This design comes from an exercise in tuning for small area, a short achievable clock period and few clock cycles on the open sky130 flow, not from production work. At most, simulation tests tie the RTL to the original design; equivalence was not proved. Not every run is shown, and edits may drop behaviour that the tests do not exercise. The RTL of runs 2 to 8 was laid out without a check of its function.

`flow/run.sh`:
```
#!/bin/bash
# synth_recipe.tcl (not shown) runs the flow's synth.tcl, then flattens the netlist and writes it again
# the make line also repeats each setting of config.mk as NAME=value (left out here)
make -C /OpenROAD-flow-scripts/flow DESIGN_CONFIG=/design/flow/config.mk WORK_HOME=/design/flow/orfs CLKGATE_MAP_FILE= SYNTH_SCRIPT=/design/flow/synth_recipe.tcl finish
```
`flow/config.mk`:
```
export PLATFORM = sky130hd
export DESIGN_NAME = process
export DESIGN_NICKNAME = process
export VERILOG_FILES = /design/flow/design.v
export SDC_FILE = /design/flow/constraint.sdc
export NUM_CORES = 4
export LEC_CHECK = 0
export CAP_MARGIN = 20
export CORE_MARGIN = 2
export CORE_UTILIZATION = 45
export PLACE_DENSITY = 0.6
export SLEW_MARGIN = 20
```
`flow/constraint.sdc`:
```
create_clock -name core_clock -period 7.0 [get_ports {clk}]
set_input_delay 1.4000 -clock core_clock [delete_from_list [all_inputs] [get_ports {clk}]]
set_output_delay 1.4000 -clock core_clock [all_outputs]
set_load 0.01 [all_outputs]
```
`flow/design.v`:
```
`timescale 1ns / 1ps
module process(
	input clk,
	input rst,
	input [23:0] in_pix,
	output reg [5:0] row, col,
	output reg out_we,
	output reg [23:0] out_pix,
	output reg mirror_done,
	output reg gray_done,
	output reg filter_done);
localparam PM = 2'd0, PG = 2'd1, PF = 2'd2;
reg [1:0]  phase, nphase;
reg [1:0]  sub, nsub;
reg [12:0] cnt, ncnt;
reg [23:0] P;
reg signed [12:0] T1, Tpre;
reg [9:0]  Hreg;
reg [7:0]  G1, G2;
wire [6:0] s = cnt[12:6];
wire [5:0] i = cnt[5:0];
always @(*) begin
	nphase = phase; nsub = sub; ncnt = cnt;
	case (phase)
	PM: begin
		if (sub == 2'd2) begin
			nsub = 2'd0;
			ncnt = cnt + 13'd1;
			if (cnt[10:0] == 11'd2047) begin nphase = PG; ncnt = 13'd0; end
		end else
			nsub = sub + 2'd1;
	end
	PG: begin
		nsub = sub + 2'd1;
		if (sub == 2'd3) begin
			ncnt = cnt + 13'd1;
			if (cnt[10:0] == 11'd2047) begin nphase = PF; ncnt = 13'd0; end
		end
	end
	default: begin
		if (sub == 2'd0)
			nsub = 2'd1;
		else if (sub == 2'd1) begin
			if (s == 7'd65 && i == 6'd1) begin
				nphase = PM; nsub = 2'd0; ncnt = 13'd0;
			end else if (i == 6'd1 && s != 7'd0) begin
				nsub = 2'd2;
			end else begin
				nsub = 2'd0; ncnt = cnt + 13'd1;
			end
		end else begin
			nsub = 2'd0; ncnt = cnt + 13'd1;
		end
	end
	endcase
end
reg [5:0] nrow, ncol;
reg nwe, nmd, ngd, nfd;
wire [6:0]  nsw = ncnt[12:6];
wire [5:0]  ni  = ncnt[5:0];
wire [12:0] wpos = ncnt - 13'd66;
always @(*) begin
	nrow = 6'd0; ncol = 6'd0; nwe = 1'b0; nmd = 1'b0; ngd = 1'b0; nfd = 1'b0;
	case (nphase)
	PM: begin
		nrow = (nsub == 2'd1) ? ~{1'b0, ncnt[10:6]} : {1'b0, ncnt[10:6]};
		ncol = ncnt[5:0];
		nwe = (nsub != 2'd0);
		nmd = (nsub == 2'd2) && (ncnt[10:0] == 11'd2047);
	end
	PG: begin
		nrow = ncnt[10:5];
		ncol = {ncnt[4:0], nsub[0]};
		nwe = nsub[1];
		ngd = (nsub == 2'd3) && (ncnt[10:0] == 11'd2047);
	end
	default: begin
		case (nsub)
		2'd0: begin
			if (nsw <= 7'd63) begin
				nrow = nsw[5:0];
				ncol = nsw[0] ? ~ni : ni;
				nwe = 1'b1;
			end else if (nsw == 7'd64 && ni == 6'd0) begin
				nrow = 6'd63; ncol = 6'd63; nwe = 1'b1;
			end
		end
		2'd1: begin
			nrow = wpos[11:6];
			ncol = wpos[6] ? wpos[5:0] : ~wpos[5:0];
			nwe = (ncnt >= 13'd66) && (ncnt <= 13'd4161);
			nfd = (nsw == 7'd65) && (ni == 6'd1);
		end
		default: begin
			if (nsw == 7'd64) begin nrow = 6'd63; ncol = 6'd63; end
			else begin nrow = nsw[5:0]; ncol = nsw[0] ? 6'd63 : 6'd0; end
		end
		endcase
	end
	endcase
end
always @(posedge clk) begin
	if (rst) begin
		phase <= PM; sub <= 2'd0; cnt <= 13'd0;
		row <= 6'd0; col <= 6'd0; out_we <= 1'b0;
		mirror_done <= 1'b0; gray_done <= 1'b0; filter_done <= 1'b0;
	end else begin
		phase <= nphase; sub <= nsub; cnt <= ncnt;
		row <= nrow; col <= ncol; out_we <= nwe;
		mirror_done <= nmd; gray_done <= ngd; filter_done <= nfd;
	end
end
wire [7:0] pr = P[23:16], pg = P[15:8], pb = P[7:0];
wire [7:0] mx1 = (pr > pg) ? pr : pg;
wire [7:0] mn1 = (pr > pg) ? pg : pr;
wire [7:0] mx  = (pb > mx1) ? pb : mx1;
wire [7:0] mn  = (pb < mn1) ? pb : mn1;
wire [8:0] gsum = {1'b0, mx} + {1'b0, mn};
wire signed [12:0] pT = P[22:10];
wire [9:0] pH = P[9:0];
wire signed [12:0] tpre_n = $signed({1'b0, G1, 3'b000}) + $signed({5'b0, G1})
                          - $signed({5'b0, G2}) - $signed({3'b0, pH});
wire [7:0] gm = (i == 6'd0) ? 8'd0 : pg;
wire signed [12:0] Tn = Tpre - $signed({5'b0, gm});
wire [9:0] Hn = {2'b0, G1} + {2'b0, G2} + {2'b0, gm};
wire signed [12:0] fd = T1 - $signed({3'b0, Hreg});
wire [7:0] fcl = fd[12] ? 8'd0 : (|fd[11:8]) ? 8'd255 : fd[7:0];
always @(posedge clk) begin
	case (phase)
	PM: out_pix <= in_pix;
	PG: begin
		P <= in_pix;
		if (sub == 2'd1 || sub == 2'd2) out_pix <= {8'd0, gsum[8:1], 8'd0};
	end
	default: begin
		case (sub)
		2'd0: begin
			out_pix <= {8'd0, fcl, 8'd0};
			T1 <= pT;
			Tpre <= tpre_n;
			P <= (s <= 7'd63) ? in_pix : 24'd0;
		end
		2'd1: begin
			out_pix <= {1'b0, Tn, Hn};
			Hreg <= Hn;
			G2 <= (i == 6'd0) ? 8'd0 : G1;
			G1 <= pg;
			P <= (s == 7'd0) ? 24'd0 : (i == 6'd0) ? {1'b0, Tn, Hn} : in_pix;
		end
		default: P <= in_pix;
		endcase
	end
	endcase
end
endmodule
```
### Signal wires on met1, run 1

Scale bar: 50 um.
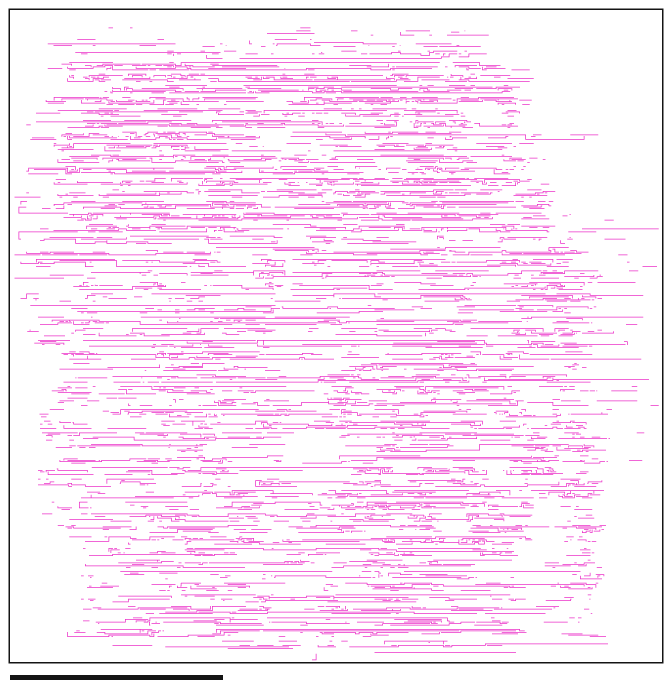
- longest straight run: 71.3 um
- main direction: horizontal
- nets with wire on the layer: 1,169
- share of all routed wire: 48%
- wire length on this layer: 14,500 um
Post-Route WL: 30,120 um
via count: 8,324

### Signal wires by layer, run 1

Two of the layers only.
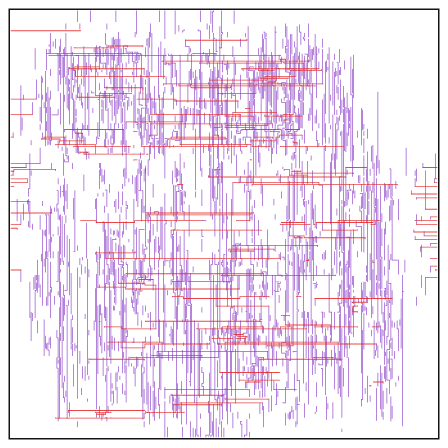
- red: M3 (wire length 2,880 um)
- purple: M2 (wire length 12,200 um)
DR WL/cell: 21.50 um
gr usage total: 26.24%

### Local utilization, run 1

Scale bar: 50 um. 15 x 15 tiles, from black (low) to pale yellow (high), 0 to 100% covered.
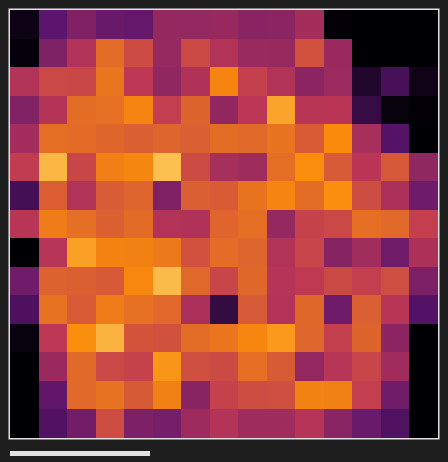
- nearly empty tiles: 8.4%
- tiles over 75% full: 4.9%
- mean over tiles: 48%
- emptiest ninth of the die: north-east
Placeable Area: 21,820 sq um
Starting Density: 45.96%
post-layout util: 53.18%

==> results.toml, run 1 <==
[outcome]
status = "complete, no violations"

[place]
io_buffers = 65
routabilityCongestion = 0.9580

[final_layout]
final_cell_mix = "100 x edfxtp_1, 94 x inv_1, 86 x nand2_1, 83 x nor2_1, 83 x ha_1"
n_fill_cell = 2043
multi_input_cells = 777
diodes = 0
buf_share_pct = 7.007
syn_to_final_growth_pct = 15.70
drive_gt1_share_pct = 7.583
design_area_sq_um = 11610
reg_top3 = "P: 24 flops, out_pix: 24 flops"
layout.cells.non_filler = 1401
clockNetworkAreaShare_pct = 5.239

[synthesis]
synth_xor_xnor_area_share_pct = 5.251
synthesis.nets = 1185
synthTopCellsByArea = "edfxtp_1 30%, ha_1 10%, dfxtp_1 6.6%, fa_1 5.4%, a21oi_1 3.8%"
synth.largest_area_cell = "edfxtp_1"
synth_cell_type_count = 81
synth-compound-area-share_pct = 21.09
synth_top_family_by_area = "compound AO/OA/AOI/OAI gates"
ys_top_cells_by_count = "100 x edfxtp_1, 94 x inv_1, 86 x nand2_1"
synth_most_common_cell = "edfxtp_1"
synth_top_cell_area_share_pct = 29.94
syn_area_per_cell_sq_um = 9.562

[critical_path]
worst_setup_path_end_kind = "register"
r2r_cells = 26
crit_path_start_kind = "register"
cp_max_fo = 18
crit_start = "P[13]"
max_stage_delay_ns = 0.57
slowest_stage = "a21o_1"
cp_num_cells = 26
cp.arrival_ns = 6.32

[die]
row_count = 54
taps = 280
io_pins = 66
die_area_sq_um = 23500

[timing]
finalCritPeriodShare_pct = 87.91
rsz0062_at_grt = "no"
hold_violations = 0
clock_skew_ns = 0.007261
fmax_ghz = 0.1625

[power_and_ir_drop]
finalPower_w = 0.002009
p_leak_nw = 4.676
p_comb_share_pct = 10.6
swShare_pct = 24.79
p_seq_w = 0.000864
power.switching_w = 0.0004979
peakVddDrop_mv = 0.1670

[routing]
wl_met3_um = 2877
drt-pass1-iter-count = 5
drtIter0Drc = 937
route.detailed.drc = 0

[grt]
antenna_found_initial = 0
grt_max_degree = 42
grt_pass1_wl_um = 46790
grt_pass1_vias = 7891
gr-usage-met1_pct = 40.60

[min_path]
hold_end = "T1[11]"
whs_path_depth = 0

[clocking]
clockRootBuffer = "clkbuf_16"
postCtsSetupRepairBufs = 0
cts_sinks = 133
Testbench counts for the RTL of run 1, summed over its fixed seeds: cycles 363,584.
### Cell classes on the final placement, run 1

Scale bar: 50 um. Fill, decap, tap and diode cells in gray.
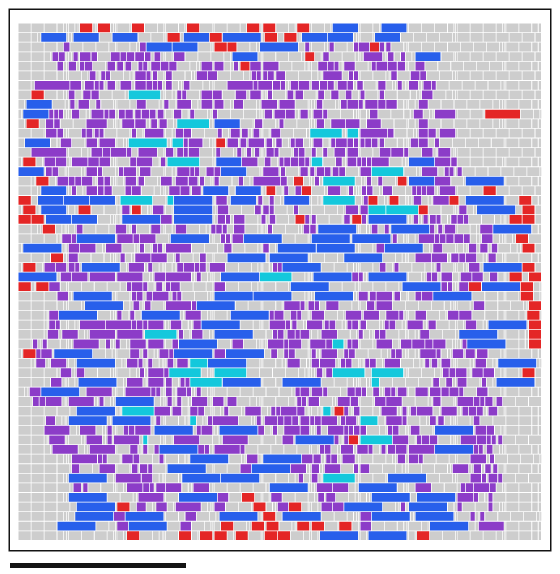

--- run 2 (diff from run 1) ---
--- a/flow/design.v
+++ b/flow/design.v
@@ -16,5 +16,3 @@
 reg [23:0] P;
-reg signed [12:0] T1, Tpre;
-reg [9:0]  Hreg;
-reg [7:0]  G1, G2;
+reg [7:0]  G0, G1, G2, D;
 wire [6:0] s = cnt[12:6];
@@ -120,9 +118,8 @@
 wire [9:0] pH = P[9:0];
-wire signed [12:0] tpre_n = $signed({1'b0, G1, 3'b000}) + $signed({5'b0, G1})
-                          - $signed({5'b0, G2}) - $signed({3'b0, pH});
-wire [7:0] gm = (i == 6'd0) ? 8'd0 : pg;
-wire signed [12:0] Tn = Tpre - $signed({5'b0, gm});
-wire [9:0] Hn = {2'b0, G1} + {2'b0, G2} + {2'b0, gm};
-wire signed [12:0] fd = T1 - $signed({3'b0, Hreg});
-wire [7:0] fcl = fd[12] ? 8'd0 : (|fd[11:8]) ? 8'd255 : fd[7:0];
+wire [7:0] g0m = (i == 6'd0) ? 8'd0 : G0;
+wire [9:0] Hn = {2'b0, g0m} + {2'b0, G1} + {2'b0, G2};
+wire signed [12:0] Tn = $signed({1'b0, G1, 3'b000}) + $signed({4'b0, G1, 1'b0})
+                      - $signed({3'b0, Hn}) - $signed({3'b0, pH});
+wire signed [12:0] Dn = pT - $signed({3'b0, Hn});
+wire [7:0] Dcl = Dn[12] ? 8'd0 : (|Dn[11:8]) ? 8'd255 : Dn[7:0];
 always @(posedge clk) begin
@@ -137,6 +134,6 @@
 		2'd0: begin
-			out_pix <= {8'd0, fcl, 8'd0};
-			T1 <= pT;
-			Tpre <= tpre_n;
-			P <= (s <= 7'd63) ? in_pix : 24'd0;
+			out_pix <= {8'd0, D, 8'd0};
+			G0 <= (s <= 7'd63) ? in_pix[15:8] : 8'd0;
+			G1 <= G0;
+			G2 <= (i == 6'd1) ? 8'd0 : G1;
 		end
@@ -144,5 +141,3 @@
 			out_pix <= {1'b0, Tn, Hn};
-			Hreg <= Hn;
-			G2 <= (i == 6'd0) ? 8'd0 : G1;
-			G1 <= pg;
+			D <= Dcl;
 			P <= (s == 7'd0) ? 24'd0 : (i == 6'd0) ? {1'b0, Tn, Hn} : in_pix;
### Cell classes on the final placement, run 2

Scale bar: 50 um. Fill, decap, tap and diode cells in gray.
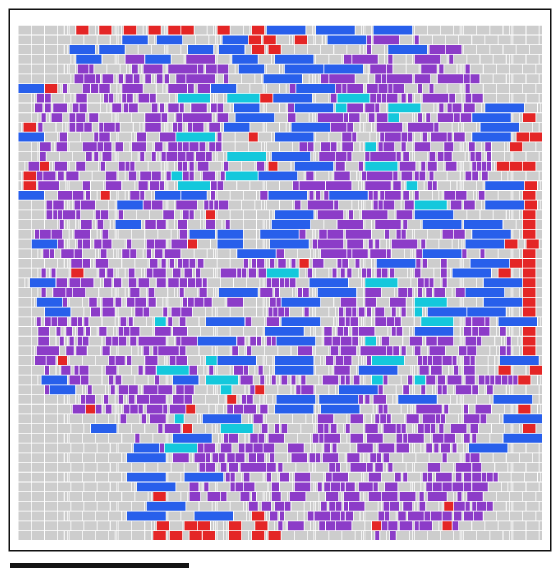
- cyan: clock drivers and dummy loads (cells 32)
- blue: registers (cells 113)
- red: remaining buffers and delay cells (cells 81)
- purple: remaining logic cells (cells 947)
fin area: 11,260 sq um
num rows: 53
post-layout util: 53.21%
sequential portion of the cell area: 27.21%

### Signal wires by layer, run 2

Two of the layers only.
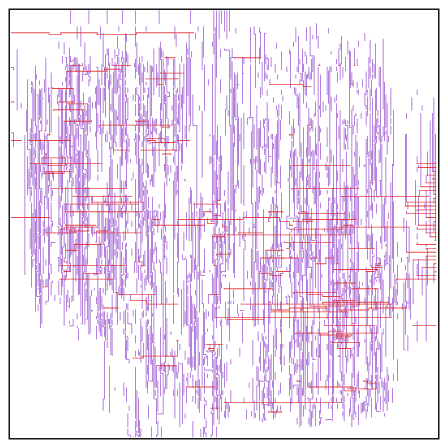
- purple: M2 (wire length 14,700 um)
- red: M3 (wire length 1,740 um)
via count: 8,661
Post-Route WL: 30,910 um

==> results.toml, run 2 <==
[power_and_ir_drop]
peakVddDrop_mv = 0.1730
swShare_pct = 29.89
p_seq_share_pct = 36.1
p_comb_share_pct = 20.1
p_seq_w = 0.000740
p_leak_nw = 4.666
power.switching_w = 0.0006123
finalPower_w = 0.002049

[final_layout]
largestClassByArea = "multi-input combinational cells"
clockNetworkAreaShare_pct = 5.291
layout.area.seq_sq_um = 3063
drive_gt1_share_pct = 7.758
syn_to_final_growth_pct = 15.51
multi_input_cells = 842
buf_share_pct = 6.847
final_cell_mix = "105 x inv_1, 105 x nand2_1, 98 x a21oi_1, 97 x nor2_1, 80 x edfxtp_1"
layout.cells.non_filler = 1448
n_fill_cell = 1976
reg_top3 = "P: 24 flops, out_pix: 24 flops, cnt: 13 flops"
diodes = 0

[synthesis]
synthTopCellsByArea = "edfxtp_1 25%, ha_1 9.5%, dfxtp_1 6.8%, fa_1 5.5%, a21oi_1 5.0%"
synth_top_cell_area_share_pct = 24.65
synth.largest_area_cell = "edfxtp_1"
synth_xor_xnor_area_share_pct = 4.686
syn_area_per_cell_sq_um = 8.804
ys_top_cells_by_count = "105 x inv_1, 105 x nand2_1, 98 x a21oi_1, 98 x nor2_1, 80 x edfxtp_1"
synth-compound-area-share_pct = 21.92
synthesis.nets = 1234
synth-async-reset-ratio_pct = 0
synth-simple-area-share_pct = 17.76
synth_cell_type_count = 95
synth_top_family_by_area = "compound AO/OA/AOI/OAI gates"

[grt]
grt_pass1_wl_um = 47300
grt_max_degree = 35
gr-usage-met1_pct = 35.89
grt_pass1_vias = 8201
track_usage_pct = 27.80
antenna_found_initial = 0
top_usage_layer = "met2"

[critical_path]
crit_start = "cnt[5]"
r2r_cells = 24
cp.arrival_ns = 6.38
cp_num_cells = 24
crit_chain = "nor4_2 > buf_4 > nand2_1 > and2_1 > fa_1 > ha_1 > fa_1 > a21o_1 > a21oi_1 > xnor2_1 > inv_1 > fa_1 > inv_1 > fa_1 > inv_1 > ha_1 > o21ai_0 > a21boi_0 > o21ai_0 > nand2b_1 > a21o_1 > a21oi_1 > o31ai_1 > o21ai_0"
max_stage_delay_ns = 0.51
slowest_stage = "fa_1"
cp_max_fo = 13
crit_path_start_kind = "register"
worst_setup_path_end_kind = "register"
r2r_slack_ns = 0.75

[place]
io_buffers = 65
place_hpwl_um = 23910
routabilityCongestion = 0.9606

[routing]
wl_per_cell_um = 21.35
route.detailed.drc = 0
drtIter0Drc = 766
drt-pass1-iter-count = 5
wl_met3_um = 1742
wl_met2_um = 14750

[min_path]
whs_path_depth = 0
hold_end = "G1[2]"

[clocking]
cts_sinks = 113
clk_pin_slew_ns = 0.06
postCtsSetupRepairBufs = 0
clockRootBuffer = "clkbuf_16"

[timing]
rsz0062_at_grt = "no"
fmax_ghz = 0.1601
clock_skew_ns = 0.008149
finalCritPeriodShare_pct = 89.22
hold_violations = 0

[die]
taps = 275
die_area_sq_um = 22850
io_pins = 66
core_sq_um = 21150
initial_core_util_pct = 46.07

[outcome]
status = "complete, no violations"

[flow_run]
max-cap-violations = 0
--- run 3 (diff from run 2) ---
--- a/flow/config.mk
+++ b/flow/config.mk
@@ -7,2 +7,3 @@
 export LEC_CHECK = 0
+export ABC_CLOCK_PERIOD_IN_PS = 2500
 export CAP_MARGIN = 20
### Local utilization, run 3

Scale bar: 50 um. 15 x 15 tiles, from black (low) to pale yellow (high), 0 to 100% covered.
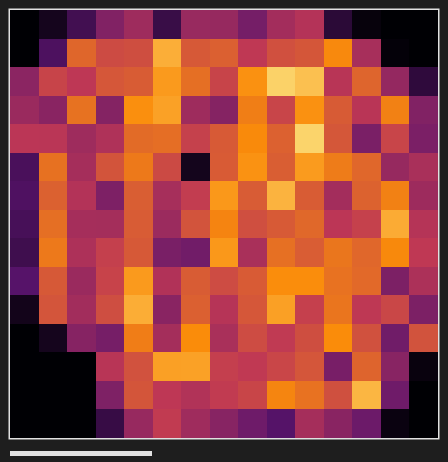
- nearly empty tiles: 8.4%
- mean over tiles: 48%
- fullest tile: 91%
- tiles over 75% full: 10%
- emptiest ninth of the die: south-west
Placeable Area: 21,150 sq um
Starting Density: 46.07%

==> results.toml, run 3 <==
[outcome]
status = "complete, no violations"

[routing]
vias = 8661
wl_met3_um = 1742
route.detailed.drc = 0
drtIter0Drc = 766

[timing]
fmax_ghz = 0.1601
rsz0062_at_grt = "no"
clock_skew_ns = 0.008149

[grt]
antenna_found_initial = 0
grt_pass1_vias = 8201
top_usage_layer = "met2"

[synthesis]
synth_top_family_by_area = "compound AO/OA/AOI/OAI gates"
synth-simple-area-share_pct = 17.76
synth-async-reset-ratio_pct = 0
synthTopCellsByArea = "edfxtp_1 25%, ha_1 9.5%, dfxtp_1 6.8%, fa_1 5.5%, a21oi_1 5.0%"
synth_top_cell_area_share_pct = 24.65
synth_cell_type_count = 95
synth.largest_area_cell = "edfxtp_1"

[die]
die_area_sq_um = 22850
taps = 275

[power_and_ir_drop]
p_leak_nw = 4.666
finalPower_w = 0.002049
swShare_pct = 29.89
power.switching_w = 0.0006123
p_seq_w = 0.000740
p_comb_share_pct = 20.1

[final_layout]
reg_top3 = "P: 24 flops, out_pix: 24 flops, cnt: 13 flops"
diodes = 0
buf_share_pct = 6.847
syn_to_final_growth_pct = 15.51
post-route-util_pct = 53.21
design_area_sq_um = 11260
clockNetworkAreaShare_pct = 5.291
drive_gt1_share_pct = 7.758
layout.cells.non_filler = 1448
seq_area_share_pct = 27.21
largestClassByArea = "multi-input combinational cells"
n_fill_cell = 1976

[flow_run]
max-cap-violations = 0

[critical_path]
r2r_slack_ns = 0.75
crit_path_start_kind = "register"
slowest_stage = "fa_1"
worst_setup_path_end_kind = "register"

[place]
place_hpwl_um = 23910
routabilityCongestion = 0.9606
io_buffers = 65

[clocking]
clk_pin_slew_ns = 0.06
postCtsSetupRepairBufs = 0
### Signal wires on met1, run 3

Scale bar: 50 um.
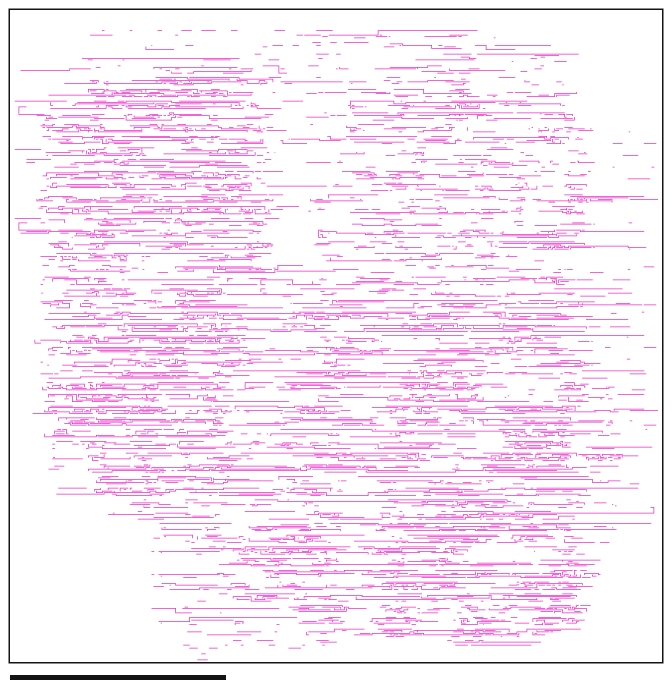
- wire length on this layer: 13,100 um
- main direction: horizontal
- share of all routed wire: 42%
- nets with wire on the layer: 1,212
- longest straight run: 53.4 um
met1 Usage GRT: 35.89%

### The whole layout, all layers, run 3

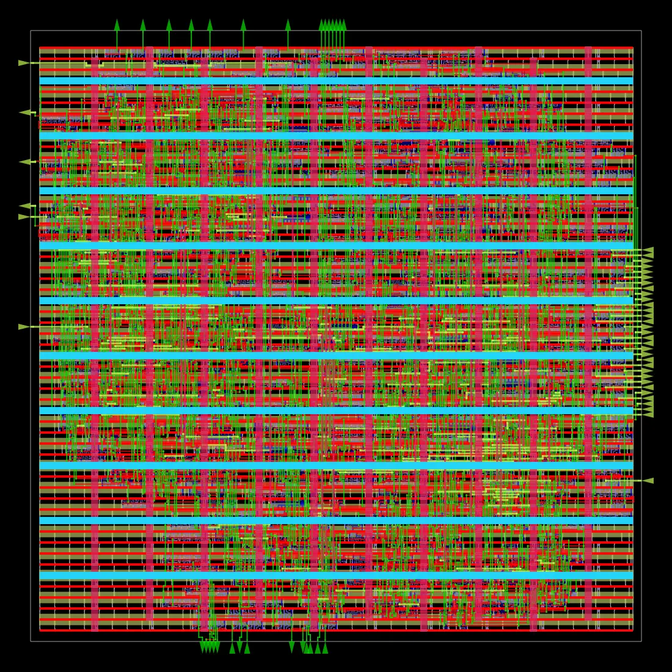

--- run 4 (diff from run 3) ---
--- a/flow/config.mk
+++ b/flow/config.mk
@@ -12,2 +12,3 @@
 export PLACE_DENSITY = 0.6
+export SETUP_SLACK_MARGIN = 4.3
 export SLEW_MARGIN = 20
### The whole layout, all layers, run 4

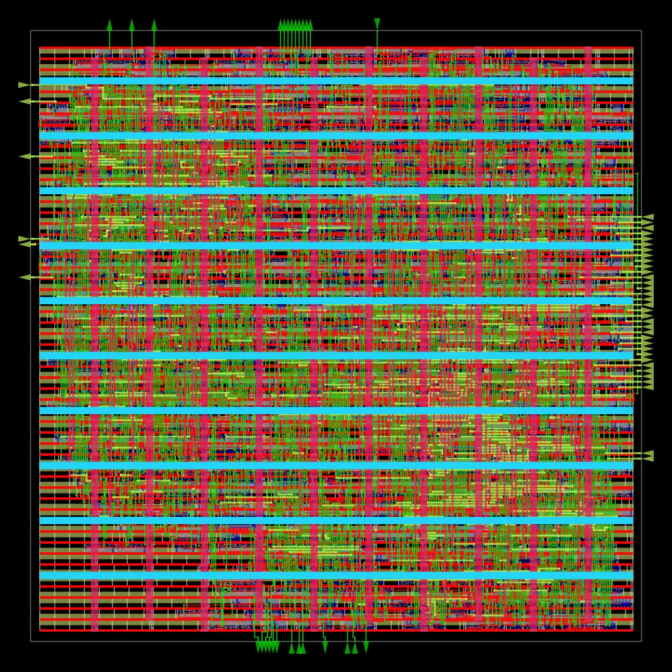
Post-Route WL: 38,970 um
# IOs: 66
final non-filler cell total: 1,635

==> results.toml, run 4 <==
[outcome]
status = "complete, no violations"

[power_and_ir_drop]
p_comb_share_pct = 29.8
peakVddDrop_mv = 0.1727
p_leak_nw = 6.314
swShare_pct = 30.07
p_seq_share_pct = 31.2
power.switching_w = 0.0007119
p_seq_w = 0.000739
finalPower_w = 0.002367

[synthesis]
synthesis.nets = 1234
ys_top_cells_by_count = "105 x inv_1, 105 x nand2_1, 98 x a21oi_1, 98 x nor2_1, 80 x edfxtp_1"
synth.largest_area_cell = "edfxtp_1"
synth_top_family_by_area = "compound AO/OA/AOI/OAI gates"
syn_area_per_cell_sq_um = 8.804
synth-compound-area-share_pct = 21.92
synth-simple-area-share_pct = 17.76
synth_cell_type_count = 95
synth_top_cell_area_share_pct = 24.65
synth_xor_xnor_area_share_pct = 4.686
synthTopCellsByArea = "edfxtp_1 25%, ha_1 9.5%, dfxtp_1 6.8%, fa_1 5.5%, a21oi_1 5.0%"

[grt]
top_usage_layer = "met2"
grt_max_degree = 35
grt_pass1_wl_um = 55980
antenna_found_initial = 0
grt_pass1_vias = 9685
gr-usage-met1_pct = 40.26

[place]
place_hpwl_um = 24620
dp_cells = 1409
routabilityCongestion = 0.9351
io_buffers = 65

[final_layout]
n_fill_cell = 1452
clockNetworkAreaShare_pct = 4.167
reg_top3 = "P: 24 flops, out_pix: 24 flops, cnt: 13 flops"
seq_area_share_pct = 20.47
buf_share_pct = 16.99
drive_gt1_share_pct = 41.10
diodes = 0
design_area_sq_um = 15130
largestClassByArea = "multi-input combinational cells"
layout_commonest_cell = "buf_4"
post-route-util_pct = 71.54
clockBufferCount = 27

[routing]
wl_met3_um = 3022
drtIter0Drc = 1010
drt-pass1-iter-count = 5
route.detailed.drc = 0

[critical_path]
cp_max_fo = 8
crit_path_start_kind = "register"
worst_setup_path_end_kind = "register"
r2r_cells = 30
cp.arrival_ns = 5.57
crit_start = "cnt[4]"
slowest_stage = "fa_2"
cp_num_cells = 30
max_stage_delay_ns = 0.58

[timing]
finalCritPeriodShare_pct = 77.34
rsz0062_at_grt = "yes"
fmax_ghz = 0.1847
hold_violations = 0
fin_ws_ns = 1.586
clock_skew_ns = 0.01078

[clocking]
postCtsSetupRepairBufs = 133
worstSkewPairLatency_ns = 0.43
cts_sinks = 113
clockRootBuffer = "clkbuf_16"
clk_pin_slew_ns = 0.06

[min_path]
hold_end = "G1[3]"
whs_path_depth = 0

[die]
die_area_sq_um = 22850
taps = 275
row_count = 53

[flow_run]
max-cap-violations = 0
### Signal wires by layer, run 4

Two of the layers only.
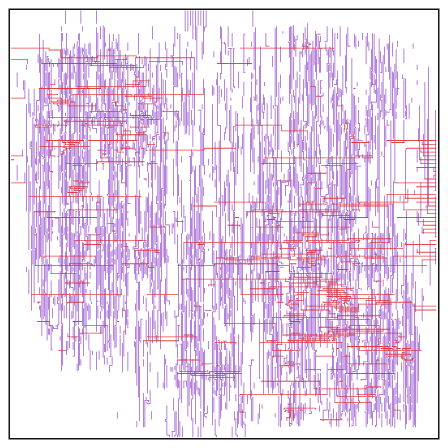
- purple: M2 (wire length 18,500 um)
- red: M3 (wire length 3,020 um)
DR WL/cell: 23.83 um
via count: 10,175
gr usage total: 32.65%

### Signal wires on met1, run 4

Scale bar: 50 um.
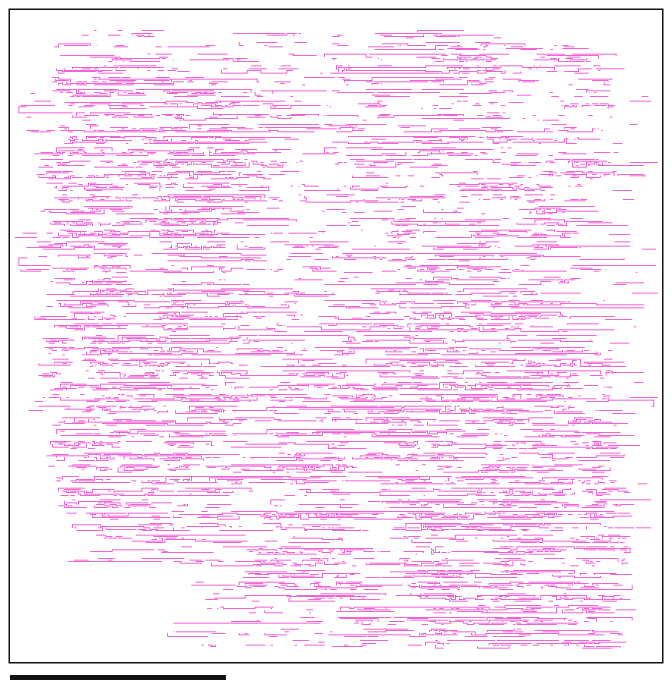

==> run 5: a larger rewrite; changed files in full <==
==> flow/design.v <==
`timescale 1ns / 1ps
module process(
	input clk,
	input rst,
	input [23:0] in_pix,
	output reg [5:0] row, col,
	output reg out_we,
	output reg [23:0] out_pix,
	output reg mirror_done,
	output reg gray_done,
	output reg filter_done);
localparam PM = 2'd0, PG = 2'd1, PF = 2'd2;
reg [1:0]  phase, nphase;
reg [1:0]  sub, nsub;
reg [12:0] cnt, ncnt;
wire [6:0]  s = cnt[12:6];
wire [5:0]  i = cnt[5:0];
wire [12:0] cinc = cnt + 13'd1;
wire [6:0]  s1 = cinc[12:6];
wire [5:0]  i1 = cinc[5:0];
wire [12:0] wpos = cnt - 13'd66;
wire        last11 = (cnt[10:0] == 11'd2047);
reg [5:0] nrow, ncol;
reg nwe, nmd, ngd, nfd;
reg f_i0, f_i1, f_s0, f_ra;
always @(*) begin
	nphase = phase; nsub = sub; ncnt = cnt;
	nrow = row; ncol = col;
	nwe = 1'b0; nmd = 1'b0; ngd = 1'b0; nfd = 1'b0;
	case (phase)
	PM: begin
		case (sub)
		2'd0: begin
			nsub = 2'd1; nrow = ~{1'b0, cnt[10:6]}; ncol = cnt[5:0]; nwe = 1'b1;
		end
		2'd1: begin
			nsub = 2'd2; nrow = {1'b0, cnt[10:6]}; ncol = cnt[5:0]; nwe = 1'b1;
			nmd = last11;
		end
		default: begin
			nsub = 2'd0;
			if (last11) begin
				nphase = PG; ncnt = 13'd0; nrow = 6'd0; ncol = 6'd0;
			end else begin
				ncnt = cinc; nrow = {1'b0, cinc[10:6]}; ncol = cinc[5:0];
			end
		end
		endcase
	end
	PG: begin
		nsub = sub + 2'd1;
		case (sub)
		2'd0: begin nrow = cnt[10:5]; ncol = {cnt[4:0], 1'b1}; end
		2'd1: begin ncol = {cnt[4:0], 1'b0}; nwe = 1'b1; end
		2'd2: begin ncol = {cnt[4:0], 1'b1}; nwe = 1'b1; ngd = last11; end
		default: begin
			if (last11) begin
				nphase = PF; ncnt = 13'd0; nrow = 6'd0; ncol = 6'd0; nwe = 1'b1;
			end else begin
				ncnt = cinc; nrow = cinc[10:5]; ncol = {cinc[4:0], 1'b0};
			end
		end
		endcase
	end
	default: begin
		case (sub)
		2'd0: begin
			nsub = 2'd1;
			nrow = wpos[11:6];
			ncol = wpos[6] ? wpos[5:0] : ~wpos[5:0];
			nwe = (cnt >= 13'd66) && (cnt <= 13'd4161);
			nfd = (cnt == 13'd4161);
		end
		2'd1: begin
			if (cnt == 13'd4161) begin
				nphase = PM; nsub = 2'd0; ncnt = 13'd0; nrow = 6'd0; ncol = 6'd0;
			end else if (i == 6'd1 && s != 7'd0 && s <= 7'd64) begin
				nsub = 2'd2;
				if (s == 7'd64) begin nrow = 6'd63; ncol = 6'd63; end
				else begin nrow = s[5:0]; ncol = {6{s[0]}}; end
			end else begin
				nsub = 2'd0; ncnt = cinc;
				if (s1 <= 7'd63) begin
					nrow = s1[5:0]; ncol = s1[0] ? ~i1 : i1; nwe = 1'b1;
				end else if (s1 == 7'd64 && i1 == 6'd0) begin
					nrow = 6'd63; ncol = 6'd63; nwe = 1'b1;
				end
			end
		end
		default: begin
			nsub = 2'd0; ncnt = cinc;
			nrow = s[5:0]; ncol = s[0] ? 6'd61 : 6'd2;
			nwe = (s <= 7'd63);
		end
		endcase
	end
	endcase
end
always @(posedge clk) begin
	if (rst) begin
		phase <= PM; sub <= 2'd0; cnt <= 13'd0;
		f_i0 <= 1'b1; f_i1 <= 1'b0; f_s0 <= 1'b1; f_ra <= 1'b1;
		row <= 6'd0; col <= 6'd0; out_we <= 1'b0;
		mirror_done <= 1'b0; gray_done <= 1'b0; filter_done <= 1'b0;
	end else begin
		phase <= nphase; sub <= nsub; cnt <= ncnt;
		f_i0 <= (ncnt[5:0] == 6'd0); f_i1 <= (ncnt[5:0] == 6'd1);
		f_s0 <= (ncnt[12:6] == 7'd0); f_ra <= ~ncnt[12];
		row <= nrow; col <= ncol; out_we <= nwe;
		mirror_done <= nmd; gray_done <= ngd; filter_done <= nfd;
	end
end
reg [23:0] P;
reg [7:0]  G0, G1;
reg [8:0]  E;
reg signed [12:0] K, J;
wire [7:0] ir = in_pix[23:16], ig = in_pix[15:8], ib = in_pix[7:0];
wire rg = ir > ig, rb = ir > ib, gb = ig > ib;
wire [7:0] imax = rg ? (rb ? ir : ib) : (gb ? ig : ib);
wire [7:0] imin = rg ? (gb ? ib : ig) : (rb ? ib : ir);
wire [8:0] gsum = {1'b0, P[15:8]} + {1'b0, P[7:0]};
wire signed [12:0] pT = P[22:10];
wire [9:0] pH = P[9:0];
wire first = f_i0;
wire [7:0] g0a = f_i1 ? 8'd0 : G0;
wire signed [12:0] Dn = J - $signed({5'b0, g0a});
wire [7:0] Dcl = Dn[12] ? 8'd0 : (|Dn[11:8]) ? 8'd255 : Dn[7:0];
wire [7:0] g0b = first ? 8'd0 : G0;
wire [7:0] g1b = first ? 8'd0 : G1;
wire [9:0] Hn = {1'b0, E} + {2'b0, g0b};
wire signed [12:0] Tn = K - $signed({5'b0, g0b});
always @(posedge clk) begin
	case (phase)
	PM: begin
		out_pix <= in_pix;
	end
	PG: begin
		P <= {8'd0, imax, imin};
		out_pix <= {8'd0, gsum[8:1], 8'd0};
	end
	default: begin
		case (sub)
		2'd0: begin
			out_pix <= {8'd0, Dcl, 8'd0};
			K <= K - $signed({3'b0, pH});
			J <= pT - $signed({4'b0, E});
			G1 <= G0;
			G0 <= f_ra ? in_pix[15:8] : 8'd0;
		end
		2'd1: begin
			out_pix <= {1'b0, Tn, Hn};
			E <= {1'b0, G0} + {1'b0, g1b};
			K <= $signed({2'b0, G0, 3'b000}) + $signed({5'b0, G0}) - $signed({5'b0, g1b});
			P <= f_s0 ? 24'd0 : first ? {1'b0, Tn, Hn} : in_pix;
		end
		default: P <= in_pix;
		endcase
	end
	endcase
end
endmodule
==> flow/config.mk <==
export PLATFORM = sky130hd
export DESIGN_NAME = process
export DESIGN_NICKNAME = process
export VERILOG_FILES = /design/flow/design.v
export SDC_FILE = /design/flow/constraint.sdc
export NUM_CORES = 4
export LEC_CHECK = 0
export CAP_MARGIN = 20
export CORE_MARGIN = 2
export CORE_UTILIZATION = 45
export PLACE_DENSITY = 0.6
export SLEW_MARGIN = 20
### Signal wires on met1, run 5

Scale bar: 50 um.
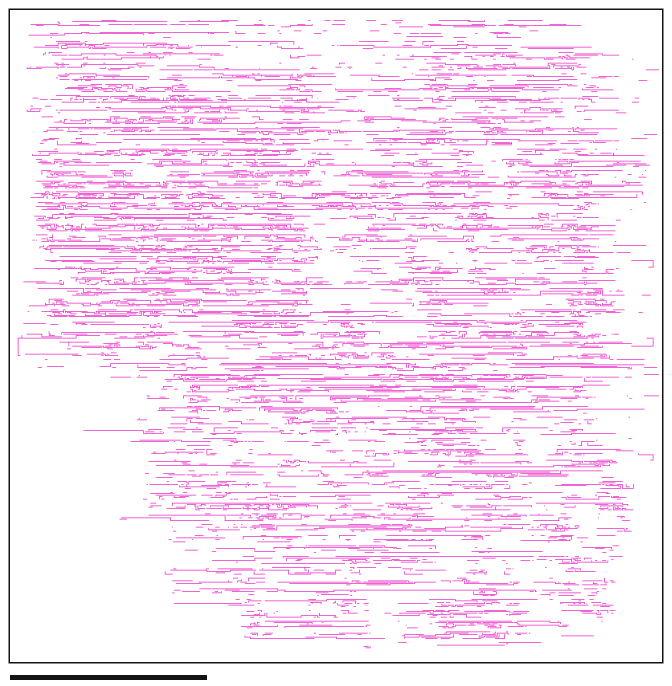
- wire length on this layer: 16,000 um
- longest straight run: 84.6 um
- share of all routed wire: 42%
- main direction: horizontal
Post-Route WL: 37,840 um
met1 Usage GRT: 36.74%
via count: 10,608

==> results.toml, run 5 <==
[outcome]
status = "complete, no violations"

[timing]
hold_violations = 0
fin_ws_ns = 2.815
fmax_ghz = 0.2390

[critical_path]
slowest_stage = "clkdlybuf4s50_1"
max_stage_delay_ns = 0.71
cp_max_fo = 9
worst_setup_path_end_kind = "register"
r2r_slack_ns = 3.34
r2r_cells = 13
crit_path_start_kind = "primary input"

[clocking]
worstSkewPairLatency_ns = 0.43
clockRootBuffer = "clkbuf_16"

[final_layout]
drive_gt1_share_pct = 5.434
layout.area.seq_sq_um = 3684
multi_input_cells = 1063
largestClassByArea = "multi-input combinational cells"
clockNetworkAreaShare_pct = 4.538
final_cell_mix = "140 x nor2_1, 109 x ha_1, 106 x inv_1, 104 x nand2_1, 98 x edfxtp_1"
layout_commonest_cell = "nor2_1"
diodes = 0
reg_top3 = "out_pix: 24 flops, P: 23 flops"

[synthesis]
synth_top_family_by_area = "compound AO/OA/AOI/OAI gates"
synth_cell_type_count = 86
synth_xor_xnor_area_share_pct = 6.274
synth.largest_area_cell = "edfxtp_1"
synth_top_cell_area_share_pct = 25.14
syn_area_per_cell_sq_um = 8.538
synth_most_common_cell = "nor2_1"
synthTopCellsByArea = "edfxtp_1 25%, ha_1 12%, dfxtp_1 6.3%, nor2_1 4.5%, xnor2_1 4.3%"

[grt]
top_usage_layer = "met2"
grt_max_degree = 45
antenna_found_initial = 0

[routing]
wl_met2_um = 17610
drt-pass1-iter-count = 6
wl_met3_um = 2423

[power_and_ir_drop]
peakVddDrop_mv = 0.1360
power.switching_w = 0.0006852

[die]
row_count = 59
taps = 335

[min_path]
hold_end = "col[1]"
### Local utilization, run 5

Scale bar: 50 um. 17 x 17 tiles, from black (low) to pale yellow (high), 0 to 100% covered.
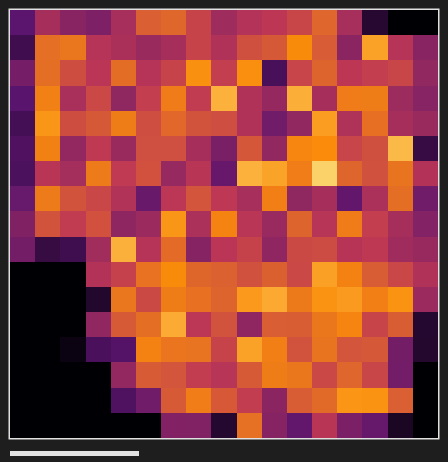
- tiles over 75% full: 8.0%
- fullest tile: 90%
- emptiest ninth of the die: south-west
- nearly empty tiles: 10%
- mean over tiles: 47%
Placeable Area: 25,760 sq um
Starting Density: 45.44%
post-layout util: 51.37%

### The whole layout, all layers, run 5

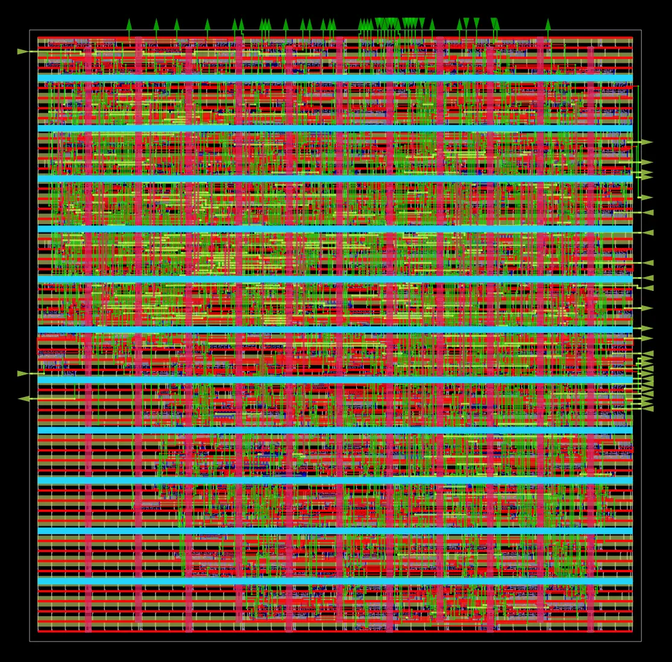

--- run 6 (diff from run 5) ---
--- a/flow/design.v
+++ b/flow/design.v
@@ -116,7 +116,7 @@
 reg signed [12:0] K, J;
-wire [7:0] ir = in_pix[23:16], ig = in_pix[15:8], ib = in_pix[7:0];
-wire rg = ir > ig, rb = ir > ib, gb = ig > ib;
-wire [7:0] imax = rg ? (rb ? ir : ib) : (gb ? ig : ib);
-wire [7:0] imin = rg ? (gb ? ib : ig) : (rb ? ib : ir);
-wire [8:0] gsum = {1'b0, P[15:8]} + {1'b0, P[7:0]};
+reg rg, rb, gb;
+wire [7:0] pr = P[23:16], pg = P[15:8], pb = P[7:0];
+wire [7:0] pmax = rg ? (rb ? pr : pb) : (gb ? pg : pb);
+wire [7:0] pmin = rg ? (gb ? pb : pg) : (rb ? pb : pr);
+wire [8:0] gsum = {1'b0, pmax} + {1'b0, pmin};
 wire signed [12:0] pT = P[22:10];
@@ -124,7 +124,5 @@
 wire first = f_i0;
-wire [7:0] g0a = f_i1 ? 8'd0 : G0;
-wire signed [12:0] Dn = J - $signed({5'b0, g0a});
+wire signed [12:0] Dn = J - $signed({3'b0, out_pix[9:0]});
 wire [7:0] Dcl = Dn[12] ? 8'd0 : (|Dn[11:8]) ? 8'd255 : Dn[7:0];
 wire [7:0] g0b = first ? 8'd0 : G0;
-wire [7:0] g1b = first ? 8'd0 : G1;
 wire [9:0] Hn = {1'b0, E} + {2'b0, g0b};
@@ -137,3 +135,6 @@
 	PG: begin
-		P <= {8'd0, imax, imin};
+		P <= in_pix;
+		rg <= in_pix[23:16] > in_pix[15:8];
+		rb <= in_pix[23:16] > in_pix[7:0];
+		gb <= in_pix[15:8] > in_pix[7:0];
 		out_pix <= {8'd0, gsum[8:1], 8'd0};
@@ -145,4 +146,4 @@
 			K <= K - $signed({3'b0, pH});
-			J <= pT - $signed({4'b0, E});
-			G1 <= G0;
+			J <= pT;
+			G1 <= first ? 8'd0 : G0;
 			G0 <= f_ra ? in_pix[15:8] : 8'd0;
@@ -151,4 +152,4 @@
 			out_pix <= {1'b0, Tn, Hn};
-			E <= {1'b0, G0} + {1'b0, g1b};
-			K <= $signed({2'b0, G0, 3'b000}) + $signed({5'b0, G0}) - $signed({5'b0, g1b});
+			E <= {1'b0, G0} + {1'b0, G1};
+			K <= $signed({2'b0, G0, 3'b000}) + $signed({5'b0, G0}) - $signed({5'b0, G1});
 			P <= f_s0 ? 24'd0 : first ? {1'b0, Tn, Hn} : in_pix;
### The whole layout, all layers, run 6

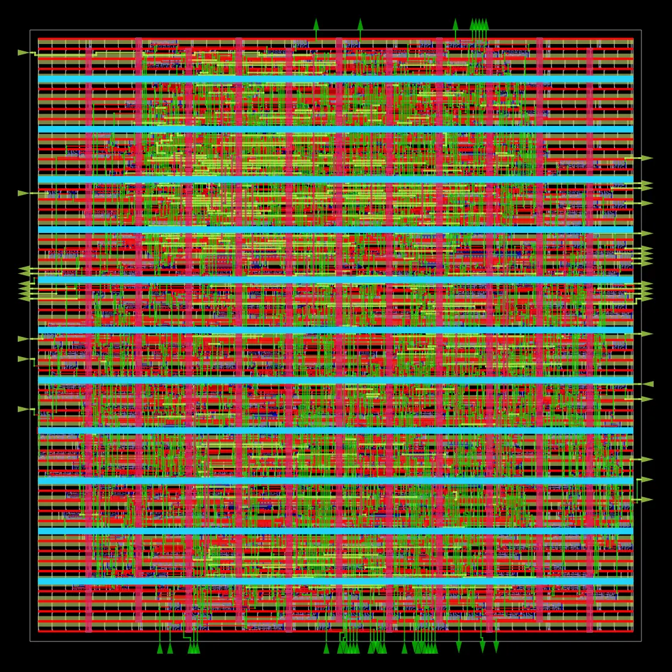
final non-filler cell total: 1,734
num rows: 59
Die ar.: 27,420 sq um

==> results.toml, run 6 <==
[routing]
drtIter0Drc = 1170
wl_met3_um = 3109
wl_met2_um = 16900
vias = 10585
route.detailed.drc = 0
drt-pass1-iter-count = 7
routed_wl_um = 37590

[final_layout]
seq_area_share_pct = 28.51
buf_share_pct = 5.978
design_area_sq_um = 13270
clockBufferCount = 18
final_cell_mix = "109 x inv_1, 108 x a21oi_1, 107 x nand2_1, 102 x edfxtp_1, 101 x ha_1"
syn_to_final_growth_pct = 12.93
multi_input_cells = 1032
layout.area.seq_sq_um = 3784
layout_commonest_cell = "inv_1"
diodes = 0

[grt]
top_usage_layer = "met2"
antenna_found_initial = 1
grt_pass1_vias = 10120
grt_pass1_wl_um = 58080

[synthesis]
synthTopCellsByArea = "edfxtp_1 26%, ha_1 11%, dfxtp_1 6.1%, a21oi_1 4.6%, xnor2_1 3.9%"
synth-compound-area-share_pct = 24.79
synth-async-reset-ratio_pct = 0
synth_cell_type_count = 84
synth-simple-area-share_pct = 16.51
synth_top_family_by_area = "compound AO/OA/AOI/OAI gates"
synth_top_cell_area_share_pct = 26.07
synth_most_common_cell = "inv_1"

[clocking]
cts_sinks = 138
worstSkewPairLatency_ns = 0.44
clk_pin_slew_ns = 0.08
postCtsSetupRepairBufs = 0
clockRootBuffer = "clkbuf_16"

[place]
routabilityCongestion = 0.9500
place_hpwl_um = 27930

[min_path]
hold_end = "row[5]"

[timing]
clock_skew_ns = 0.01859
fmax_ghz = 0.2551
hold_violations = 0
finalCritPeriodShare_pct = 56.01

[critical_path]
r2r_cells = 8
crit_chain = "ha_1 > nand4_1 > o31ai_1 > nand4_1 > a2111oi_4 > o21ai_1 > and3_1 > a41o_1"
crit_path_start_kind = "register"
worst_setup_path_end_kind = "register"
crit_start = "cnt[0]"

[flow_run]
max-cap-violations = 0

[power_and_ir_drop]
power.switching_w = 0.0006605
peakVddDrop_mv = 0.1286
swShare_pct = 28.99
p_seq_w = 0.000920
finalPower_w = 0.002278

[outcome]
status = "complete, no violations"

[die]
taps = 335
io_pins = 66
### Local utilization, run 6

Scale bar: 50 um. 17 x 17 tiles, from black (low) to pale yellow (high), 0 to 100% covered.
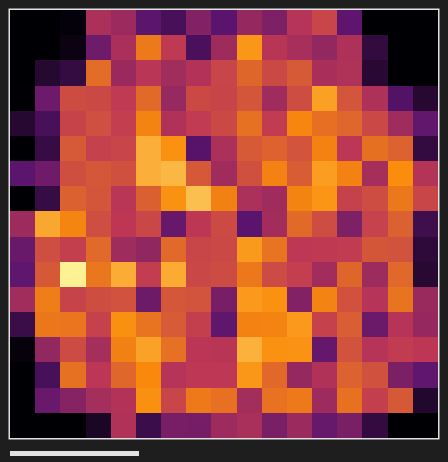
- fullest tile: 97%
- tiles over 75% full: 9.0%
- nearly empty tiles: 8.3%
- mean over tiles: 47%
post-layout util: 51.36%
Starting Density: 45.48%

### Signal wires by layer, run 6

Two of the layers only.
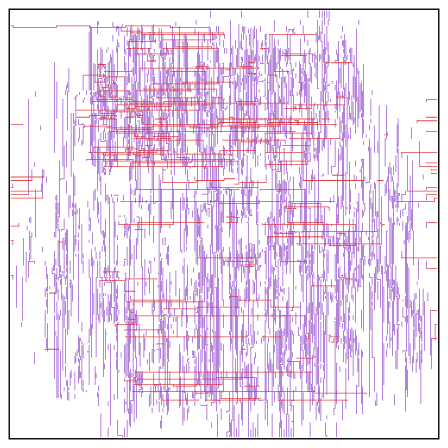

--- run 7 (diff from run 6) ---
--- a/flow/config.mk
+++ b/flow/config.mk
@@ -9,4 +9,4 @@
 export CORE_MARGIN = 2
-export CORE_UTILIZATION = 45
-export PLACE_DENSITY = 0.6
+export CORE_UTILIZATION = 65
+export PLACE_DENSITY = 0.75
 export SLEW_MARGIN = 20
### Signal wires by layer, run 7

Two of the layers only.
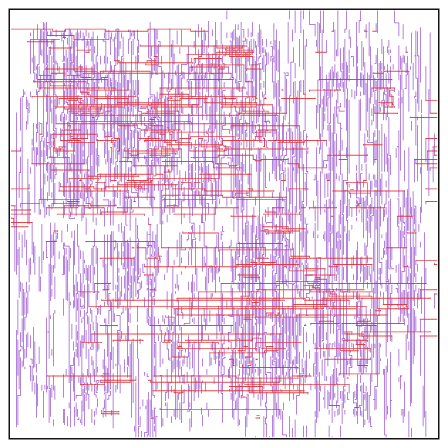
- red: M3 (wire length 4,000 um)
- purple: M2 (wire length 16,100 um)
gr usage total: 38.05%
DR WL/cell: 22.93 um

### Cell classes on the final placement, run 7

Scale bar: 50 um. Fill, decap, tap and diode cells in gray.
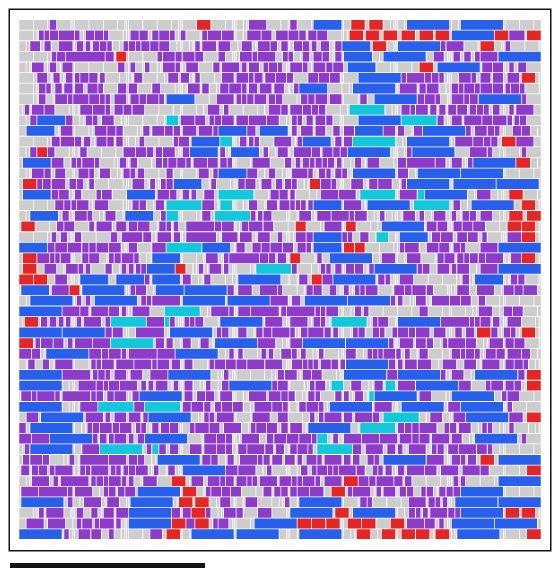
- blue: registers (cells 138)
- red: remaining buffers and delay cells (cells 76)
- purple: remaining logic cells (cells 1,146)
- cyan: clock drivers and dummy loads (cells 32)
post-layout util: 73.32%
num rows: 49
Placeable Area: 17,840 sq um
fin area: 13,080 sq um

==> results.toml, run 7 <==
[critical_path]
cp.arrival_ns = 4.18
slowest_stage = "a2111oi_4"
cp_max_fo = 15
r2r_slack_ns = 3.14
crit_chain = "ha_1 > nand4_1 > o31ai_1 > nand4_1 > a2111oi_4 > o21ai_1 > and3_1 > a41o_1"
crit_start = "cnt[0]"
crit_path_start_kind = "register"
r2r_cells = 8

[die]
initial_core_util_pct = 65.86
taps = 229
die_area_sq_um = 19170
io_pins = 66

[synthesis]
synth_xor_xnor_area_share_pct = 5.367
synth.largest_area_cell = "edfxtp_1"
synthTopCellsByArea = "edfxtp_1 26%, ha_1 11%, dfxtp_1 6.1%, a21oi_1 4.6%, xnor2_1 3.9%"
synth_top_cell_area_share_pct = 26.07
synth_cell_type_count = 84
synth_top_family_by_area = "compound AO/OA/AOI/OAI gates"
synth_most_common_cell = "inv_1"

[power_and_ir_drop]
peakVddDrop_mv = 0.1789
power.switching_w = 0.0006303
finalPower_w = 0.002248
p_comb_share_pct = 17.5
p_seq_share_pct = 41.0

[final_layout]
largestClassByArea = "multi-input combinational cells"
final_cell_mix = "108 x inv_1, 108 x a21oi_1, 107 x nand2_1, 102 x edfxtp_1, 101 x ha_1"
buf_share_pct = 5.606
layout.area.seq_sq_um = 3784
multi_input_cells = 1032
clockBufferCount = 18
reg_top3 = "P: 24 flops, out_pix: 24 flops"
seq_area_share_pct = 28.93
drive_gt1_share_pct = 5.172

[timing]
hold_violations = 0
finalCritPeriodShare_pct = 55.16
fmax_ghz = 0.2590
rsz0062_at_grt = "no"
fin_ws_ns = 3.139

[grt]
top_usage_layer = "met2"
grt_pass1_vias = 10105
antenna_found_initial = 0
grt_max_degree = 41

[min_path]
whs_path_depth = 2

[clocking]
clk_pin_slew_ns = 0.06
postCtsSetupRepairBufs = 0
worstSkewPairLatency_ns = 0.42

[outcome]
status = "complete, no violations"

[routing]
route.detailed.drc = 0
routed_wl_um = 37170
drt-pass1-iter-count = 8

[place]
dp_cells = 1589
io_buffers = 65
### Local utilization, run 7

Scale bar: 50 um. 14 x 14 tiles, from black (low) to pale yellow (high), 0 to 100% covered.
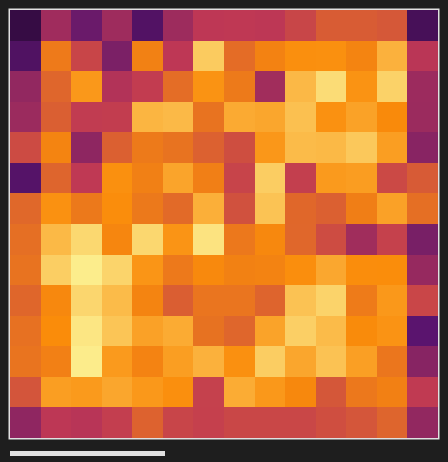

--- run 8 (changed files replaced; the others as in run 7) ---
==> flow/design.v <==
`timescale 1ns / 1ps
module process(
	input clk,
	input rst,
	input [23:0] in_pix,
	output reg [5:0] row, col,
	output reg out_we,
	output reg [23:0] out_pix,
	output reg mirror_done,
	output reg gray_done,
	output reg filter_done);
localparam PM = 2'd0, PG = 2'd1, PF = 2'd2;
reg [1:0]  phase, nphase;
reg [1:0]  sub, nsub;
reg [12:0] cnt, ncnt;
wire [6:0]  s = cnt[12:6];
wire [5:0]  i = cnt[5:0];
wire [12:0] cinc = cnt + 13'd1;
wire [12:0] wpos = cnt - 13'd66;
wire        last11 = (cnt[10:0] == 11'd2047);
reg [5:0] nrow, ncol;
reg nwe, nmd, ngd, nfd;
reg f_i0, f_s0, f_ra;
reg nf_i0, nf_s0, nf_ra;
always @(*) begin
	nphase = phase; nsub = sub; ncnt = cnt;
	nrow = row; ncol = col;
	nwe = 1'b0; nmd = 1'b0; ngd = 1'b0; nfd = 1'b0;
	nf_i0 = f_i0; nf_s0 = f_s0; nf_ra = f_ra;
	case (phase)
	PM: begin
		case (sub)
		2'd0: begin
			nsub = 2'd1; nrow = ~{1'b0, cnt[10:6]}; ncol = cnt[5:0]; nwe = 1'b1;
		end
		2'd1: begin
			nsub = 2'd2; nrow = {1'b0, cnt[10:6]}; ncol = cnt[5:0]; nwe = 1'b1;
			nmd = last11; ncnt = cinc;
		end
		default: begin
			nsub = 2'd0;
			if (cnt[11]) begin
				nphase = PG; ncnt = 13'd0; nrow = 6'd0; ncol = 6'd0;
			end else begin
				nrow = {1'b0, cnt[10:6]}; ncol = cnt[5:0];
			end
		end
		endcase
	end
	PG: begin
		nsub = sub + 2'd1;
		case (sub)
		2'd0: begin nrow = cnt[10:5]; ncol = {cnt[4:0], 1'b1}; end
		2'd1: begin ncol = {cnt[4:0], 1'b0}; nwe = 1'b1; end
		2'd2: begin ncol = {cnt[4:0], 1'b1}; nwe = 1'b1; ngd = last11; ncnt = cinc; end
		default: begin
			if (cnt[11]) begin
				nphase = PF; ncnt = 13'd0; nrow = 6'd0; ncol = 6'd0; nwe = 1'b1;
				nf_i0 = 1'b1; nf_s0 = 1'b1; nf_ra = 1'b1;
			end else begin
				nrow = cnt[10:5]; ncol = {cnt[4:0], 1'b0};
			end
		end
		endcase
	end
	default: begin
		case (sub)
		2'd0: begin
			nsub = 2'd1; ncnt = cinc;
			nrow = wpos[11:6];
			ncol = wpos[6] ? wpos[5:0] : ~wpos[5:0];
			nwe = (cnt >= 13'd66) && (cnt <= 13'd4161);
			nfd = (cnt == 13'd4161);
		end
		2'd1: begin
			if (cnt == 13'd4162) begin
				nphase = PM; nsub = 2'd0; ncnt = 13'd0; nrow = 6'd0; ncol = 6'd0;
			end else if (i == 6'd2 && s != 7'd0 && s <= 7'd64) begin
				nsub = 2'd2;
				if (s == 7'd64) begin nrow = 6'd63; ncol = 6'd63; end
				else begin nrow = s[5:0]; ncol = {6{s[0]}}; end
			end else begin
				nsub = 2'd0;
				if (s <= 7'd63) begin
					nrow = s[5:0]; ncol = s[0] ? ~i : i; nwe = 1'b1;
				end else if (s == 7'd64 && i == 6'd0) begin
					nrow = 6'd63; ncol = 6'd63; nwe = 1'b1;
				end
				nf_i0 = (i == 6'd0); nf_s0 = (s == 7'd0); nf_ra = ~cnt[12];
			end
		end
		default: begin
			nsub = 2'd0;
			nrow = s[5:0]; ncol = s[0] ? ~i : i;
			nwe = (s <= 7'd63);
			nf_i0 = 1'b0; nf_s0 = 1'b0; nf_ra = ~cnt[12];
		end
		endcase
	end
	endcase
end
always @(posedge clk) begin
	if (rst) begin
		phase <= PM; sub <= 2'd0; cnt <= 13'd0;
		f_i0 <= 1'b1; f_s0 <= 1'b1; f_ra <= 1'b1;
		row <= 6'd0; col <= 6'd0; out_we <= 1'b0;
		mirror_done <= 1'b0; gray_done <= 1'b0; filter_done <= 1'b0;
	end else begin
		phase <= nphase; sub <= nsub; cnt <= ncnt;
		f_i0 <= nf_i0; f_s0 <= nf_s0; f_ra <= nf_ra;
		row <= nrow; col <= ncol; out_we <= nwe;
		mirror_done <= nmd; gray_done <= ngd; filter_done <= nfd;
	end
end
reg [23:0] P;
reg [7:0]  G0, G1;
reg [8:0]  E;
reg signed [12:0] K, J;
reg rg, rb, gb;
wire [7:0] pr = P[23:16], pg = P[15:8], pb = P[7:0];
wire [7:0] pmax = rg ? (rb ? pr : pb) : (gb ? pg : pb);
wire [7:0] pmin = rg ? (gb ? pb : pg) : (rb ? pb : pr);
wire [8:0] gsum = {1'b0, pmax} + {1'b0, pmin};
wire signed [12:0] pT = P[22:10];
wire [9:0] pH = P[9:0];
wire first = f_i0;
wire signed [12:0] Dn = J - $signed({3'b0, out_pix[9:0]});
wire [7:0] Dcl = Dn[12] ? 8'd0 : (|Dn[11:8]) ? 8'd255 : Dn[7:0];
wire [7:0] g0b = first ? 8'd0 : G0;
wire [9:0] Hn = {1'b0, E} + {2'b0, g0b};
wire signed [12:0] Tn = K - $signed({5'b0, g0b});
wire fA = (phase == PF) && (sub == 2'd0);
wire fB = (phase == PF) && (sub == 2'd1);
always @(posedge clk) begin
	P <= !fB ? in_pix : f_s0 ? 24'd0 : first ? {1'b0, Tn, Hn} : in_pix;
	rg <= in_pix[23:16] > in_pix[15:8];
	rb <= in_pix[23:16] > in_pix[7:0];
	gb <= in_pix[15:8] > in_pix[7:0];
	E <= {1'b0, G0} + {1'b0, G1};
	K <= fA ? K - $signed({3'b0, pH})
	        : $signed({2'b0, G0, 3'b000}) + $signed({5'b0, G0}) - $signed({5'b0, G1});
end
always @(posedge clk) begin
	case (phase)
	PM: out_pix <= in_pix;
	PG: out_pix <= {8'd0, gsum[8:1], 8'd0};
	default: begin
		case (sub)
		2'd0: begin
			out_pix <= {8'd0, Dcl, 8'd0};
			J <= pT;
			G1 <= first ? 8'd0 : G0;
			G0 <= f_ra ? in_pix[15:8] : 8'd0;
		end
		2'd1: out_pix <= {1'b0, Tn, Hn};
		default: ;
		endcase
	end
	endcase
end
endmodule
==> flow/config.mk <==
export PLATFORM = sky130hd
export DESIGN_NAME = process
export DESIGN_NICKNAME = process
export VERILOG_FILES = /design/flow/design.v
export SDC_FILE = /design/flow/constraint.sdc
export NUM_CORES = 4
export LEC_CHECK = 0
export CAP_MARGIN = 20
export CORE_MARGIN = 2
export CORE_UTILIZATION = 45
export PLACE_DENSITY = 0.6
export SLEW_MARGIN = 20
### Local utilization, run 8

Scale bar: 50 um. 16 x 16 tiles, from black (low) to pale yellow (high), 0 to 100% covered.
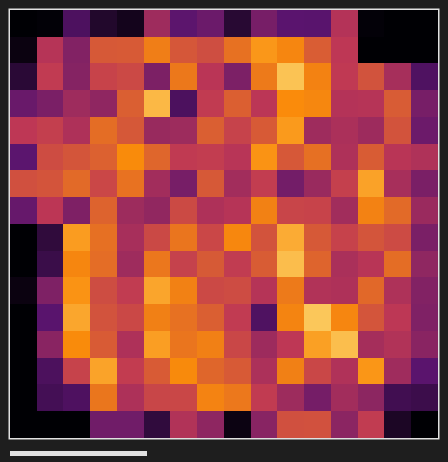
- mean over tiles: 47%
- fullest tile: 88%
- tiles over 75% full: 7.0%
post-layout util: 52.53%
Starting Density: 46.03%
Placeable Area: 22,710 sq um

### Cell classes on the final placement, run 8

Scale bar: 50 um. Fill, decap, tap and diode cells in gray.
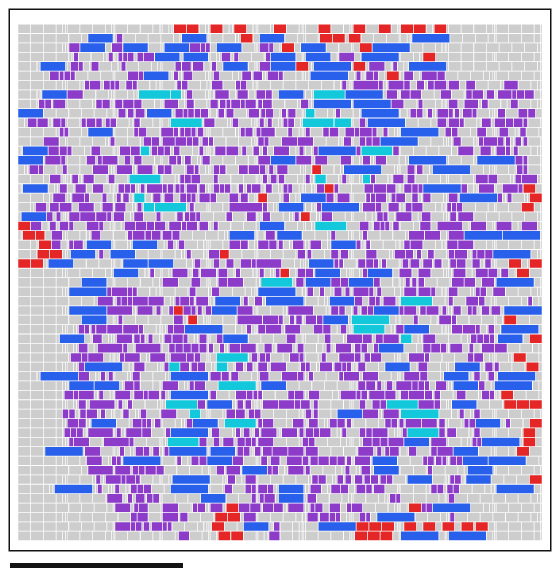
- red: remaining buffers and delay cells (cells 74)
- blue: registers (cells 138)
- purple: remaining logic cells (cells 1,041)
- cyan: clock drivers and dummy loads (cells 32)
num rows: 55
sequential portion of the cell area: 27.61%
fin area: 11,930 sq um

==> results.toml, run 8 <==
[synthesis]
synth-compound-area-share_pct = 24.47
synthesis.nets = 1377
syn_area_per_cell_sq_um = 8.457
synth_xor_xnor_area_share_pct = 4.609
synthTopCellsByArea = "dfxtp_1 16%, edfxtp_1 15%, ha_1 12%, o21ai_0 4.8%, a21oi_1 4.4%"
synth_top_family_by_area = "compound AO/OA/AOI/OAI gates"
synth_cell_type_count = 75
synth_top_cell_area_share_pct = 16.28
synth-async-reset-ratio_pct = 0
synth.largest_area_cell = "dfxtp_1"
ys_top_cells_by_count = "103 x ha_1, 103 x inv_1, 100 x o21ai_0"

[timing]
clock_skew_ns = 0.01334
fin_ws_ns = 3.520
rsz0062_at_grt = "no"
finalCritPeriodShare_pct = 49.72
hold_violations = 0
fmax_ghz = 0.2873

[final_layout]
clockNetworkAreaShare_pct = 5.202
layout.cells.non_filler = 1571
n_fill_cell = 2145
syn_to_final_growth_pct = 14.12
clockBufferCount = 18
final_cell_mix = "103 x inv_1, 103 x ha_1, 100 x o21ai_0, 95 x nand2_1, 92 x nor2_1"
layout.area.seq_sq_um = 3293
largestClassByArea = "multi-input combinational cells"
buf_share_pct = 6.021
drive_gt1_share_pct = 4.514
multi_input_cells = 937

[grt]
top_usage_layer = "met2"
grt_pass1_vias = 8982
antenna_found_initial = 0
grt_pass1_wl_um = 50070
grtUsageMet3_pct = 4.985
grt_max_degree = 36
track_usage_pct = 26.61

[clocking]
postCtsSetupRepairBufs = 0
cts_sinks = 138
clockRootBuffer = "clkbuf_16"
worstSkewPairLatency_ns = 0.44
clk_pin_slew_ns = 0.06

[power_and_ir_drop]
finalPower_w = 0.002265
p_leak_nw = 4.957
power.switching_w = 0.0006539
p_seq_share_pct = 39.5
p_seq_w = 0.000894
swShare_pct = 28.87
p_comb_share_pct = 17.4
peakVddDrop_mv = 0.1500

[routing]
met1Wirelength_um = 14370
routed_wl_um = 32080
drt-pass1-iter-count = 5
drtIter0Drc = 1025
vias = 9445
wl_met2_um = 14330
wl_met3_um = 2439
route.detailed.drc = 0
wl_per_cell_um = 20.42

[place]
io_buffers = 65
place_hpwl_um = 24210
routabilityCongestion = 0.9633
place_ws_ns = 3.569
dp_cells = 1538

[critical_path]
cp.arrival_ns = 3.65
cp_max_fo = 25
crit_path_start_kind = "register"
r2r_cells = 11
max_stage_delay_ns = 0.90
crit_chain = "inv_1 > o22ai_1 > a211oi_1 > fa_1 > a21o_1 > a31o_2 > a21oi_1 > nand2b_1 > a21oi_1 > a221oi_1 > o21ai_0"
cp_num_cells = 11
worst_setup_path_end_kind = "register"
crit_start = "rg"

[min_path]
whs_path_depth = 2
hold_end = "row[5]"

[die]
die_area_sq_um = 24460
io_pins = 66
die_y_um = 156.4
taps = 285

[outcome]
status = "complete, no violations"

[flow_run]
max-cap-violations = 0
### Signal wires by layer, run 8

Two of the layers only.
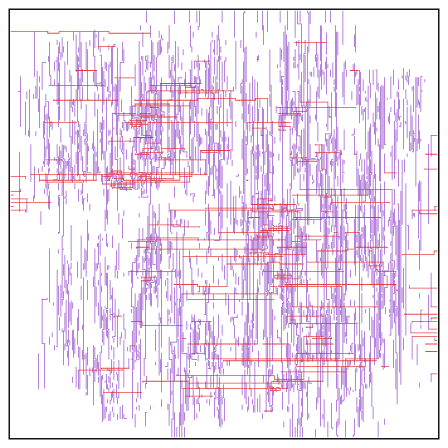

--- run 9 (diff from run 8) ---
--- a/flow/design.v
+++ b/flow/design.v
@@ -24,2 +24,3 @@
 reg nf_i0, nf_s0, nf_ra;
+reg f_byp, nf_byp;
 always @(*) begin
@@ -28,3 +29,3 @@
 	nwe = 1'b0; nmd = 1'b0; ngd = 1'b0; nfd = 1'b0;
-	nf_i0 = f_i0; nf_s0 = f_s0; nf_ra = f_ra;
+	nf_i0 = f_i0; nf_s0 = f_s0; nf_ra = f_ra; nf_byp = 1'b0;
 	case (phase)
@@ -68,3 +69,3 @@
 		2'd0: begin
-			nsub = 2'd1; ncnt = cinc;
+			nsub = 2'd1; ncnt = cinc; nf_byp = f_i0;
 			nrow = wpos[11:6];
@@ -88,3 +89,3 @@
 				end
-				nf_i0 = (i == 6'd0); nf_s0 = (s == 7'd0); nf_ra = ~cnt[12];
+				nf_i0 = (i == 6'd0); nf_s0 = (cnt <= 13'd64); nf_ra = ~cnt[12];
 			end
@@ -104,3 +105,3 @@
 		phase <= PM; sub <= 2'd0; cnt <= 13'd0;
-		f_i0 <= 1'b1; f_s0 <= 1'b1; f_ra <= 1'b1;
+		f_i0 <= 1'b1; f_s0 <= 1'b1; f_ra <= 1'b1; f_byp <= 1'b0;
 		row <= 6'd0; col <= 6'd0; out_we <= 1'b0;
@@ -109,3 +110,3 @@
 		phase <= nphase; sub <= nsub; cnt <= ncnt;
-		f_i0 <= nf_i0; f_s0 <= nf_s0; f_ra <= nf_ra;
+		f_i0 <= nf_i0; f_s0 <= nf_s0; f_ra <= nf_ra; f_byp <= nf_byp;
 		row <= nrow; col <= ncol; out_we <= nwe;
@@ -128,5 +129,6 @@
 wire [7:0] Dcl = Dn[12] ? 8'd0 : (|Dn[11:8]) ? 8'd255 : Dn[7:0];
-wire [7:0] g0b = first ? 8'd0 : G0;
-wire [9:0] Hn = {1'b0, E} + {2'b0, g0b};
-wire signed [12:0] Tn = K - $signed({5'b0, g0b});
+wire [9:0] Hs = {1'b0, E} + {2'b0, G0};
+wire signed [12:0] Ts = K - $signed({5'b0, G0});
+wire [9:0] Hn = first ? {1'b0, E} : Hs;
+wire signed [12:0] Tn = first ? K : Ts;
 wire fA = (phase == PF) && (sub == 2'd0);
@@ -134,3 +136,3 @@
 always @(posedge clk) begin
-	P <= !fB ? in_pix : f_s0 ? 24'd0 : first ? {1'b0, Tn, Hn} : in_pix;
+	P <= f_byp ? {1'b0, Tn, Hn} : in_pix;
 	rg <= in_pix[23:16] > in_pix[15:8];
@@ -139,3 +141,3 @@
 	E <= {1'b0, G0} + {1'b0, G1};
-	K <= fA ? K - $signed({3'b0, pH})
+	K <= fA ? K - $signed({3'b0, f_s0 ? 10'd0 : pH})
 	        : $signed({2'b0, G0, 3'b000}) + $signed({5'b0, G0}) - $signed({5'b0, G1});
--- a/flow/config.mk
+++ b/flow/config.mk
@@ -11,2 +11,3 @@
 export PLACE_DENSITY = 0.6
+export SETUP_SLACK_MARGIN = 3.9
 export SLEW_MARGIN = 20
### Signal wires by layer, run 9

Two of the layers only.
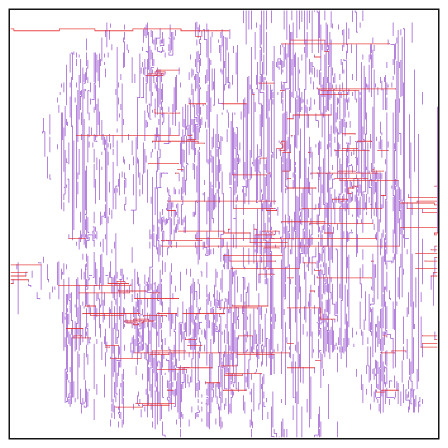
- red: M3 (wire length 1,580 um)
- purple: M2 (wire length 13,800 um)
DR WL/cell: 19.60 um
via count: 9,124
Post-Route WL: 30,420 um

==> results.toml, run 9 <==
[final_layout]
final_cell_mix = "113 x a21oi_1, 104 x nor2_1, 101 x ha_1, 96 x inv_1, 83 x dfxtp_1"
design_area_sq_um = 11880
n_all_inverters = 97
reg_top3 = "P: 24 flops, out_pix: 24 flops"
diodes = 0
clockNetworkAreaShare_pct = 4.877
seq_area_share_pct = 27.99
layout.cells.non_filler = 1552
seq_cells = 139
drive_gt1_share_pct = 6.788
largestClassByArea = "multi-input combinational cells"
multi_input_cells = 914
syn_to_final_growth_pct = 15.11
clockBufferCount = 17
buf_share_pct = 6.762
n_fill_cell = 2125
layout_commonest_cell = "a21oi_1"
layout.area.seq_sq_um = 3324

[flow_run]
max-cap-violations = 0

[grt]
gr-usage-met1_pct = 36.12
track_usage_pct = 25.25
grt_pass1_vias = 8281
top_usage_layer = "met2"
antenna_found_initial = 0
grtUsageMet3_pct = 3.900
grt_max_degree = 45
grt_pass1_wl_um = 47020

[place]
place_hpwl_um = 22800
place_ws_ns = 3.540
routabilityCongestion = 0.8910
io_buffers = 65
dp_cells = 1510
dpl_cell_area_sq_um = 11160

[min_path]
min-delay-start = "col[3]"
min_path_type = "register to register"
hold_end = "col[3]"
whs_path_depth = 2

[synthesis]
synth_top_cell_area_share_pct = 16.68
synth_cell_type_count = 79
synth_top_family_by_area = "compound AO/OA/AOI/OAI gates"
syn_area_per_cell_sq_um = 8.515
synth-async-reset-ratio_pct = 0
synthTopCellsByArea = "dfxtp_1 17%, edfxtp_1 15%, ha_1 12%, a21oi_1 5.5%, o21ai_0 3.9%"
synthesis.nets = 1352
synth_area_sq_um = 10320
synth-compound-area-share_pct = 23.78
synthMuxAreaShare_pct = 2.655
synth_xor_xnor_area_share_pct = 4.753
synth-simple-area-share_pct = 16.09
synth.largest_area_cell = "dfxtp_1"
synth_most_common_cell = "a21oi_1"
ys_top_cells_by_count = "113 x a21oi_1, 105 x nor2_1, 102 x ha_1"

[power_and_ir_drop]
power.switching_w = 0.0006460
p_comb_share_pct = 16.9
p_seq_w = 0.000896
p_leak_nw = 4.871
p_seq_share_pct = 41.1
swShare_pct = 29.67
intPower_w = 0.001532
pg_clk_w = 0.000914
finalPower_w = 0.002178
peakVddDrop_mv = 0.1043

[critical_path]
r2r_cells = 11
cp_max_fo = 8
cp_data_required_time_ns = 7.14
crit_chain = "inv_1 > ha_2 > fa_2 > nor2b_1 > o31ai_2 > a2bb2oi_2 > or4b_1 > a31oi_4 > o211ai_4 > o21ai_1 > o221ai_1"
crit_path_start_kind = "register"
crit_start = "J[0]"
max_stage_delay_ns = 0.54
worst_setup_path_end_kind = "register"
cp.arrival_ns = 3.11
cp_num_cells = 11
r2r_slack_ns = 4.02
slowest_stage = "or4b_1"

[die]
die_area_sq_um = 24160
die_y_um = 155.4
io_pins = 66
taps = 285
row_count = 55

[timing]
clock_skew_ns = 0.01105
rsz0062_at_grt = "yes"
hold_violations = 0
finalCritPeriodShare_pct = 42.53
fmax_ghz = 0.3359
fin_ws_ns = 4.023

[routing]
met1Wirelength_um = 14400
route.detailed.drc = 0
drt-pass1-iter-count = 5
wl_met3_um = 1579
wl_met2_um = 13790
drtIter0Drc = 746
postRouteAntennaNets = 0

[clocking]
cts_sinks = 139
worstSkewPairLatency_ns = 0.43
postCtsSetupRepairBufs = 0
clk_pin_slew_ns = 0.07
clockRootBuffer = "clkbuf_16"
h-tree-depth = 4

[outcome]
status = "complete, no violations"
Testbench counts for the RTL of run 9, summed over its fixed seeds: cycles 363,584.
### Local utilization, run 9

Scale bar: 50 um. 16 x 16 tiles, from black (low) to pale yellow (high), 0 to 100% covered.
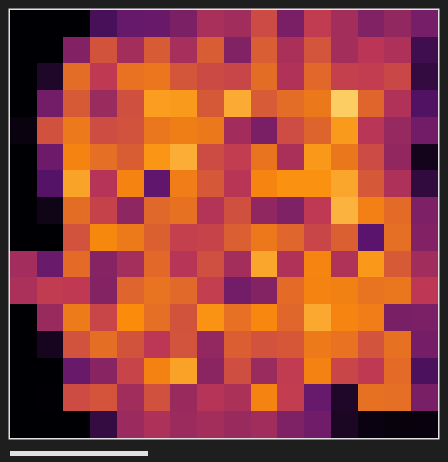
- fullest tile: 89%
- nearly empty tiles: 8.2%
- mean over tiles: 48%
- tiles over 75% full: 7.0%
Starting Density: 45.72%
post-layout util: 52.63%
Placeable Area: 22,570 sq um

### Cell classes on the final placement, run 9

Scale bar: 50 um. Fill, decap, tap and diode cells in gray.
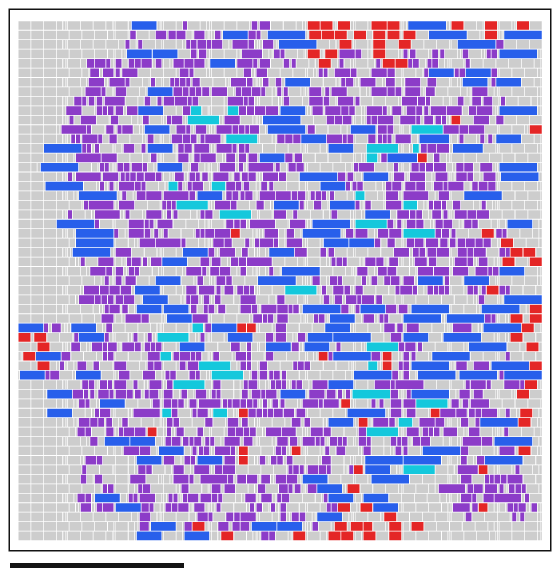

--- run 10 (diff from run 9) ---
--- a/flow/config.mk
+++ b/flow/config.mk
@@ -11,3 +11,2 @@
 export PLACE_DENSITY = 0.6
-export SETUP_SLACK_MARGIN = 3.9
 export SLEW_MARGIN = 20
### Cell classes on the final placement, run 10

Scale bar: 50 um. Fill, decap, tap and diode cells in gray.
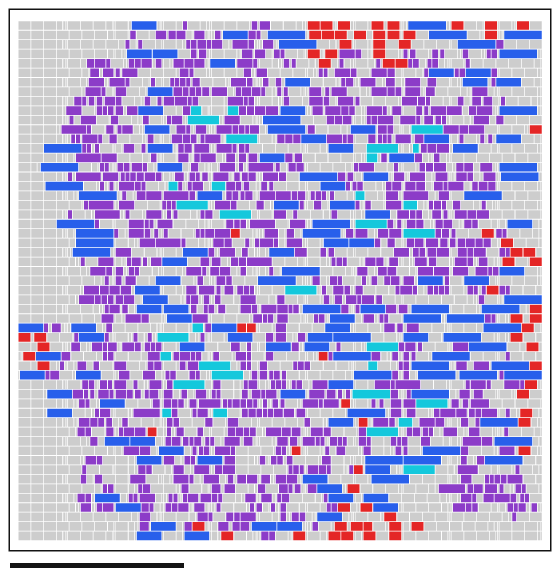
- red: remaining buffers and delay cells (cells 75)
- blue: registers (cells 139)
- cyan: clock drivers and dummy loads (cells 32)
- purple: remaining logic cells (cells 1,011)
fin area: 11,740 sq um
post-layout util: 52.00%
sequential portion of the cell area: 28.23%

==> results.toml, run 10 <==
[final_layout]
clockBufferCount = 17
final_cell_mix = "113 x a21oi_1, 104 x nor2_1, 102 x ha_1, 96 x inv_1, 86 x dfxtp_1"
layout.area.seq_sq_um = 3313
layout_commonest_cell = "a21oi_1"
n_fill_cell = 2135
layout.cells.non_filler = 1542

[critical_path]
crit_start = "rg"
crit_chain = "xor2_1 > mux2i_1 > a211oi_1 > fa_1 > a21o_1 > a21oi_1 > nor2b_1 > o21a_1 > o21a_1 > o21ai_0 > a311o_1 > o211ai_1"
max_stage_delay_ns = 0.98
slowest_stage = "dfxtp_1"
cp_num_cells = 12
crit_path_start_kind = "register"
r2r_slack_ns = 3.50

[outcome]
status = "complete, no violations"

[routing]
met1Wirelength_um = 14320
route.detailed.drc = 0
routed_wl_um = 30200
postRouteAntennaNets = 0
wl_met2_um = 13730

[die]
io_pins = 66
taps = 285
core_sq_um = 22570
die_y_um = 155.4
die_area_sq_um = 24160
row_count = 55

[synthesis]
synth_top_cell_area_share_pct = 16.68
synthTopCellsByArea = "dfxtp_1 17%, edfxtp_1 15%, ha_1 12%, a21oi_1 5.5%, o21ai_0 3.9%"
syn_area_per_cell_sq_um = 8.515
synth-simple-area-share_pct = 16.09
synth.largest_area_cell = "dfxtp_1"
synth_top_family_by_area = "compound AO/OA/AOI/OAI gates"
synth-async-reset-ratio_pct = 0
synth_area_sq_um = 10320
synthMuxAreaShare_pct = 2.655
synthesis.nets = 1352

[grt]
top_usage_layer = "met2"
grt_pass1_vias = 8267
grt_pass1_wl_um = 46990

[timing]
fmax_ghz = 0.2856
clock_skew_ns = 0.01098
fin_ws_ns = 3.499

[place]
io_buffers = 65
dpl_cell_area_sq_um = 11160
routabilityCongestion = 0.8910
dp_cells = 1510
place_hpwl_um = 22800

[clocking]
h-tree-depth = 4
cts_sinks = 139
clk_pin_slew_ns = 0.07

[power_and_ir_drop]
pg_clk_w = 0.000915
### Local utilization, run 10

Scale bar: 50 um. 16 x 16 tiles, from black (low) to pale yellow (high), 0 to 100% covered.
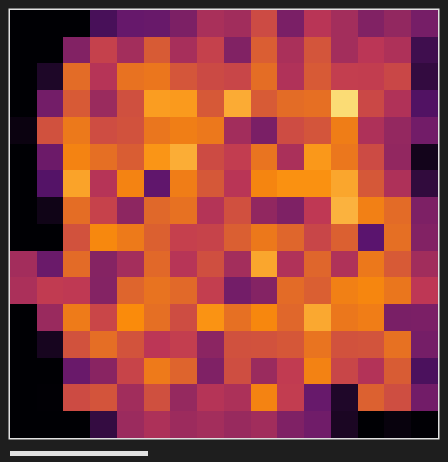
- fullest tile: 92%
- mean over tiles: 47%
- tiles over 75% full: 5.9%

### Signal wires by layer, run 10

Two of the layers only.
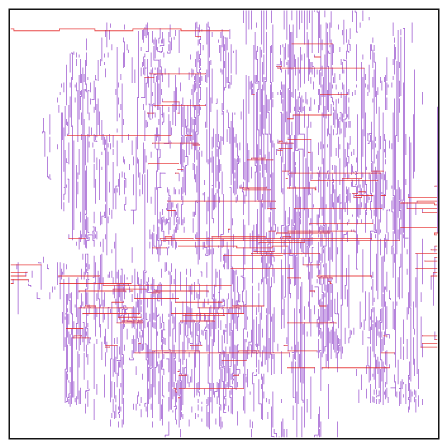

--- run 11 (diff from run 10) ---
--- a/flow/design.v
+++ b/flow/design.v
@@ -119,7 +119,10 @@
 reg signed [12:0] K, J;
-reg rg, rb, gb;
+reg mxr, mxg, mxb, mnr, mng, mnb;
 wire [7:0] pr = P[23:16], pg = P[15:8], pb = P[7:0];
-wire [7:0] pmax = rg ? (rb ? pr : pb) : (gb ? pg : pb);
-wire [7:0] pmin = rg ? (gb ? pb : pg) : (rb ? pb : pr);
+wire [7:0] pmax = ({8{mxr}} & pr) | ({8{mxg}} & pg) | ({8{mxb}} & pb);
+wire [7:0] pmin = ({8{mnr}} & pr) | ({8{mng}} & pg) | ({8{mnb}} & pb);
 wire [8:0] gsum = {1'b0, pmax} + {1'b0, pmin};
+wire irg = in_pix[23:16] > in_pix[15:8];
+wire irb = in_pix[23:16] > in_pix[7:0];
+wire igb = in_pix[15:8] > in_pix[7:0];
 wire signed [12:0] pT = P[22:10];
@@ -137,5 +140,8 @@
 	P <= f_byp ? {1'b0, Tn, Hn} : in_pix;
-	rg <= in_pix[23:16] > in_pix[15:8];
-	rb <= in_pix[23:16] > in_pix[7:0];
-	gb <= in_pix[15:8] > in_pix[7:0];
+	mxr <= irg & irb;
+	mxg <= ~(irg & irb) & igb;
+	mxb <= ~(irg & irb) & ~igb;
+	mnb <= irb & igb;
+	mng <= ~(irb & igb) & irg;
+	mnr <= ~(irb & igb) & ~irg;
 	E <= {1'b0, G0} + {1'b0, G1};
--- a/flow/config.mk
+++ b/flow/config.mk
@@ -11,2 +11,3 @@
 export PLACE_DENSITY = 0.6
+export SETUP_SLACK_MARGIN = 4.4
 export SLEW_MARGIN = 20
### Signal wires by layer, run 11

Two of the layers only.
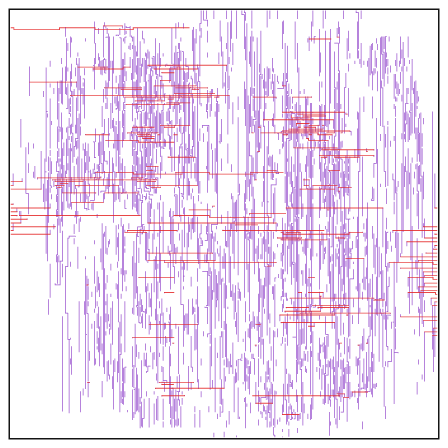
- red: M3 (wire length 1,970 um)
- purple: M2 (wire length 14,100 um)
gr usage total: 26.06%
DR WL/cell: 19.87 um
via count: 9,152

### Cell classes on the final placement, run 11

Scale bar: 50 um. Fill, decap, tap and diode cells in gray.
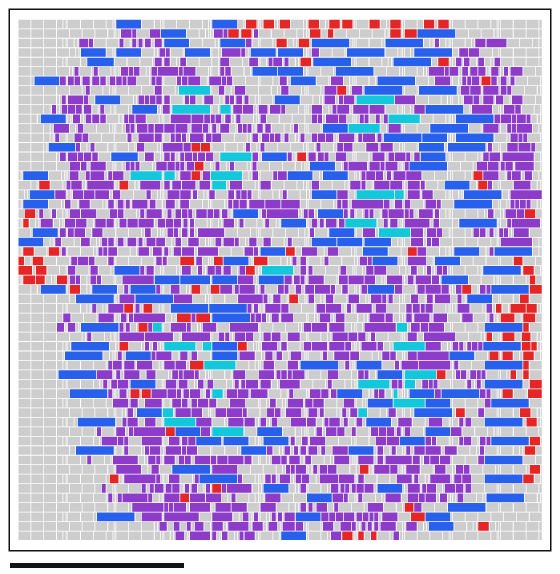
- purple: remaining logic cells (cells 1,012)
- cyan: clock drivers and dummy loads (cells 32)
- red: remaining buffers and delay cells (cells 108)
- blue: registers (cells 142)
post-layout util: 55.45%
Placeable Area: 22,500 sq um
sequential portion of the cell area: 27.12%
fin area: 12,480 sq um

==> results.toml, run 11 <==
[final_layout]
n_fill_cell = 2067
n_all_inverters = 105
syn_to_final_growth_pct = 21.62
diodes = 0
largestClassByArea = "multi-input combinational cells"
clockNetworkAreaShare_pct = 4.913
seq_cells = 142
drive_gt1_share_pct = 17.54
multi_input_cells = 907
buf_share_pct = 7.069
layout_commonest_cell = "nor2_1"
multi_input_area_sq_um = 6820
final_cell_mix = "111 x nor2_1, 90 x inv_1, 86 x ha_1, 85 x nand2_1"
clockBufferCount = 18
layout.cells.non_filler = 1579
layout.area.seq_sq_um = 3385
reg_top3 = "P: 24 flops, out_pix: 24 flops"

[clocking]
clockRootBuffer = "clkbuf_16"
cts_sinks = 142
postCtsSetupRepairBufs = 16
h-tree-depth = 4
worstSkewPairLatency_ns = 0.44
clk_pin_slew_ns = 0.06

[grt]
grtUsageMet3_pct = 3.872
antenna_found_initial = 0
grt_pass1_wl_um = 48400
grt_pass1_vias = 8741
grt_max_degree = 46
top_usage_layer = "met2"
gr-usage-met1_pct = 35.60

[routing]
route.detailed.drc = 0
met1Wirelength_um = 14130
drtIter0Drc = 839
wl_met2_um = 14090
drt-pass1-iter-count = 5
wl_met3_um = 1965
routed_wl_um = 31380
postRouteAntennaNets = 0
via_per_inst = 5.796

[synthesis]
synth_top_family_by_area = "compound AO/OA/AOI/OAI gates"
synth-compound-area-share_pct = 22.57
synthesis.nets = 1355
ys_ff_latch = 142
synthTopCellsByArea = "dfxtp_1 17%, edfxtp_1 16%, ha_1 12%, o21ai_0 4.9%, a21oi_1 4.7%"
synth_area_sq_um = 10260
synth_xor_xnor_area_share_pct = 4.695
ys_top_cells_by_count = "117 x nor2_1, 105 x inv_1, 102 x ha_1"
synth_cell_type_count = 82
synthMuxAreaShare_pct = 1.415
synth-async-reset-ratio_pct = 0
synth_top_cell_area_share_pct = 17.37
synth_most_common_cell = "nor2_1"
synth_edf_count = 53
synth.largest_area_cell = "dfxtp_1"
synth-simple-area-share_pct = 17.35
syn_area_per_cell_sq_um = 8.444

[critical_path]
cp.arrival_ns = 3.05
worst_setup_path_end_kind = "register"
cp_data_required_time_ns = 7.17
r2r_slack_ns = 4.12
crit_path_start_kind = "register"
crit_chain = "ha_4 > fa_2 > nor2b_4 > o2111ai_2 > nand4b_1 > nand3_1 > a21oi_2 > a21bo_4 > o21ai_4 > or4b_1"
timing.setup.critical_path_class = "register to register"
slowest_stage = "or4b_1"
cp_num_cells = 10
max_stage_delay_ns = 0.44
r2r_cells = 10
crit_start = "out_pix[0]"
cp_max_fo = 8
worst-path-buf-inv = 0

[die]
die_y_um = 155.0
initial_core_util_pct = 45.59
die_x_um = 155.0
die_area_sq_um = 24020
taps = 285
row_count = 55
io_pins = 66

[power_and_ir_drop]
intPower_w = 0.001595
swShare_pct = 27.93
pg_clk_w = 0.000965
peakVddDrop_mv = 0.1475
p_leak_nw = 5.297
power.switching_w = 0.0006181
finalPower_w = 0.002213
p_seq_w = 0.000914
p_comb_share_pct = 15.1
p_seq_share_pct = 41.3

[place]
io_buffers = 65
routabilityCongestion = 0.8937
dpl_cell_area_sq_um = 11140
place_ws_ns = 3.540
place_hpwl_um = 22870
dp_cells = 1512

[timing]
finalCritPeriodShare_pct = 41.16
worstMarginPinSlew_ns = 0.6902
rsz0062_at_grt = "yes"
clock_skew_ns = 0.01306
hold_violations = 0
fin_hold_ws_ns = 0.4911
fin_ws_ns = 4.119
fmax_ghz = 0.3471
layout_min_cycle_time_ns = 2.881

[min_path]
hold_end = "J[12]"
min_path_type = "register to register"
whs_path_depth = 0
min-delay-start = "P[22]"

[flow_run]
max-cap-violations = 0

[outcome]
status = "complete, no violations"
Testbench counts for the RTL of run 11, summed over its fixed seeds: cycles 363,584.
### The whole layout, all layers, run 11

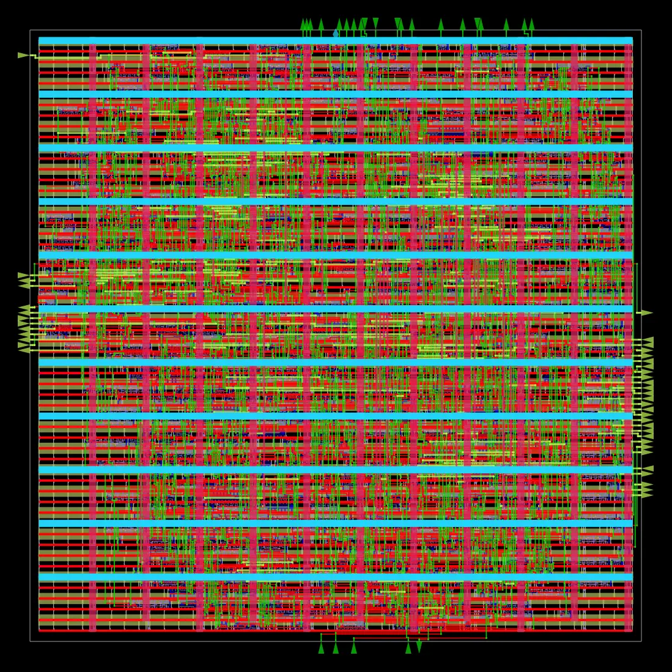

--- run 12 (diff from run 11) ---
--- a/flow/config.mk
+++ b/flow/config.mk
@@ -11,3 +11,3 @@
 export PLACE_DENSITY = 0.6
-export SETUP_SLACK_MARGIN = 4.4
+export SETUP_SLACK_MARGIN = 4.1
 export SLEW_MARGIN = 20
### The whole layout, all layers, run 12

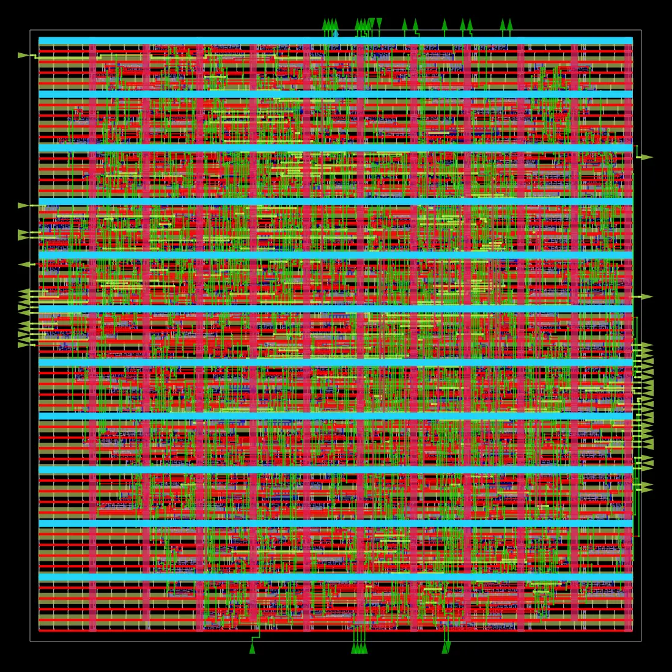
fin area: 11,830 sq um
Post-Route WL: 30,370 um
Die ar.: 24,020 sq um
final non-filler cell total: 1,551

### Signal wires by layer, run 12

Two of the layers only.
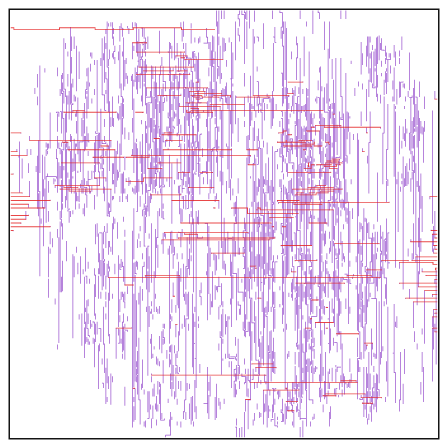
- purple: M2 (wire length 13,600 um)
- red: M3 (wire length 1,740 um)
DR WL/cell: 19.58 um
via count: 9,065
gr usage total: 25.48%

==> results.toml, run 12 <==
[final_layout]
n_fill_cell = 2105
largestClassByArea = "multi-input combinational cells"
reg_top3 = "P: 24 flops, out_pix: 24 flops"
clockBufferCount = 18
multi_input_cells = 907
diodes = 0
n_all_inverters = 105
syn_to_final_growth_pct = 15.34
seq_cells = 142
clockNetworkAreaShare_pct = 4.642
multi_input_area_sq_um = 6381
layout.area.seq_sq_um = 3382
buf_share_pct = 6.513
post-route-util_pct = 52.59
seq_area_share_pct = 28.58
drive_gt1_share_pct = 8.610
final_cell_mix = "116 x nor2_1, 101 x inv_1, 98 x ha_1, 93 x o21ai_0, 92 x a21oi_1"

[grt]
met2_usage_pct = 40.11
top_usage_layer = "met2"
grt_max_degree = 46
grt_pass1_vias = 8478
grtUsageMet3_pct = 3.788
gr-usage-met1_pct = 35.21
antenna_found_initial = 0
grt_pass1_wl_um = 47320
grt-ovfl-total = 0

[timing]
rsz0062_at_grt = "yes"
fin_ws_ns = 4.057
worstMarginPinSlew_ns = 0.9722
layout_min_cycle_time_ns = 2.943
fmax_ghz = 0.3398
finalCritPeriodShare_pct = 42.04
clock_skew_ns = 0.01215
hold_violations = 0
fin_hold_ws_ns = 0.4718

[synthesis]
synth_edf_count = 53
synthesis.nets = 1355
synth_cell_type_count = 82
synth_flop_cell = "dfxtp_1"
syn_area_per_cell_sq_um = 8.444
synthTopCellsByArea = "dfxtp_1 17%, edfxtp_1 16%, ha_1 12%, o21ai_0 4.9%, a21oi_1 4.7%"
synth-compound-area-share_pct = 22.57
synth_top_family_by_area = "compound AO/OA/AOI/OAI gates"
synth_area_sq_um = 10260
synth_xor_xnor_area_share_pct = 4.695
synth.largest_area_cell = "dfxtp_1"
ys_top_cells_by_count = "117 x nor2_1, 105 x inv_1, 102 x ha_1"
synth_top_cell_area_share_pct = 17.37
ys_ff_latch = 142
synth-async-reset-ratio_pct = 0
synth_most_common_cell = "nor2_1"
synth-simple-area-share_pct = 17.35

[min_path]
hold_end = "J[5]"
whs_path_depth = 0
min_path_type = "register to register"
min-delay-start = "P[15]"

[critical_path]
cp_max_fo = 8
crit_path_start_kind = "register"
crit_start = "out_pix[2]"
timing.setup.critical_path_class = "register to register"
worst_setup_path_end_kind = "register"
cp.arrival_ns = 3.11
worst-path-buf-inv = 1
r2r_slack_ns = 4.06
cp_num_cells = 10
cp_data_required_time_ns = 7.17
crit_chain = "inv_1 > ha_1 > nor2b_2 > o2111ai_2 > nand4b_1 > a211o_1 > a21oi_1 > a21bo_4 > o21ai_2 > or4b_1"
slowest_stage = "or4b_1"
r2r_cells = 10
max_stage_delay_ns = 0.45

[power_and_ir_drop]
p_comb_share_pct = 15.9
peakVddDrop_mv = 0.1534
p_seq_w = 0.000917
finalPower_w = 0.002115
p_leak_nw = 5.057
power.switching_w = 0.0005948
intPower_w = 0.001520
p_seq_share_pct = 43.4
swShare_pct = 28.13
power_leader = "sequential cells"

[clocking]
clockRootBuffer = "clkbuf_16"
postCtsSetupRepairBufs = 3
worstSkewPairLatency_ns = 0.43
cts_sinks = 142
clk_pin_slew_ns = 0.06
h-tree-depth = 4

[flow_run]
max-cap-violations = 0

[place]
place_hpwl_um = 22830
routabilityCongestion = 0.9047
dpl_cell_area_sq_um = 11080
place_ws_ns = 3.434
io_buffers = 65
dp_cells = 1513

[die]
die_y_um = 155.0
row_count = 55
core_sq_um = 22500
io_pins = 66
initial_core_util_pct = 45.59
taps = 285
die_x_um = 155.0

[routing]
via_per_inst = 5.845
postRouteAntennaNets = 0
drtIter0Drc = 850
route.detailed.drc = 0
highest_layer = "met4"
met1Wirelength_um = 14070
drt-pass1-iter-count = 9
wl_met2_um = 13620
wl_met3_um = 1739

[outcome]
status = "complete, no violations"
### Local utilization, run 12

Scale bar: 50 um. 15 x 15 tiles, from black (low) to pale yellow (high), 0 to 100% covered.
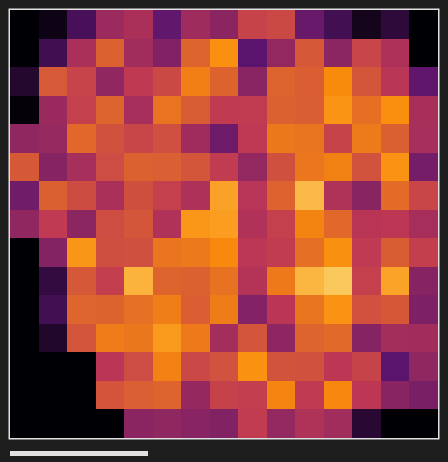

--- run 13 (diff from run 12) ---
==> flow/flow/run.sh (new file) <==
#!/bin/bash
# The standard layout (standard.sh, standard synthesis unchanged),
# except that the port buffers are sky130_fd_sc_hd__buf_2 cells.
# make's full output goes to make.log in the work folder; ORFS keeps each
# step's own log under orfs/logs.
set -euo pipefail
bash standard.sh "BUFFER_PORTS_ARGS=-buffer_cell sky130_fd_sc_hd__buf_2" finish > make.log 2>&1
==> flow/standard.sh (new file) <==
#!/bin/bash
# synth_recipe.tcl (not shown) runs the flow's synth.tcl, then flattens the netlist and writes it again
# the make line also repeats each setting of config.mk as NAME=value (left out here)
make -C /OpenROAD-flow-scripts/flow DESIGN_CONFIG=/design/flow/config.mk WORK_HOME=/design/flow/orfs CLKGATE_MAP_FILE= SYNTH_SCRIPT=/design/flow/synth_recipe.tcl "${@:-finish}"
removed: flow/run.sh
### Local utilization, run 13

Scale bar: 50 um. 15 x 15 tiles, from black (low) to pale yellow (high), 0 to 100% covered.
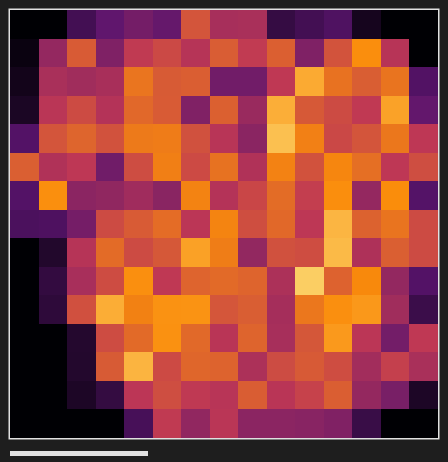
- fullest tile: 89%
- mean over tiles: 47%
- nearly empty tiles: 8.9%
Starting Density: 45.59%
post-layout util: 51.18%

### The whole layout, all layers, run 13

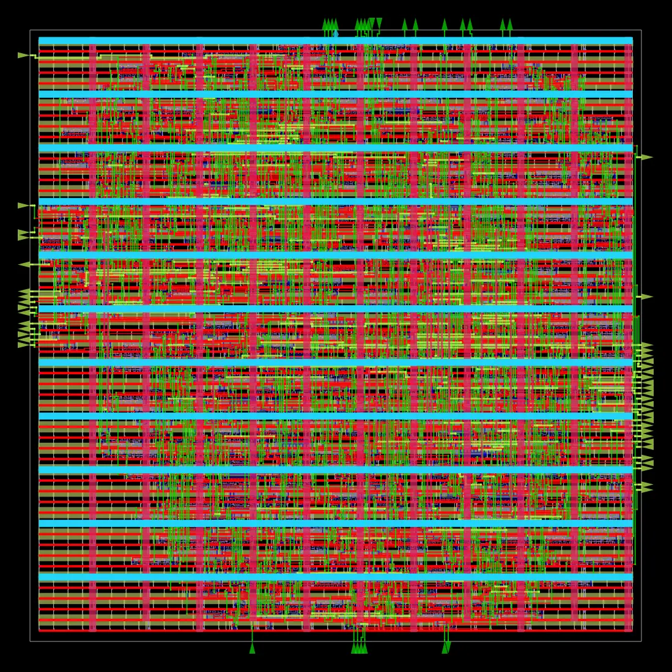
Post-Route WL: 30,380 um
DIE WIDTH: 155.0 um

==> results.toml, run 13 <==
[synthesis]
synth-async-reset-ratio_pct = 0
syn_area_per_cell_sq_um = 8.444
synth-simple-area-share_pct = 17.35
synth_top_family_by_area = "compound AO/OA/AOI/OAI gates"
synth-compound-area-share_pct = 22.57
synthesis.nets = 1355
ys_top_cells_by_count = "117 x nor2_1, 105 x inv_1, 102 x ha_1"
synth_flop_cell = "dfxtp_1"
synth_edf_count = 53
synth_xor_xnor_area_share_pct = 4.695
synth_cell_type_count = 82
synth_area_sq_um = 10260
synth_top_cell_area_share_pct = 17.37

[place]
routabilityCongestion = 0.9258
dpl_cell_area_sq_um = 10740
place_hpwl_um = 22770

[routing]
vias = 9009
route.detailed.drc = 0
wl_per_cell_um = 19.57
drtIter0Drc = 845
drt-pass1-iter-count = 6
via_per_inst = 5.805
wl_met2_um = 13530

[final_layout]
multi_input_area_sq_um = 6392
drive_gt1_share_pct = 13.10
layout.cells.non_filler = 1552
seq_cells = 142
seq_area_share_pct = 29.30
syn_to_final_growth_pct = 12.26
layout_commonest_cell = "nor2_1"
final_cell_mix = "116 x nor2_1, 101 x inv_1, 97 x o21ai_0, 96 x ha_1, 92 x a21oi_1"
reg_top3 = "P: 24 flops, out_pix: 24 flops"
clockNetworkAreaShare_pct = 4.747

[timing]
worstMarginPinSlew_ns = 1.070
fmax_ghz = 0.3491
finalCritPeriodShare_pct = 40.92
fin_hold_ws_ns = 0.4903
hold_violations = 0
clock_skew_ns = 0.01129

[die]
row_count = 55
taps = 285
core_sq_um = 22500
die_area_sq_um = 24020

[min_path]
min_path_type = "register to register"
min-delay-start = "P[15]"

[critical_path]
r2r_slack_ns = 4.14
crit_path_start_kind = "register"
slowest_stage = "or4b_4"
cp_max_fo = 6
worst-path-buf-inv = 0
crit_start = "out_pix[0]"
max_stage_delay_ns = 0.46
cp_num_cells = 10
r2r_cells = 10

[grt]
track_usage_pct = 25.44
grt_pass1_wl_um = 47560
grt-ovfl-total = 0
grt_max_degree = 46
grtUsageMet3_pct = 4.401
met2_usage_pct = 39.62

[power_and_ir_drop]
p_comb_share_pct = 15.1
p_leak_nw = 4.979
power.switching_w = 0.0005928
intPower_w = 0.001501
p_seq_share_pct = 43.7
peakVddDrop_mv = 0.1426
power_leader = "sequential cells"

[clocking]
postCtsSetupRepairBufs = 0
clk_pin_slew_ns = 0.06

[outcome]
status = "complete, no violations"
### Signal wires by layer, run 13

Two of the layers only.
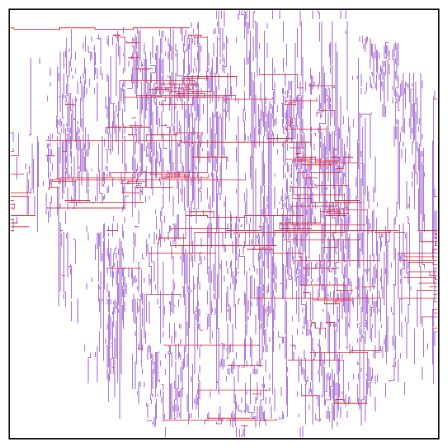

--- run 14 (diff from run 13) ---
--- a/flow/config.mk
+++ b/flow/config.mk
@@ -13 +13,2 @@
 export SLEW_MARGIN = 20
+export TNS_END_PERCENT = 5
### Signal wires by layer, run 14

Two of the layers only.
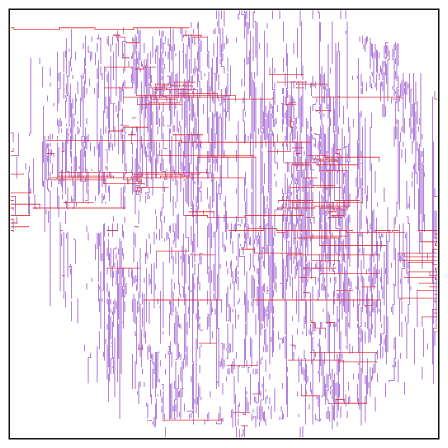
- red: M3 (wire length 1,820 um)
- purple: M2 (wire length 13,600 um)
Post-Route WL: 30,340 um
via count: 8,959
gr usage total: 25.44%
DR WL/cell: 19.55 um

==> results.toml, run 14 <==
[critical_path]
cp_max_fo = 6
worst_setup_path_end_kind = "register"
crit_path_start_kind = "register"
cp_num_cells = 10
crit_start = "out_pix[0]"
worst-path-buf-inv = 0
cp.arrival_ns = 3.04
r2r_slack_ns = 4.12
r2r_cells = 10
crit_chain = "ha_2 > fa_2 > nor2b_4 > o2111ai_2 > nand4b_1 > nand3_1 > a21oi_2 > a21bo_4 > o21ai_2 > or4b_4"
max_stage_delay_ns = 0.46
cp_data_required_time_ns = 7.16
timing.setup.critical_path_class = "register to register"
slowest_stage = "or4b_4"

[synthesis]
ys_ff_latch = 142
synth-simple-area-share_pct = 17.35
synth_top_family_by_area = "compound AO/OA/AOI/OAI gates"
synth_most_common_cell = "nor2_1"
synth-compound-area-share_pct = 22.57
synth-async-reset-ratio_pct = 0
syn_area_per_cell_sq_um = 8.444
synth_xor_xnor_area_share_pct = 4.695
synth_cell_type_count = 82
synth_top_cell_area_share_pct = 17.37
synth_edf_count = 53
synth_flop_cell = "dfxtp_1"
synth.largest_area_cell = "dfxtp_1"
synthesis.nets = 1355

[power_and_ir_drop]
power_leader = "sequential cells"
p_seq_share_pct = 43.9
swShare_pct = 28.25
power.switching_w = 0.0005896
p_comb_share_pct = 14.8
p_leak_nw = 4.979
finalPower_w = 0.002087
p_seq_w = 0.000916
pg_clk_w = 0.000862
intPower_w = 0.001498
peakVddDrop_mv = 0.1418

[grt]
antenna_found_initial = 0
top_usage_layer = "met2"
grt_pass1_wl_um = 47560
grt-ovfl-total = 0
gr-usage-met1_pct = 35.00
grt_max_degree = 46

[final_layout]
clockNetworkAreaShare_pct = 4.763
n_fill_cell = 2137
seq_cells = 142
layout.cells.non_filler = 1552
largestClassByArea = "multi-input combinational cells"
n_all_inverters = 105
buf_share_pct = 3.946
multi_input_area_sq_um = 6354
diodes = 0
layout_commonest_cell = "nor2_1"
reg_top3 = "P: 24 flops, out_pix: 24 flops"
final_cell_mix = "116 x nor2_1, 102 x inv_1, 98 x ha_1, 97 x o21ai_0, 93 x a21oi_1"
multi_input_cells = 907
syn_to_final_growth_pct = 11.88

[min_path]
hold_end = "J[5]"
min_path_type = "register to register"

[die]
row_count = 55
taps = 285
core_sq_um = 22500
io_pins = 66
die_x_um = 155.0
die_area_sq_um = 24020

[routing]
wl_met3_um = 1822
met1Wirelength_um = 13880
highest_layer = "met4"
via_per_inst = 5.773
wl_met2_um = 13640
route.detailed.drc = 0
drt-pass1-iter-count = 7
postRouteAntennaNets = 0
drtIter0Drc = 829

[clocking]
clockRootBuffer = "clkbuf_16"
h-tree-depth = 4
cts_sinks = 142
clk_pin_slew_ns = 0.06

[timing]
rsz0062_at_grt = "yes"
fin_ws_ns = 4.121
fmax_ghz = 0.3473
layout_min_cycle_time_ns = 2.879
hold_violations = 0
worstMarginPinSlew_ns = 1.078
finalCritPeriodShare_pct = 41.13
fin_hold_ws_ns = 0.4860
clock_skew_ns = 0.01185

[flow_run]
max-cap-violations = 0

[place]
place_ws_ns = 3.932
place_hpwl_um = 22770
dpl_cell_area_sq_um = 10740

[outcome]
status = "complete, no violations"
### Local utilization, run 14

Scale bar: 50 um. 15 x 15 tiles, from black (low) to pale yellow (high), 0 to 100% covered.
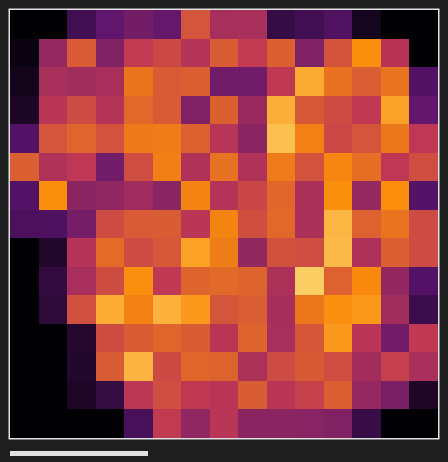
- tiles over 75% full: 8.9%
- emptiest ninth of the die: south-west
- fullest tile: 89%
- nearly empty tiles: 8.9%
- mean over tiles: 46%
post-layout util: 51.01%

### Cell classes on the final placement, run 14

Scale bar: 50 um. Fill, decap, tap and diode cells in gray.
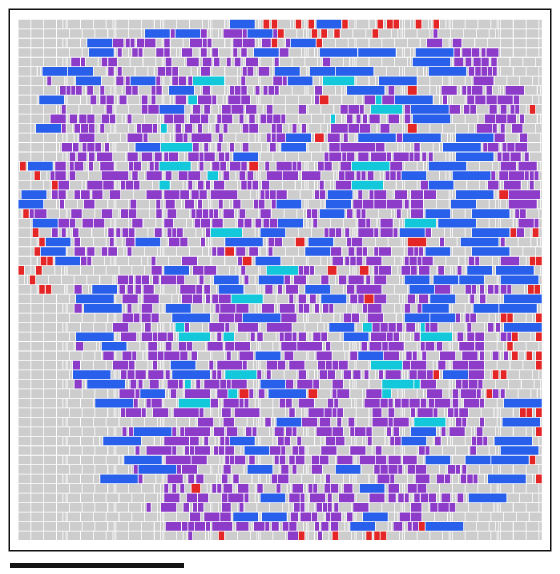

--- run 15 (diff from run 14) ---
--- a/flow/config.mk
+++ b/flow/config.mk
@@ -10,2 +10,4 @@
 export CORE_UTILIZATION = 45
+export CTS_CLUSTER_DIAMETER = 150
+export CTS_CLUSTER_SIZE = 36
 export PLACE_DENSITY = 0.6
@@ -13,2 +15 @@
 export SLEW_MARGIN = 20
-export TNS_END_PERCENT = 5
### Cell classes on the final placement, run 15

Scale bar: 50 um. Fill, decap, tap and diode cells in gray.
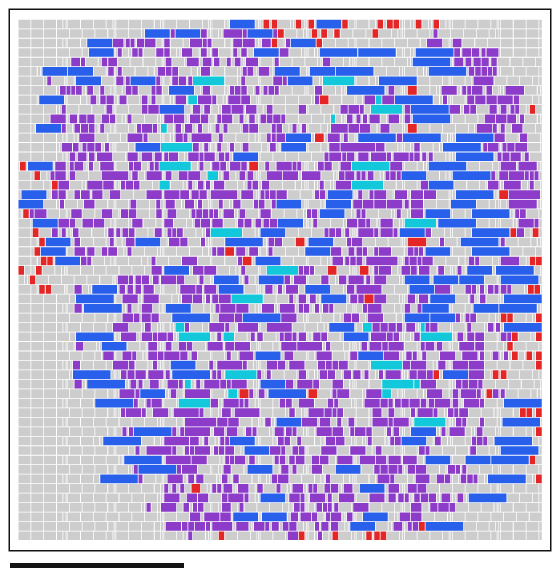
- blue: registers (cells 142)
- purple: remaining logic cells (cells 1,012)
- cyan: clock drivers and dummy loads (cells 32)
- red: remaining buffers and delay cells (cells 81)
sequential portion of the cell area: 29.30%
fin area: 11,520 sq um
post-layout util: 51.18%

### Signal wires on met1, run 15

Scale bar: 50 um.
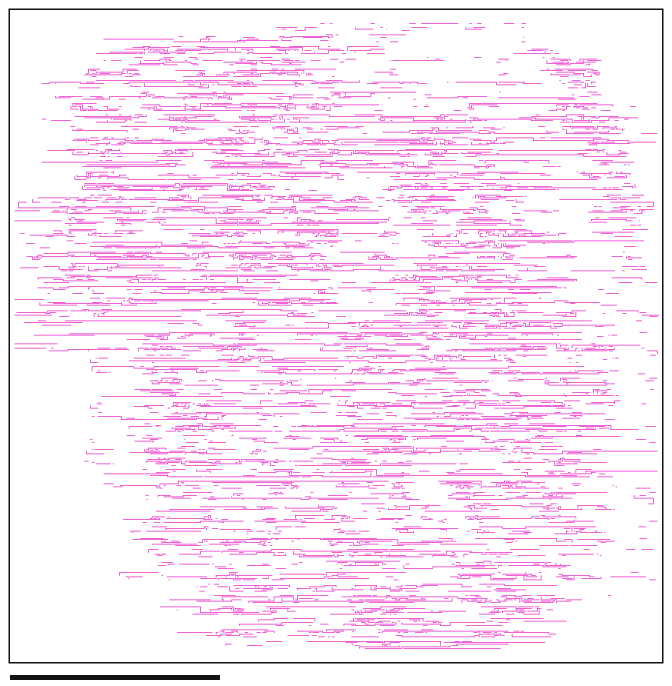
- wire length on this layer: 13,800 um
- longest straight run: 49.9 um
- main direction: horizontal
- share of all routed wire: 45%
met1 Usage GRT: 35.00%
Post-Route WL: 30,380 um
via count: 9,009

==> results.toml, run 15 <==
[routing]
highest_layer = "met4"
wl_per_cell_um = 19.57
wl_met3_um = 2000
via_per_inst = 5.805
met1Wirelength_um = 13810
wl_met2_um = 13530
postRouteAntennaNets = 0
drtIter0Drc = 845
drt-pass1-iter-count = 6

[synthesis]
synth_most_common_cell = "nor2_1"
synthesis.nets = 1355
synth-simple-area-share_pct = 17.35
synth-async-reset-ratio_pct = 0
syn_area_per_cell_sq_um = 8.444
ys_top_cells_by_count = "117 x nor2_1, 105 x inv_1, 102 x ha_1"
synth_area_sq_um = 10260
synth_xor_xnor_area_share_pct = 4.695
synth.largest_area_cell = "dfxtp_1"
synthMuxAreaShare_pct = 1.415
synth_flop_cell = "dfxtp_1"
synth-compound-area-share_pct = 22.57
synthTopCellsByArea = "dfxtp_1 17%, edfxtp_1 16%, ha_1 12%, o21ai_0 4.9%, a21oi_1 4.7%"

[timing]
worstMarginPinSlew_ns = 1.070
finalCritPeriodShare_pct = 40.92
fin_hold_ws_ns = 0.4903
clock_skew_ns = 0.01129
layout_min_cycle_time_ns = 2.864
fmax_ghz = 0.3491
rsz0062_at_grt = "yes"
hold_violations = 0
fin_ws_ns = 4.136

[final_layout]
n_all_inverters = 105
layout_commonest_cell = "nor2_1"
n_fill_cell = 2130
diodes = 0
layout.cells.non_filler = 1552
buf_share_pct = 3.933
drive_gt1_share_pct = 13.10
layout.area.seq_sq_um = 3374
largestClassByArea = "multi-input combinational cells"
multi_input_cells = 907
reg_top3 = "P: 24 flops, out_pix: 24 flops"
clockNetworkAreaShare_pct = 4.747

[critical_path]
crit_path_start_kind = "register"
worst-path-buf-inv = 0
cp_max_fo = 6
r2r_slack_ns = 4.14
r2r_cells = 10
crit_chain = "ha_2 > fa_2 > nor2b_4 > o2111ai_2 > nand4b_1 > nand3_1 > a21oi_2 > a21bo_4 > o21ai_2 > or4b_4"
cp_data_required_time_ns = 7.16
max_stage_delay_ns = 0.46
crit_start = "out_pix[0]"
cp_num_cells = 10

[die]
die_x_um = 155.0
core_sq_um = 22500
die_area_sq_um = 24020
taps = 285
initial_core_util_pct = 45.59
die_y_um = 155.0
io_pins = 66
row_count = 55

[clocking]
h-tree-depth = 4
postCtsSetupRepairBufs = 0
worstSkewPairLatency_ns = 0.43
cts_sinks = 142
clk_pin_slew_ns = 0.06
clockRootBuffer = "clkbuf_16"

[power_and_ir_drop]
p_comb_share_pct = 15.1
intPower_w = 0.001501
pg_clk_w = 0.000862
p_leak_nw = 4.979
power_leader = "sequential cells"
finalPower_w = 0.002094
swShare_pct = 28.31
p_seq_share_pct = 43.7
power.switching_w = 0.0005928

[grt]
grt_max_degree = 46
grtUsageMet3_pct = 4.401
grt_pass1_wl_um = 47560
top_usage_layer = "met2"
grt-ovfl-total = 0
antenna_found_initial = 0
track_usage_pct = 25.44
grt_pass1_vias = 8520
met2_usage_pct = 39.62

[place]
dp_cells = 1511
dpl_cell_area_sq_um = 10740
routabilityCongestion = 0.9258
place_ws_ns = 3.932

[min_path]
min-delay-start = "P[15]"
whs_path_depth = 0
hold_end = "J[5]"
min_path_type = "register to register"

[outcome]
status = "complete, no violations"

[flow_run]
max-cap-violations = 0
--- run 16 (diff from run 15) ---
--- a/flow/config.mk
+++ b/flow/config.mk
@@ -10,6 +10,4 @@
 export CORE_UTILIZATION = 45
-export CTS_CLUSTER_DIAMETER = 150
-export CTS_CLUSTER_SIZE = 36
 export PLACE_DENSITY = 0.6
-export SETUP_SLACK_MARGIN = 4.1
+export SETUP_SLACK_MARGIN = 4.3
 export SLEW_MARGIN = 20
### Signal wires on met1, run 16

Scale bar: 50 um.
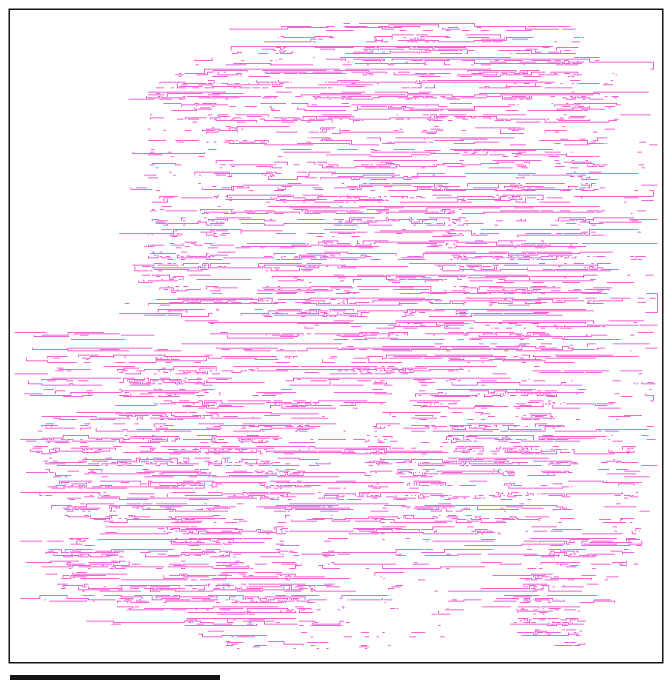
- share of all routed wire: 46%
- wire length on this layer: 14,200 um
- longest straight run: 76.5 um
- main direction: horizontal
via count: 9,186
Post-Route WL: 31,060 um
met1 Usage GRT: 35.30%

==> results.toml, run 16 <==
[synthesis]
synth_top_family_by_area = "compound AO/OA/AOI/OAI gates"
synth_edf_count = 53
syn_area_per_cell_sq_um = 8.444
synth_xor_xnor_area_share_pct = 4.695
synth_cell_type_count = 82
synthesis.nets = 1355
synth_most_common_cell = "nor2_1"
synth_top_cell_area_share_pct = 17.37
ys_ff_latch = 142

[min_path]
hold_end = "J[2]"
min-delay-start = "P[12]"

[power_and_ir_drop]
p_comb_share_pct = 14.2
power_leader = "the clock network"
p_seq_w = 0.000917

[grt]
grt_max_degree = 46
grtUsageMet3_pct = 3.816

[outcome]
status = "complete, no violations"

[clocking]
postCtsSetupRepairBufs = 12
h-tree-depth = 4
clk_pin_slew_ns = 0.07
clockRootBuffer = "clkbuf_16"
worstSkewPairLatency_ns = 0.43

[place]
dp_cells = 1513
place_ws_ns = 3.775
io_buffers = 65

[final_layout]
multi_input_cells = 907
drive_gt1_share_pct = 19.61
reg_top3 = "P: 24 flops, out_pix: 24 flops"
largestClassByArea = "multi-input combinational cells"
clockNetworkAreaShare_pct = 5.056

[timing]
layout_min_cycle_time_ns = 2.869
fmax_ghz = 0.3486
fin_ws_ns = 4.131

[die]
die_x_um = 155.0
initial_core_util_pct = 45.59
die_y_um = 155.0
io_pins = 66

[routing]
wl_met2_um = 14430
via_per_inst = 5.814

[critical_path]
crit_chain = "a222oi_1 > inv_1 > ha_1 > nand3_1 > o22a_1 > a21oi_2 > a21oi_1 > and4b_1 > or4b_1"
cp.arrival_ns = 3.03
### Local utilization, run 16

Scale bar: 50 um. 15 x 15 tiles, from black (low) to pale yellow (high), 0 to 100% covered.
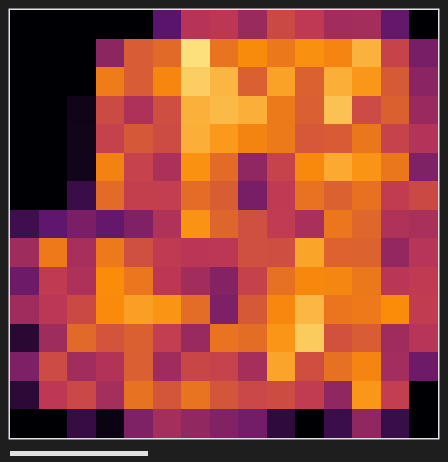
- densest ninth of the die: north
- mean over tiles: 49%
- nearly empty tiles: 11%
post-layout util: 53.77%

### Cell classes on the final placement, run 16

Scale bar: 50 um. Fill, decap, tap and diode cells in gray.
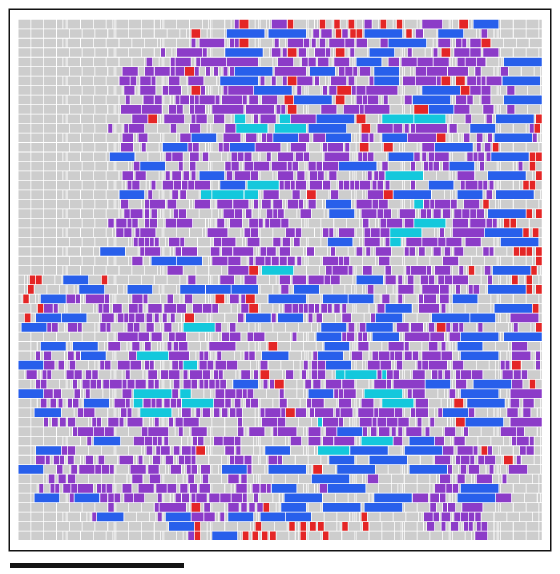

--- run 17 (diff from run 16) ---
--- a/flow/config.mk
+++ b/flow/config.mk
@@ -11,3 +11,3 @@
 export PLACE_DENSITY = 0.6
-export SETUP_SLACK_MARGIN = 4.3
+export SETUP_SLACK_MARGIN = 4.0
 export SLEW_MARGIN = 20
### Cell classes on the final placement, run 17

Scale bar: 50 um. Fill, decap, tap and diode cells in gray.
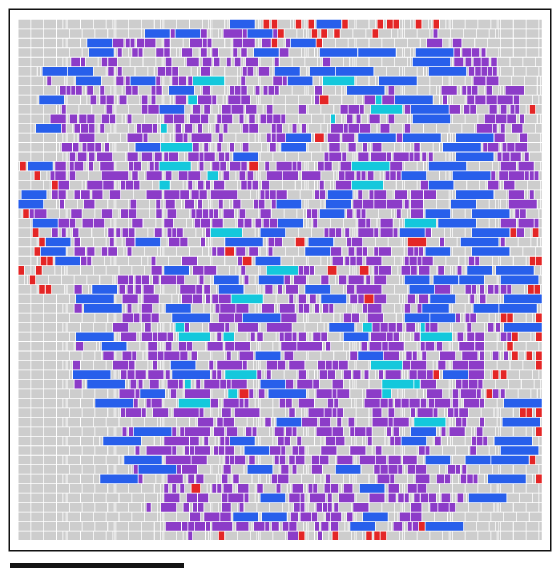
- blue: registers (cells 142)
- purple: remaining logic cells (cells 1,012)
- red: remaining buffers and delay cells (cells 77)
- cyan: clock drivers and dummy loads (cells 32)
post-layout util: 50.60%
sequential portion of the cell area: 29.63%

==> results.toml, run 17 <==
[final_layout]
design_area_sq_um = 11390
layout.cells.non_filler = 1548
diodes = 0
clockBufferCount = 18
n_fill_cell = 2143
multi_input_area_sq_um = 6292
seq_cells = 142
final_cell_mix = "116 x nor2_1, 102 x inv_1, 101 x ha_1, 98 x o21ai_0, 95 x a21oi_1"
layout_commonest_cell = "nor2_1"
multi_input_cells = 907
clockNetworkAreaShare_pct = 4.802
syn_to_final_growth_pct = 10.99
reg_top3 = "P: 24 flops, out_pix: 24 flops"

[die]
core_sq_um = 22500
die_y_um = 155.0
initial_core_util_pct = 45.59
row_count = 55
die_area_sq_um = 24020

[critical_path]
cp_num_cells = 10
r2r_cells = 10
crit_path_start_kind = "register"
max_stage_delay_ns = 0.46
slowest_stage = "or4b_1"
worst-path-buf-inv = 0
crit_chain = "ha_1 > fa_2 > nor2b_2 > o2111ai_2 > nand4b_1 > nand3_1 > a21oi_1 > a21bo_2 > o21ai_1 > or4b_1"
cp_max_fo = 8
crit_start = "out_pix[0]"
cp_data_required_time_ns = 7.16

[place]
dp_cells = 1511
io_buffers = 65
dpl_cell_area_sq_um = 10740
routabilityCongestion = 0.9258

[synthesis]
synthesis.nets = 1355
synth_edf_count = 53
synth-async-reset-ratio_pct = 0
synth_area_sq_um = 10260
syn_area_per_cell_sq_um = 8.444
synth_top_family_by_area = "compound AO/OA/AOI/OAI gates"
synth_xor_xnor_area_share_pct = 4.695
synth_top_cell_area_share_pct = 17.37
ys_ff_latch = 142
ys_top_cells_by_count = "117 x nor2_1, 105 x inv_1, 102 x ha_1"
synthTopCellsByArea = "dfxtp_1 17%, edfxtp_1 16%, ha_1 12%, o21ai_0 4.9%, a21oi_1 4.7%"
synth-compound-area-share_pct = 22.57

[routing]
via_per_inst = 5.782
postRouteAntennaNets = 0
drtIter0Drc = 868
met1Wirelength_um = 13940

[timing]
fin_ws_ns = 4.123
rsz0062_at_grt = "no"
fmax_ghz = 0.3476
layout_min_cycle_time_ns = 2.877
worstMarginPinSlew_ns = 1.084
finalCritPeriodShare_pct = 41.10
fin_hold_ws_ns = 0.4843

[clocking]
h-tree-depth = 4
cts_sinks = 142
clk_pin_slew_ns = 0.06
worstSkewPairLatency_ns = 0.43
clockRootBuffer = "clkbuf_16"

[min_path]
min_path_type = "register to register"
whs_path_depth = 0
min-delay-start = "P[15]"

[power_and_ir_drop]
intPower_w = 0.001495
p_leak_nw = 4.955
pg_clk_w = 0.000863
p_seq_share_pct = 44.0
p_comb_share_pct = 14.6
finalPower_w = 0.002082

[grt]
top_usage_layer = "met2"
grt-ovfl-total = 0
met2_usage_pct = 39.60
grt_max_degree = 46

[outcome]
status = "complete, no violations"

[flow_run]
max-cap-violations = 0
### Signal wires on met1, run 17

Scale bar: 50 um.
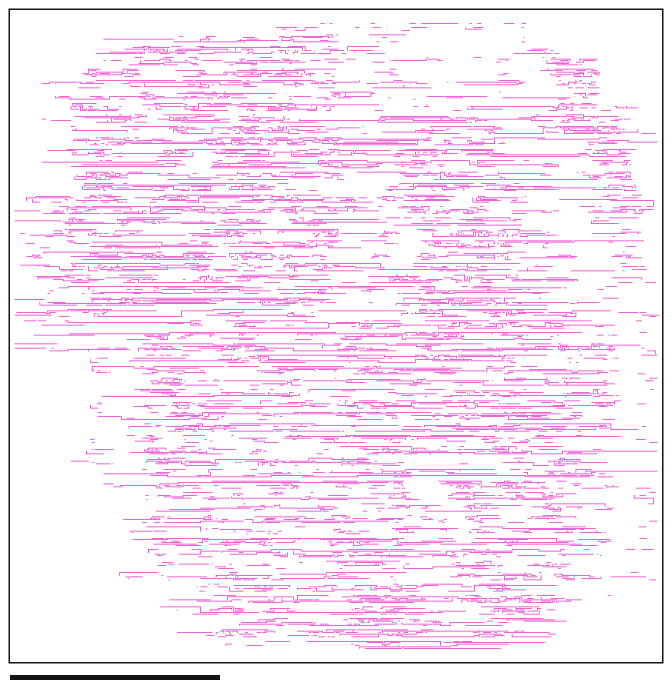
- longest straight run: 49.9 um
- nets with wire on the layer: 1,313
- share of all routed wire: 46%
- main direction: horizontal
- wire length on this layer: 13,900 um
Post-Route WL: 30,310 um
via count: 8,950
met1 Usage GRT: 35.02%

==> separate check: timing with driven ports <==
No port has a modelled driver above. Below, the same layouts with a new extraction and two added sets of constraints. Step 1 assumes that a clkbuf_16 drives the clock port and a buf_2 every other input. Step 2 moves the port delays by t, midway between the first and last clock arrival at a register: inputs arrive t later, outputs are due t later. That takes back most of the time a late clock gives input paths. a / b / c = ideal / step 1 / step 2; a / b = the first two.
run | shift t [ns] | slack for setup (ns) | worst hold slack (ns)
run 1 | 0.472 | 0.846 / 0.846 / 0.846 | 0.529 / 0.529 / 0.529
run 2 | 0.471 | 0.754 / 0.754 / 0.754 | 0.440 / 0.440 / 0.440
run 3 | 0.471 | 0.754 / 0.754 / 0.754 | 0.440 / 0.440 / 0.440
run 4 | 0.474 | 1.586 / 1.586 / 1.586 | 0.434 / 0.434 / 0.434
run 5 | 0.476 | 2.815 / 2.824 / 2.348 | 0.472 / 0.472 / 0.472
run 6 | 0.483 | 3.079 / 3.079 / 3.079 | 0.465 / 0.465 / 0.465
run 7 | 0.465 | 3.139 / 3.139 / 3.139 | 0.484 / 0.484 / 0.484
run 8 | 0.479 | 3.520 / 3.520 / 3.520 | 0.497 / 0.497 / 0.497
run 9 | 0.476 | 4.023 / 4.023 / 3.622 | 0.490 / 0.490 / 0.490
run 10 | 0.476 | 3.499 / 3.499 / 3.499 | 0.490 / 0.490 / 0.490
run 11 | 0.477 | 4.119 / 4.119 / 4.002 | 0.491 / 0.491 / 0.491
run 12 | 0.476 | 4.057 / 4.057 / 3.718 | 0.472 / 0.472 / 0.472
run 13 | 0.472 | 4.136 / 4.136 / 3.874 | 0.490 / 0.490 / 0.490
run 14 | 0.471 | 4.121 / 4.121 / 3.879 | 0.486 / 0.486 / 0.486
run 15 | 0.472 | 4.136 / 4.136 / 3.874 | 0.490 / 0.490 / 0.490
run 16 | 0.474 | 4.131 / 4.131 / 3.978 | 0.475 / 0.475 / 0.475
run 17 | 0.474 | 4.123 / 4.123 / 3.871 | 0.484 / 0.484 / 0.484
After both steps setup and hold are still met in every run listed. The setup slack of run 5, which loses most, moves by +0.009 ns with the drivers and by -0.467 ns with both steps.
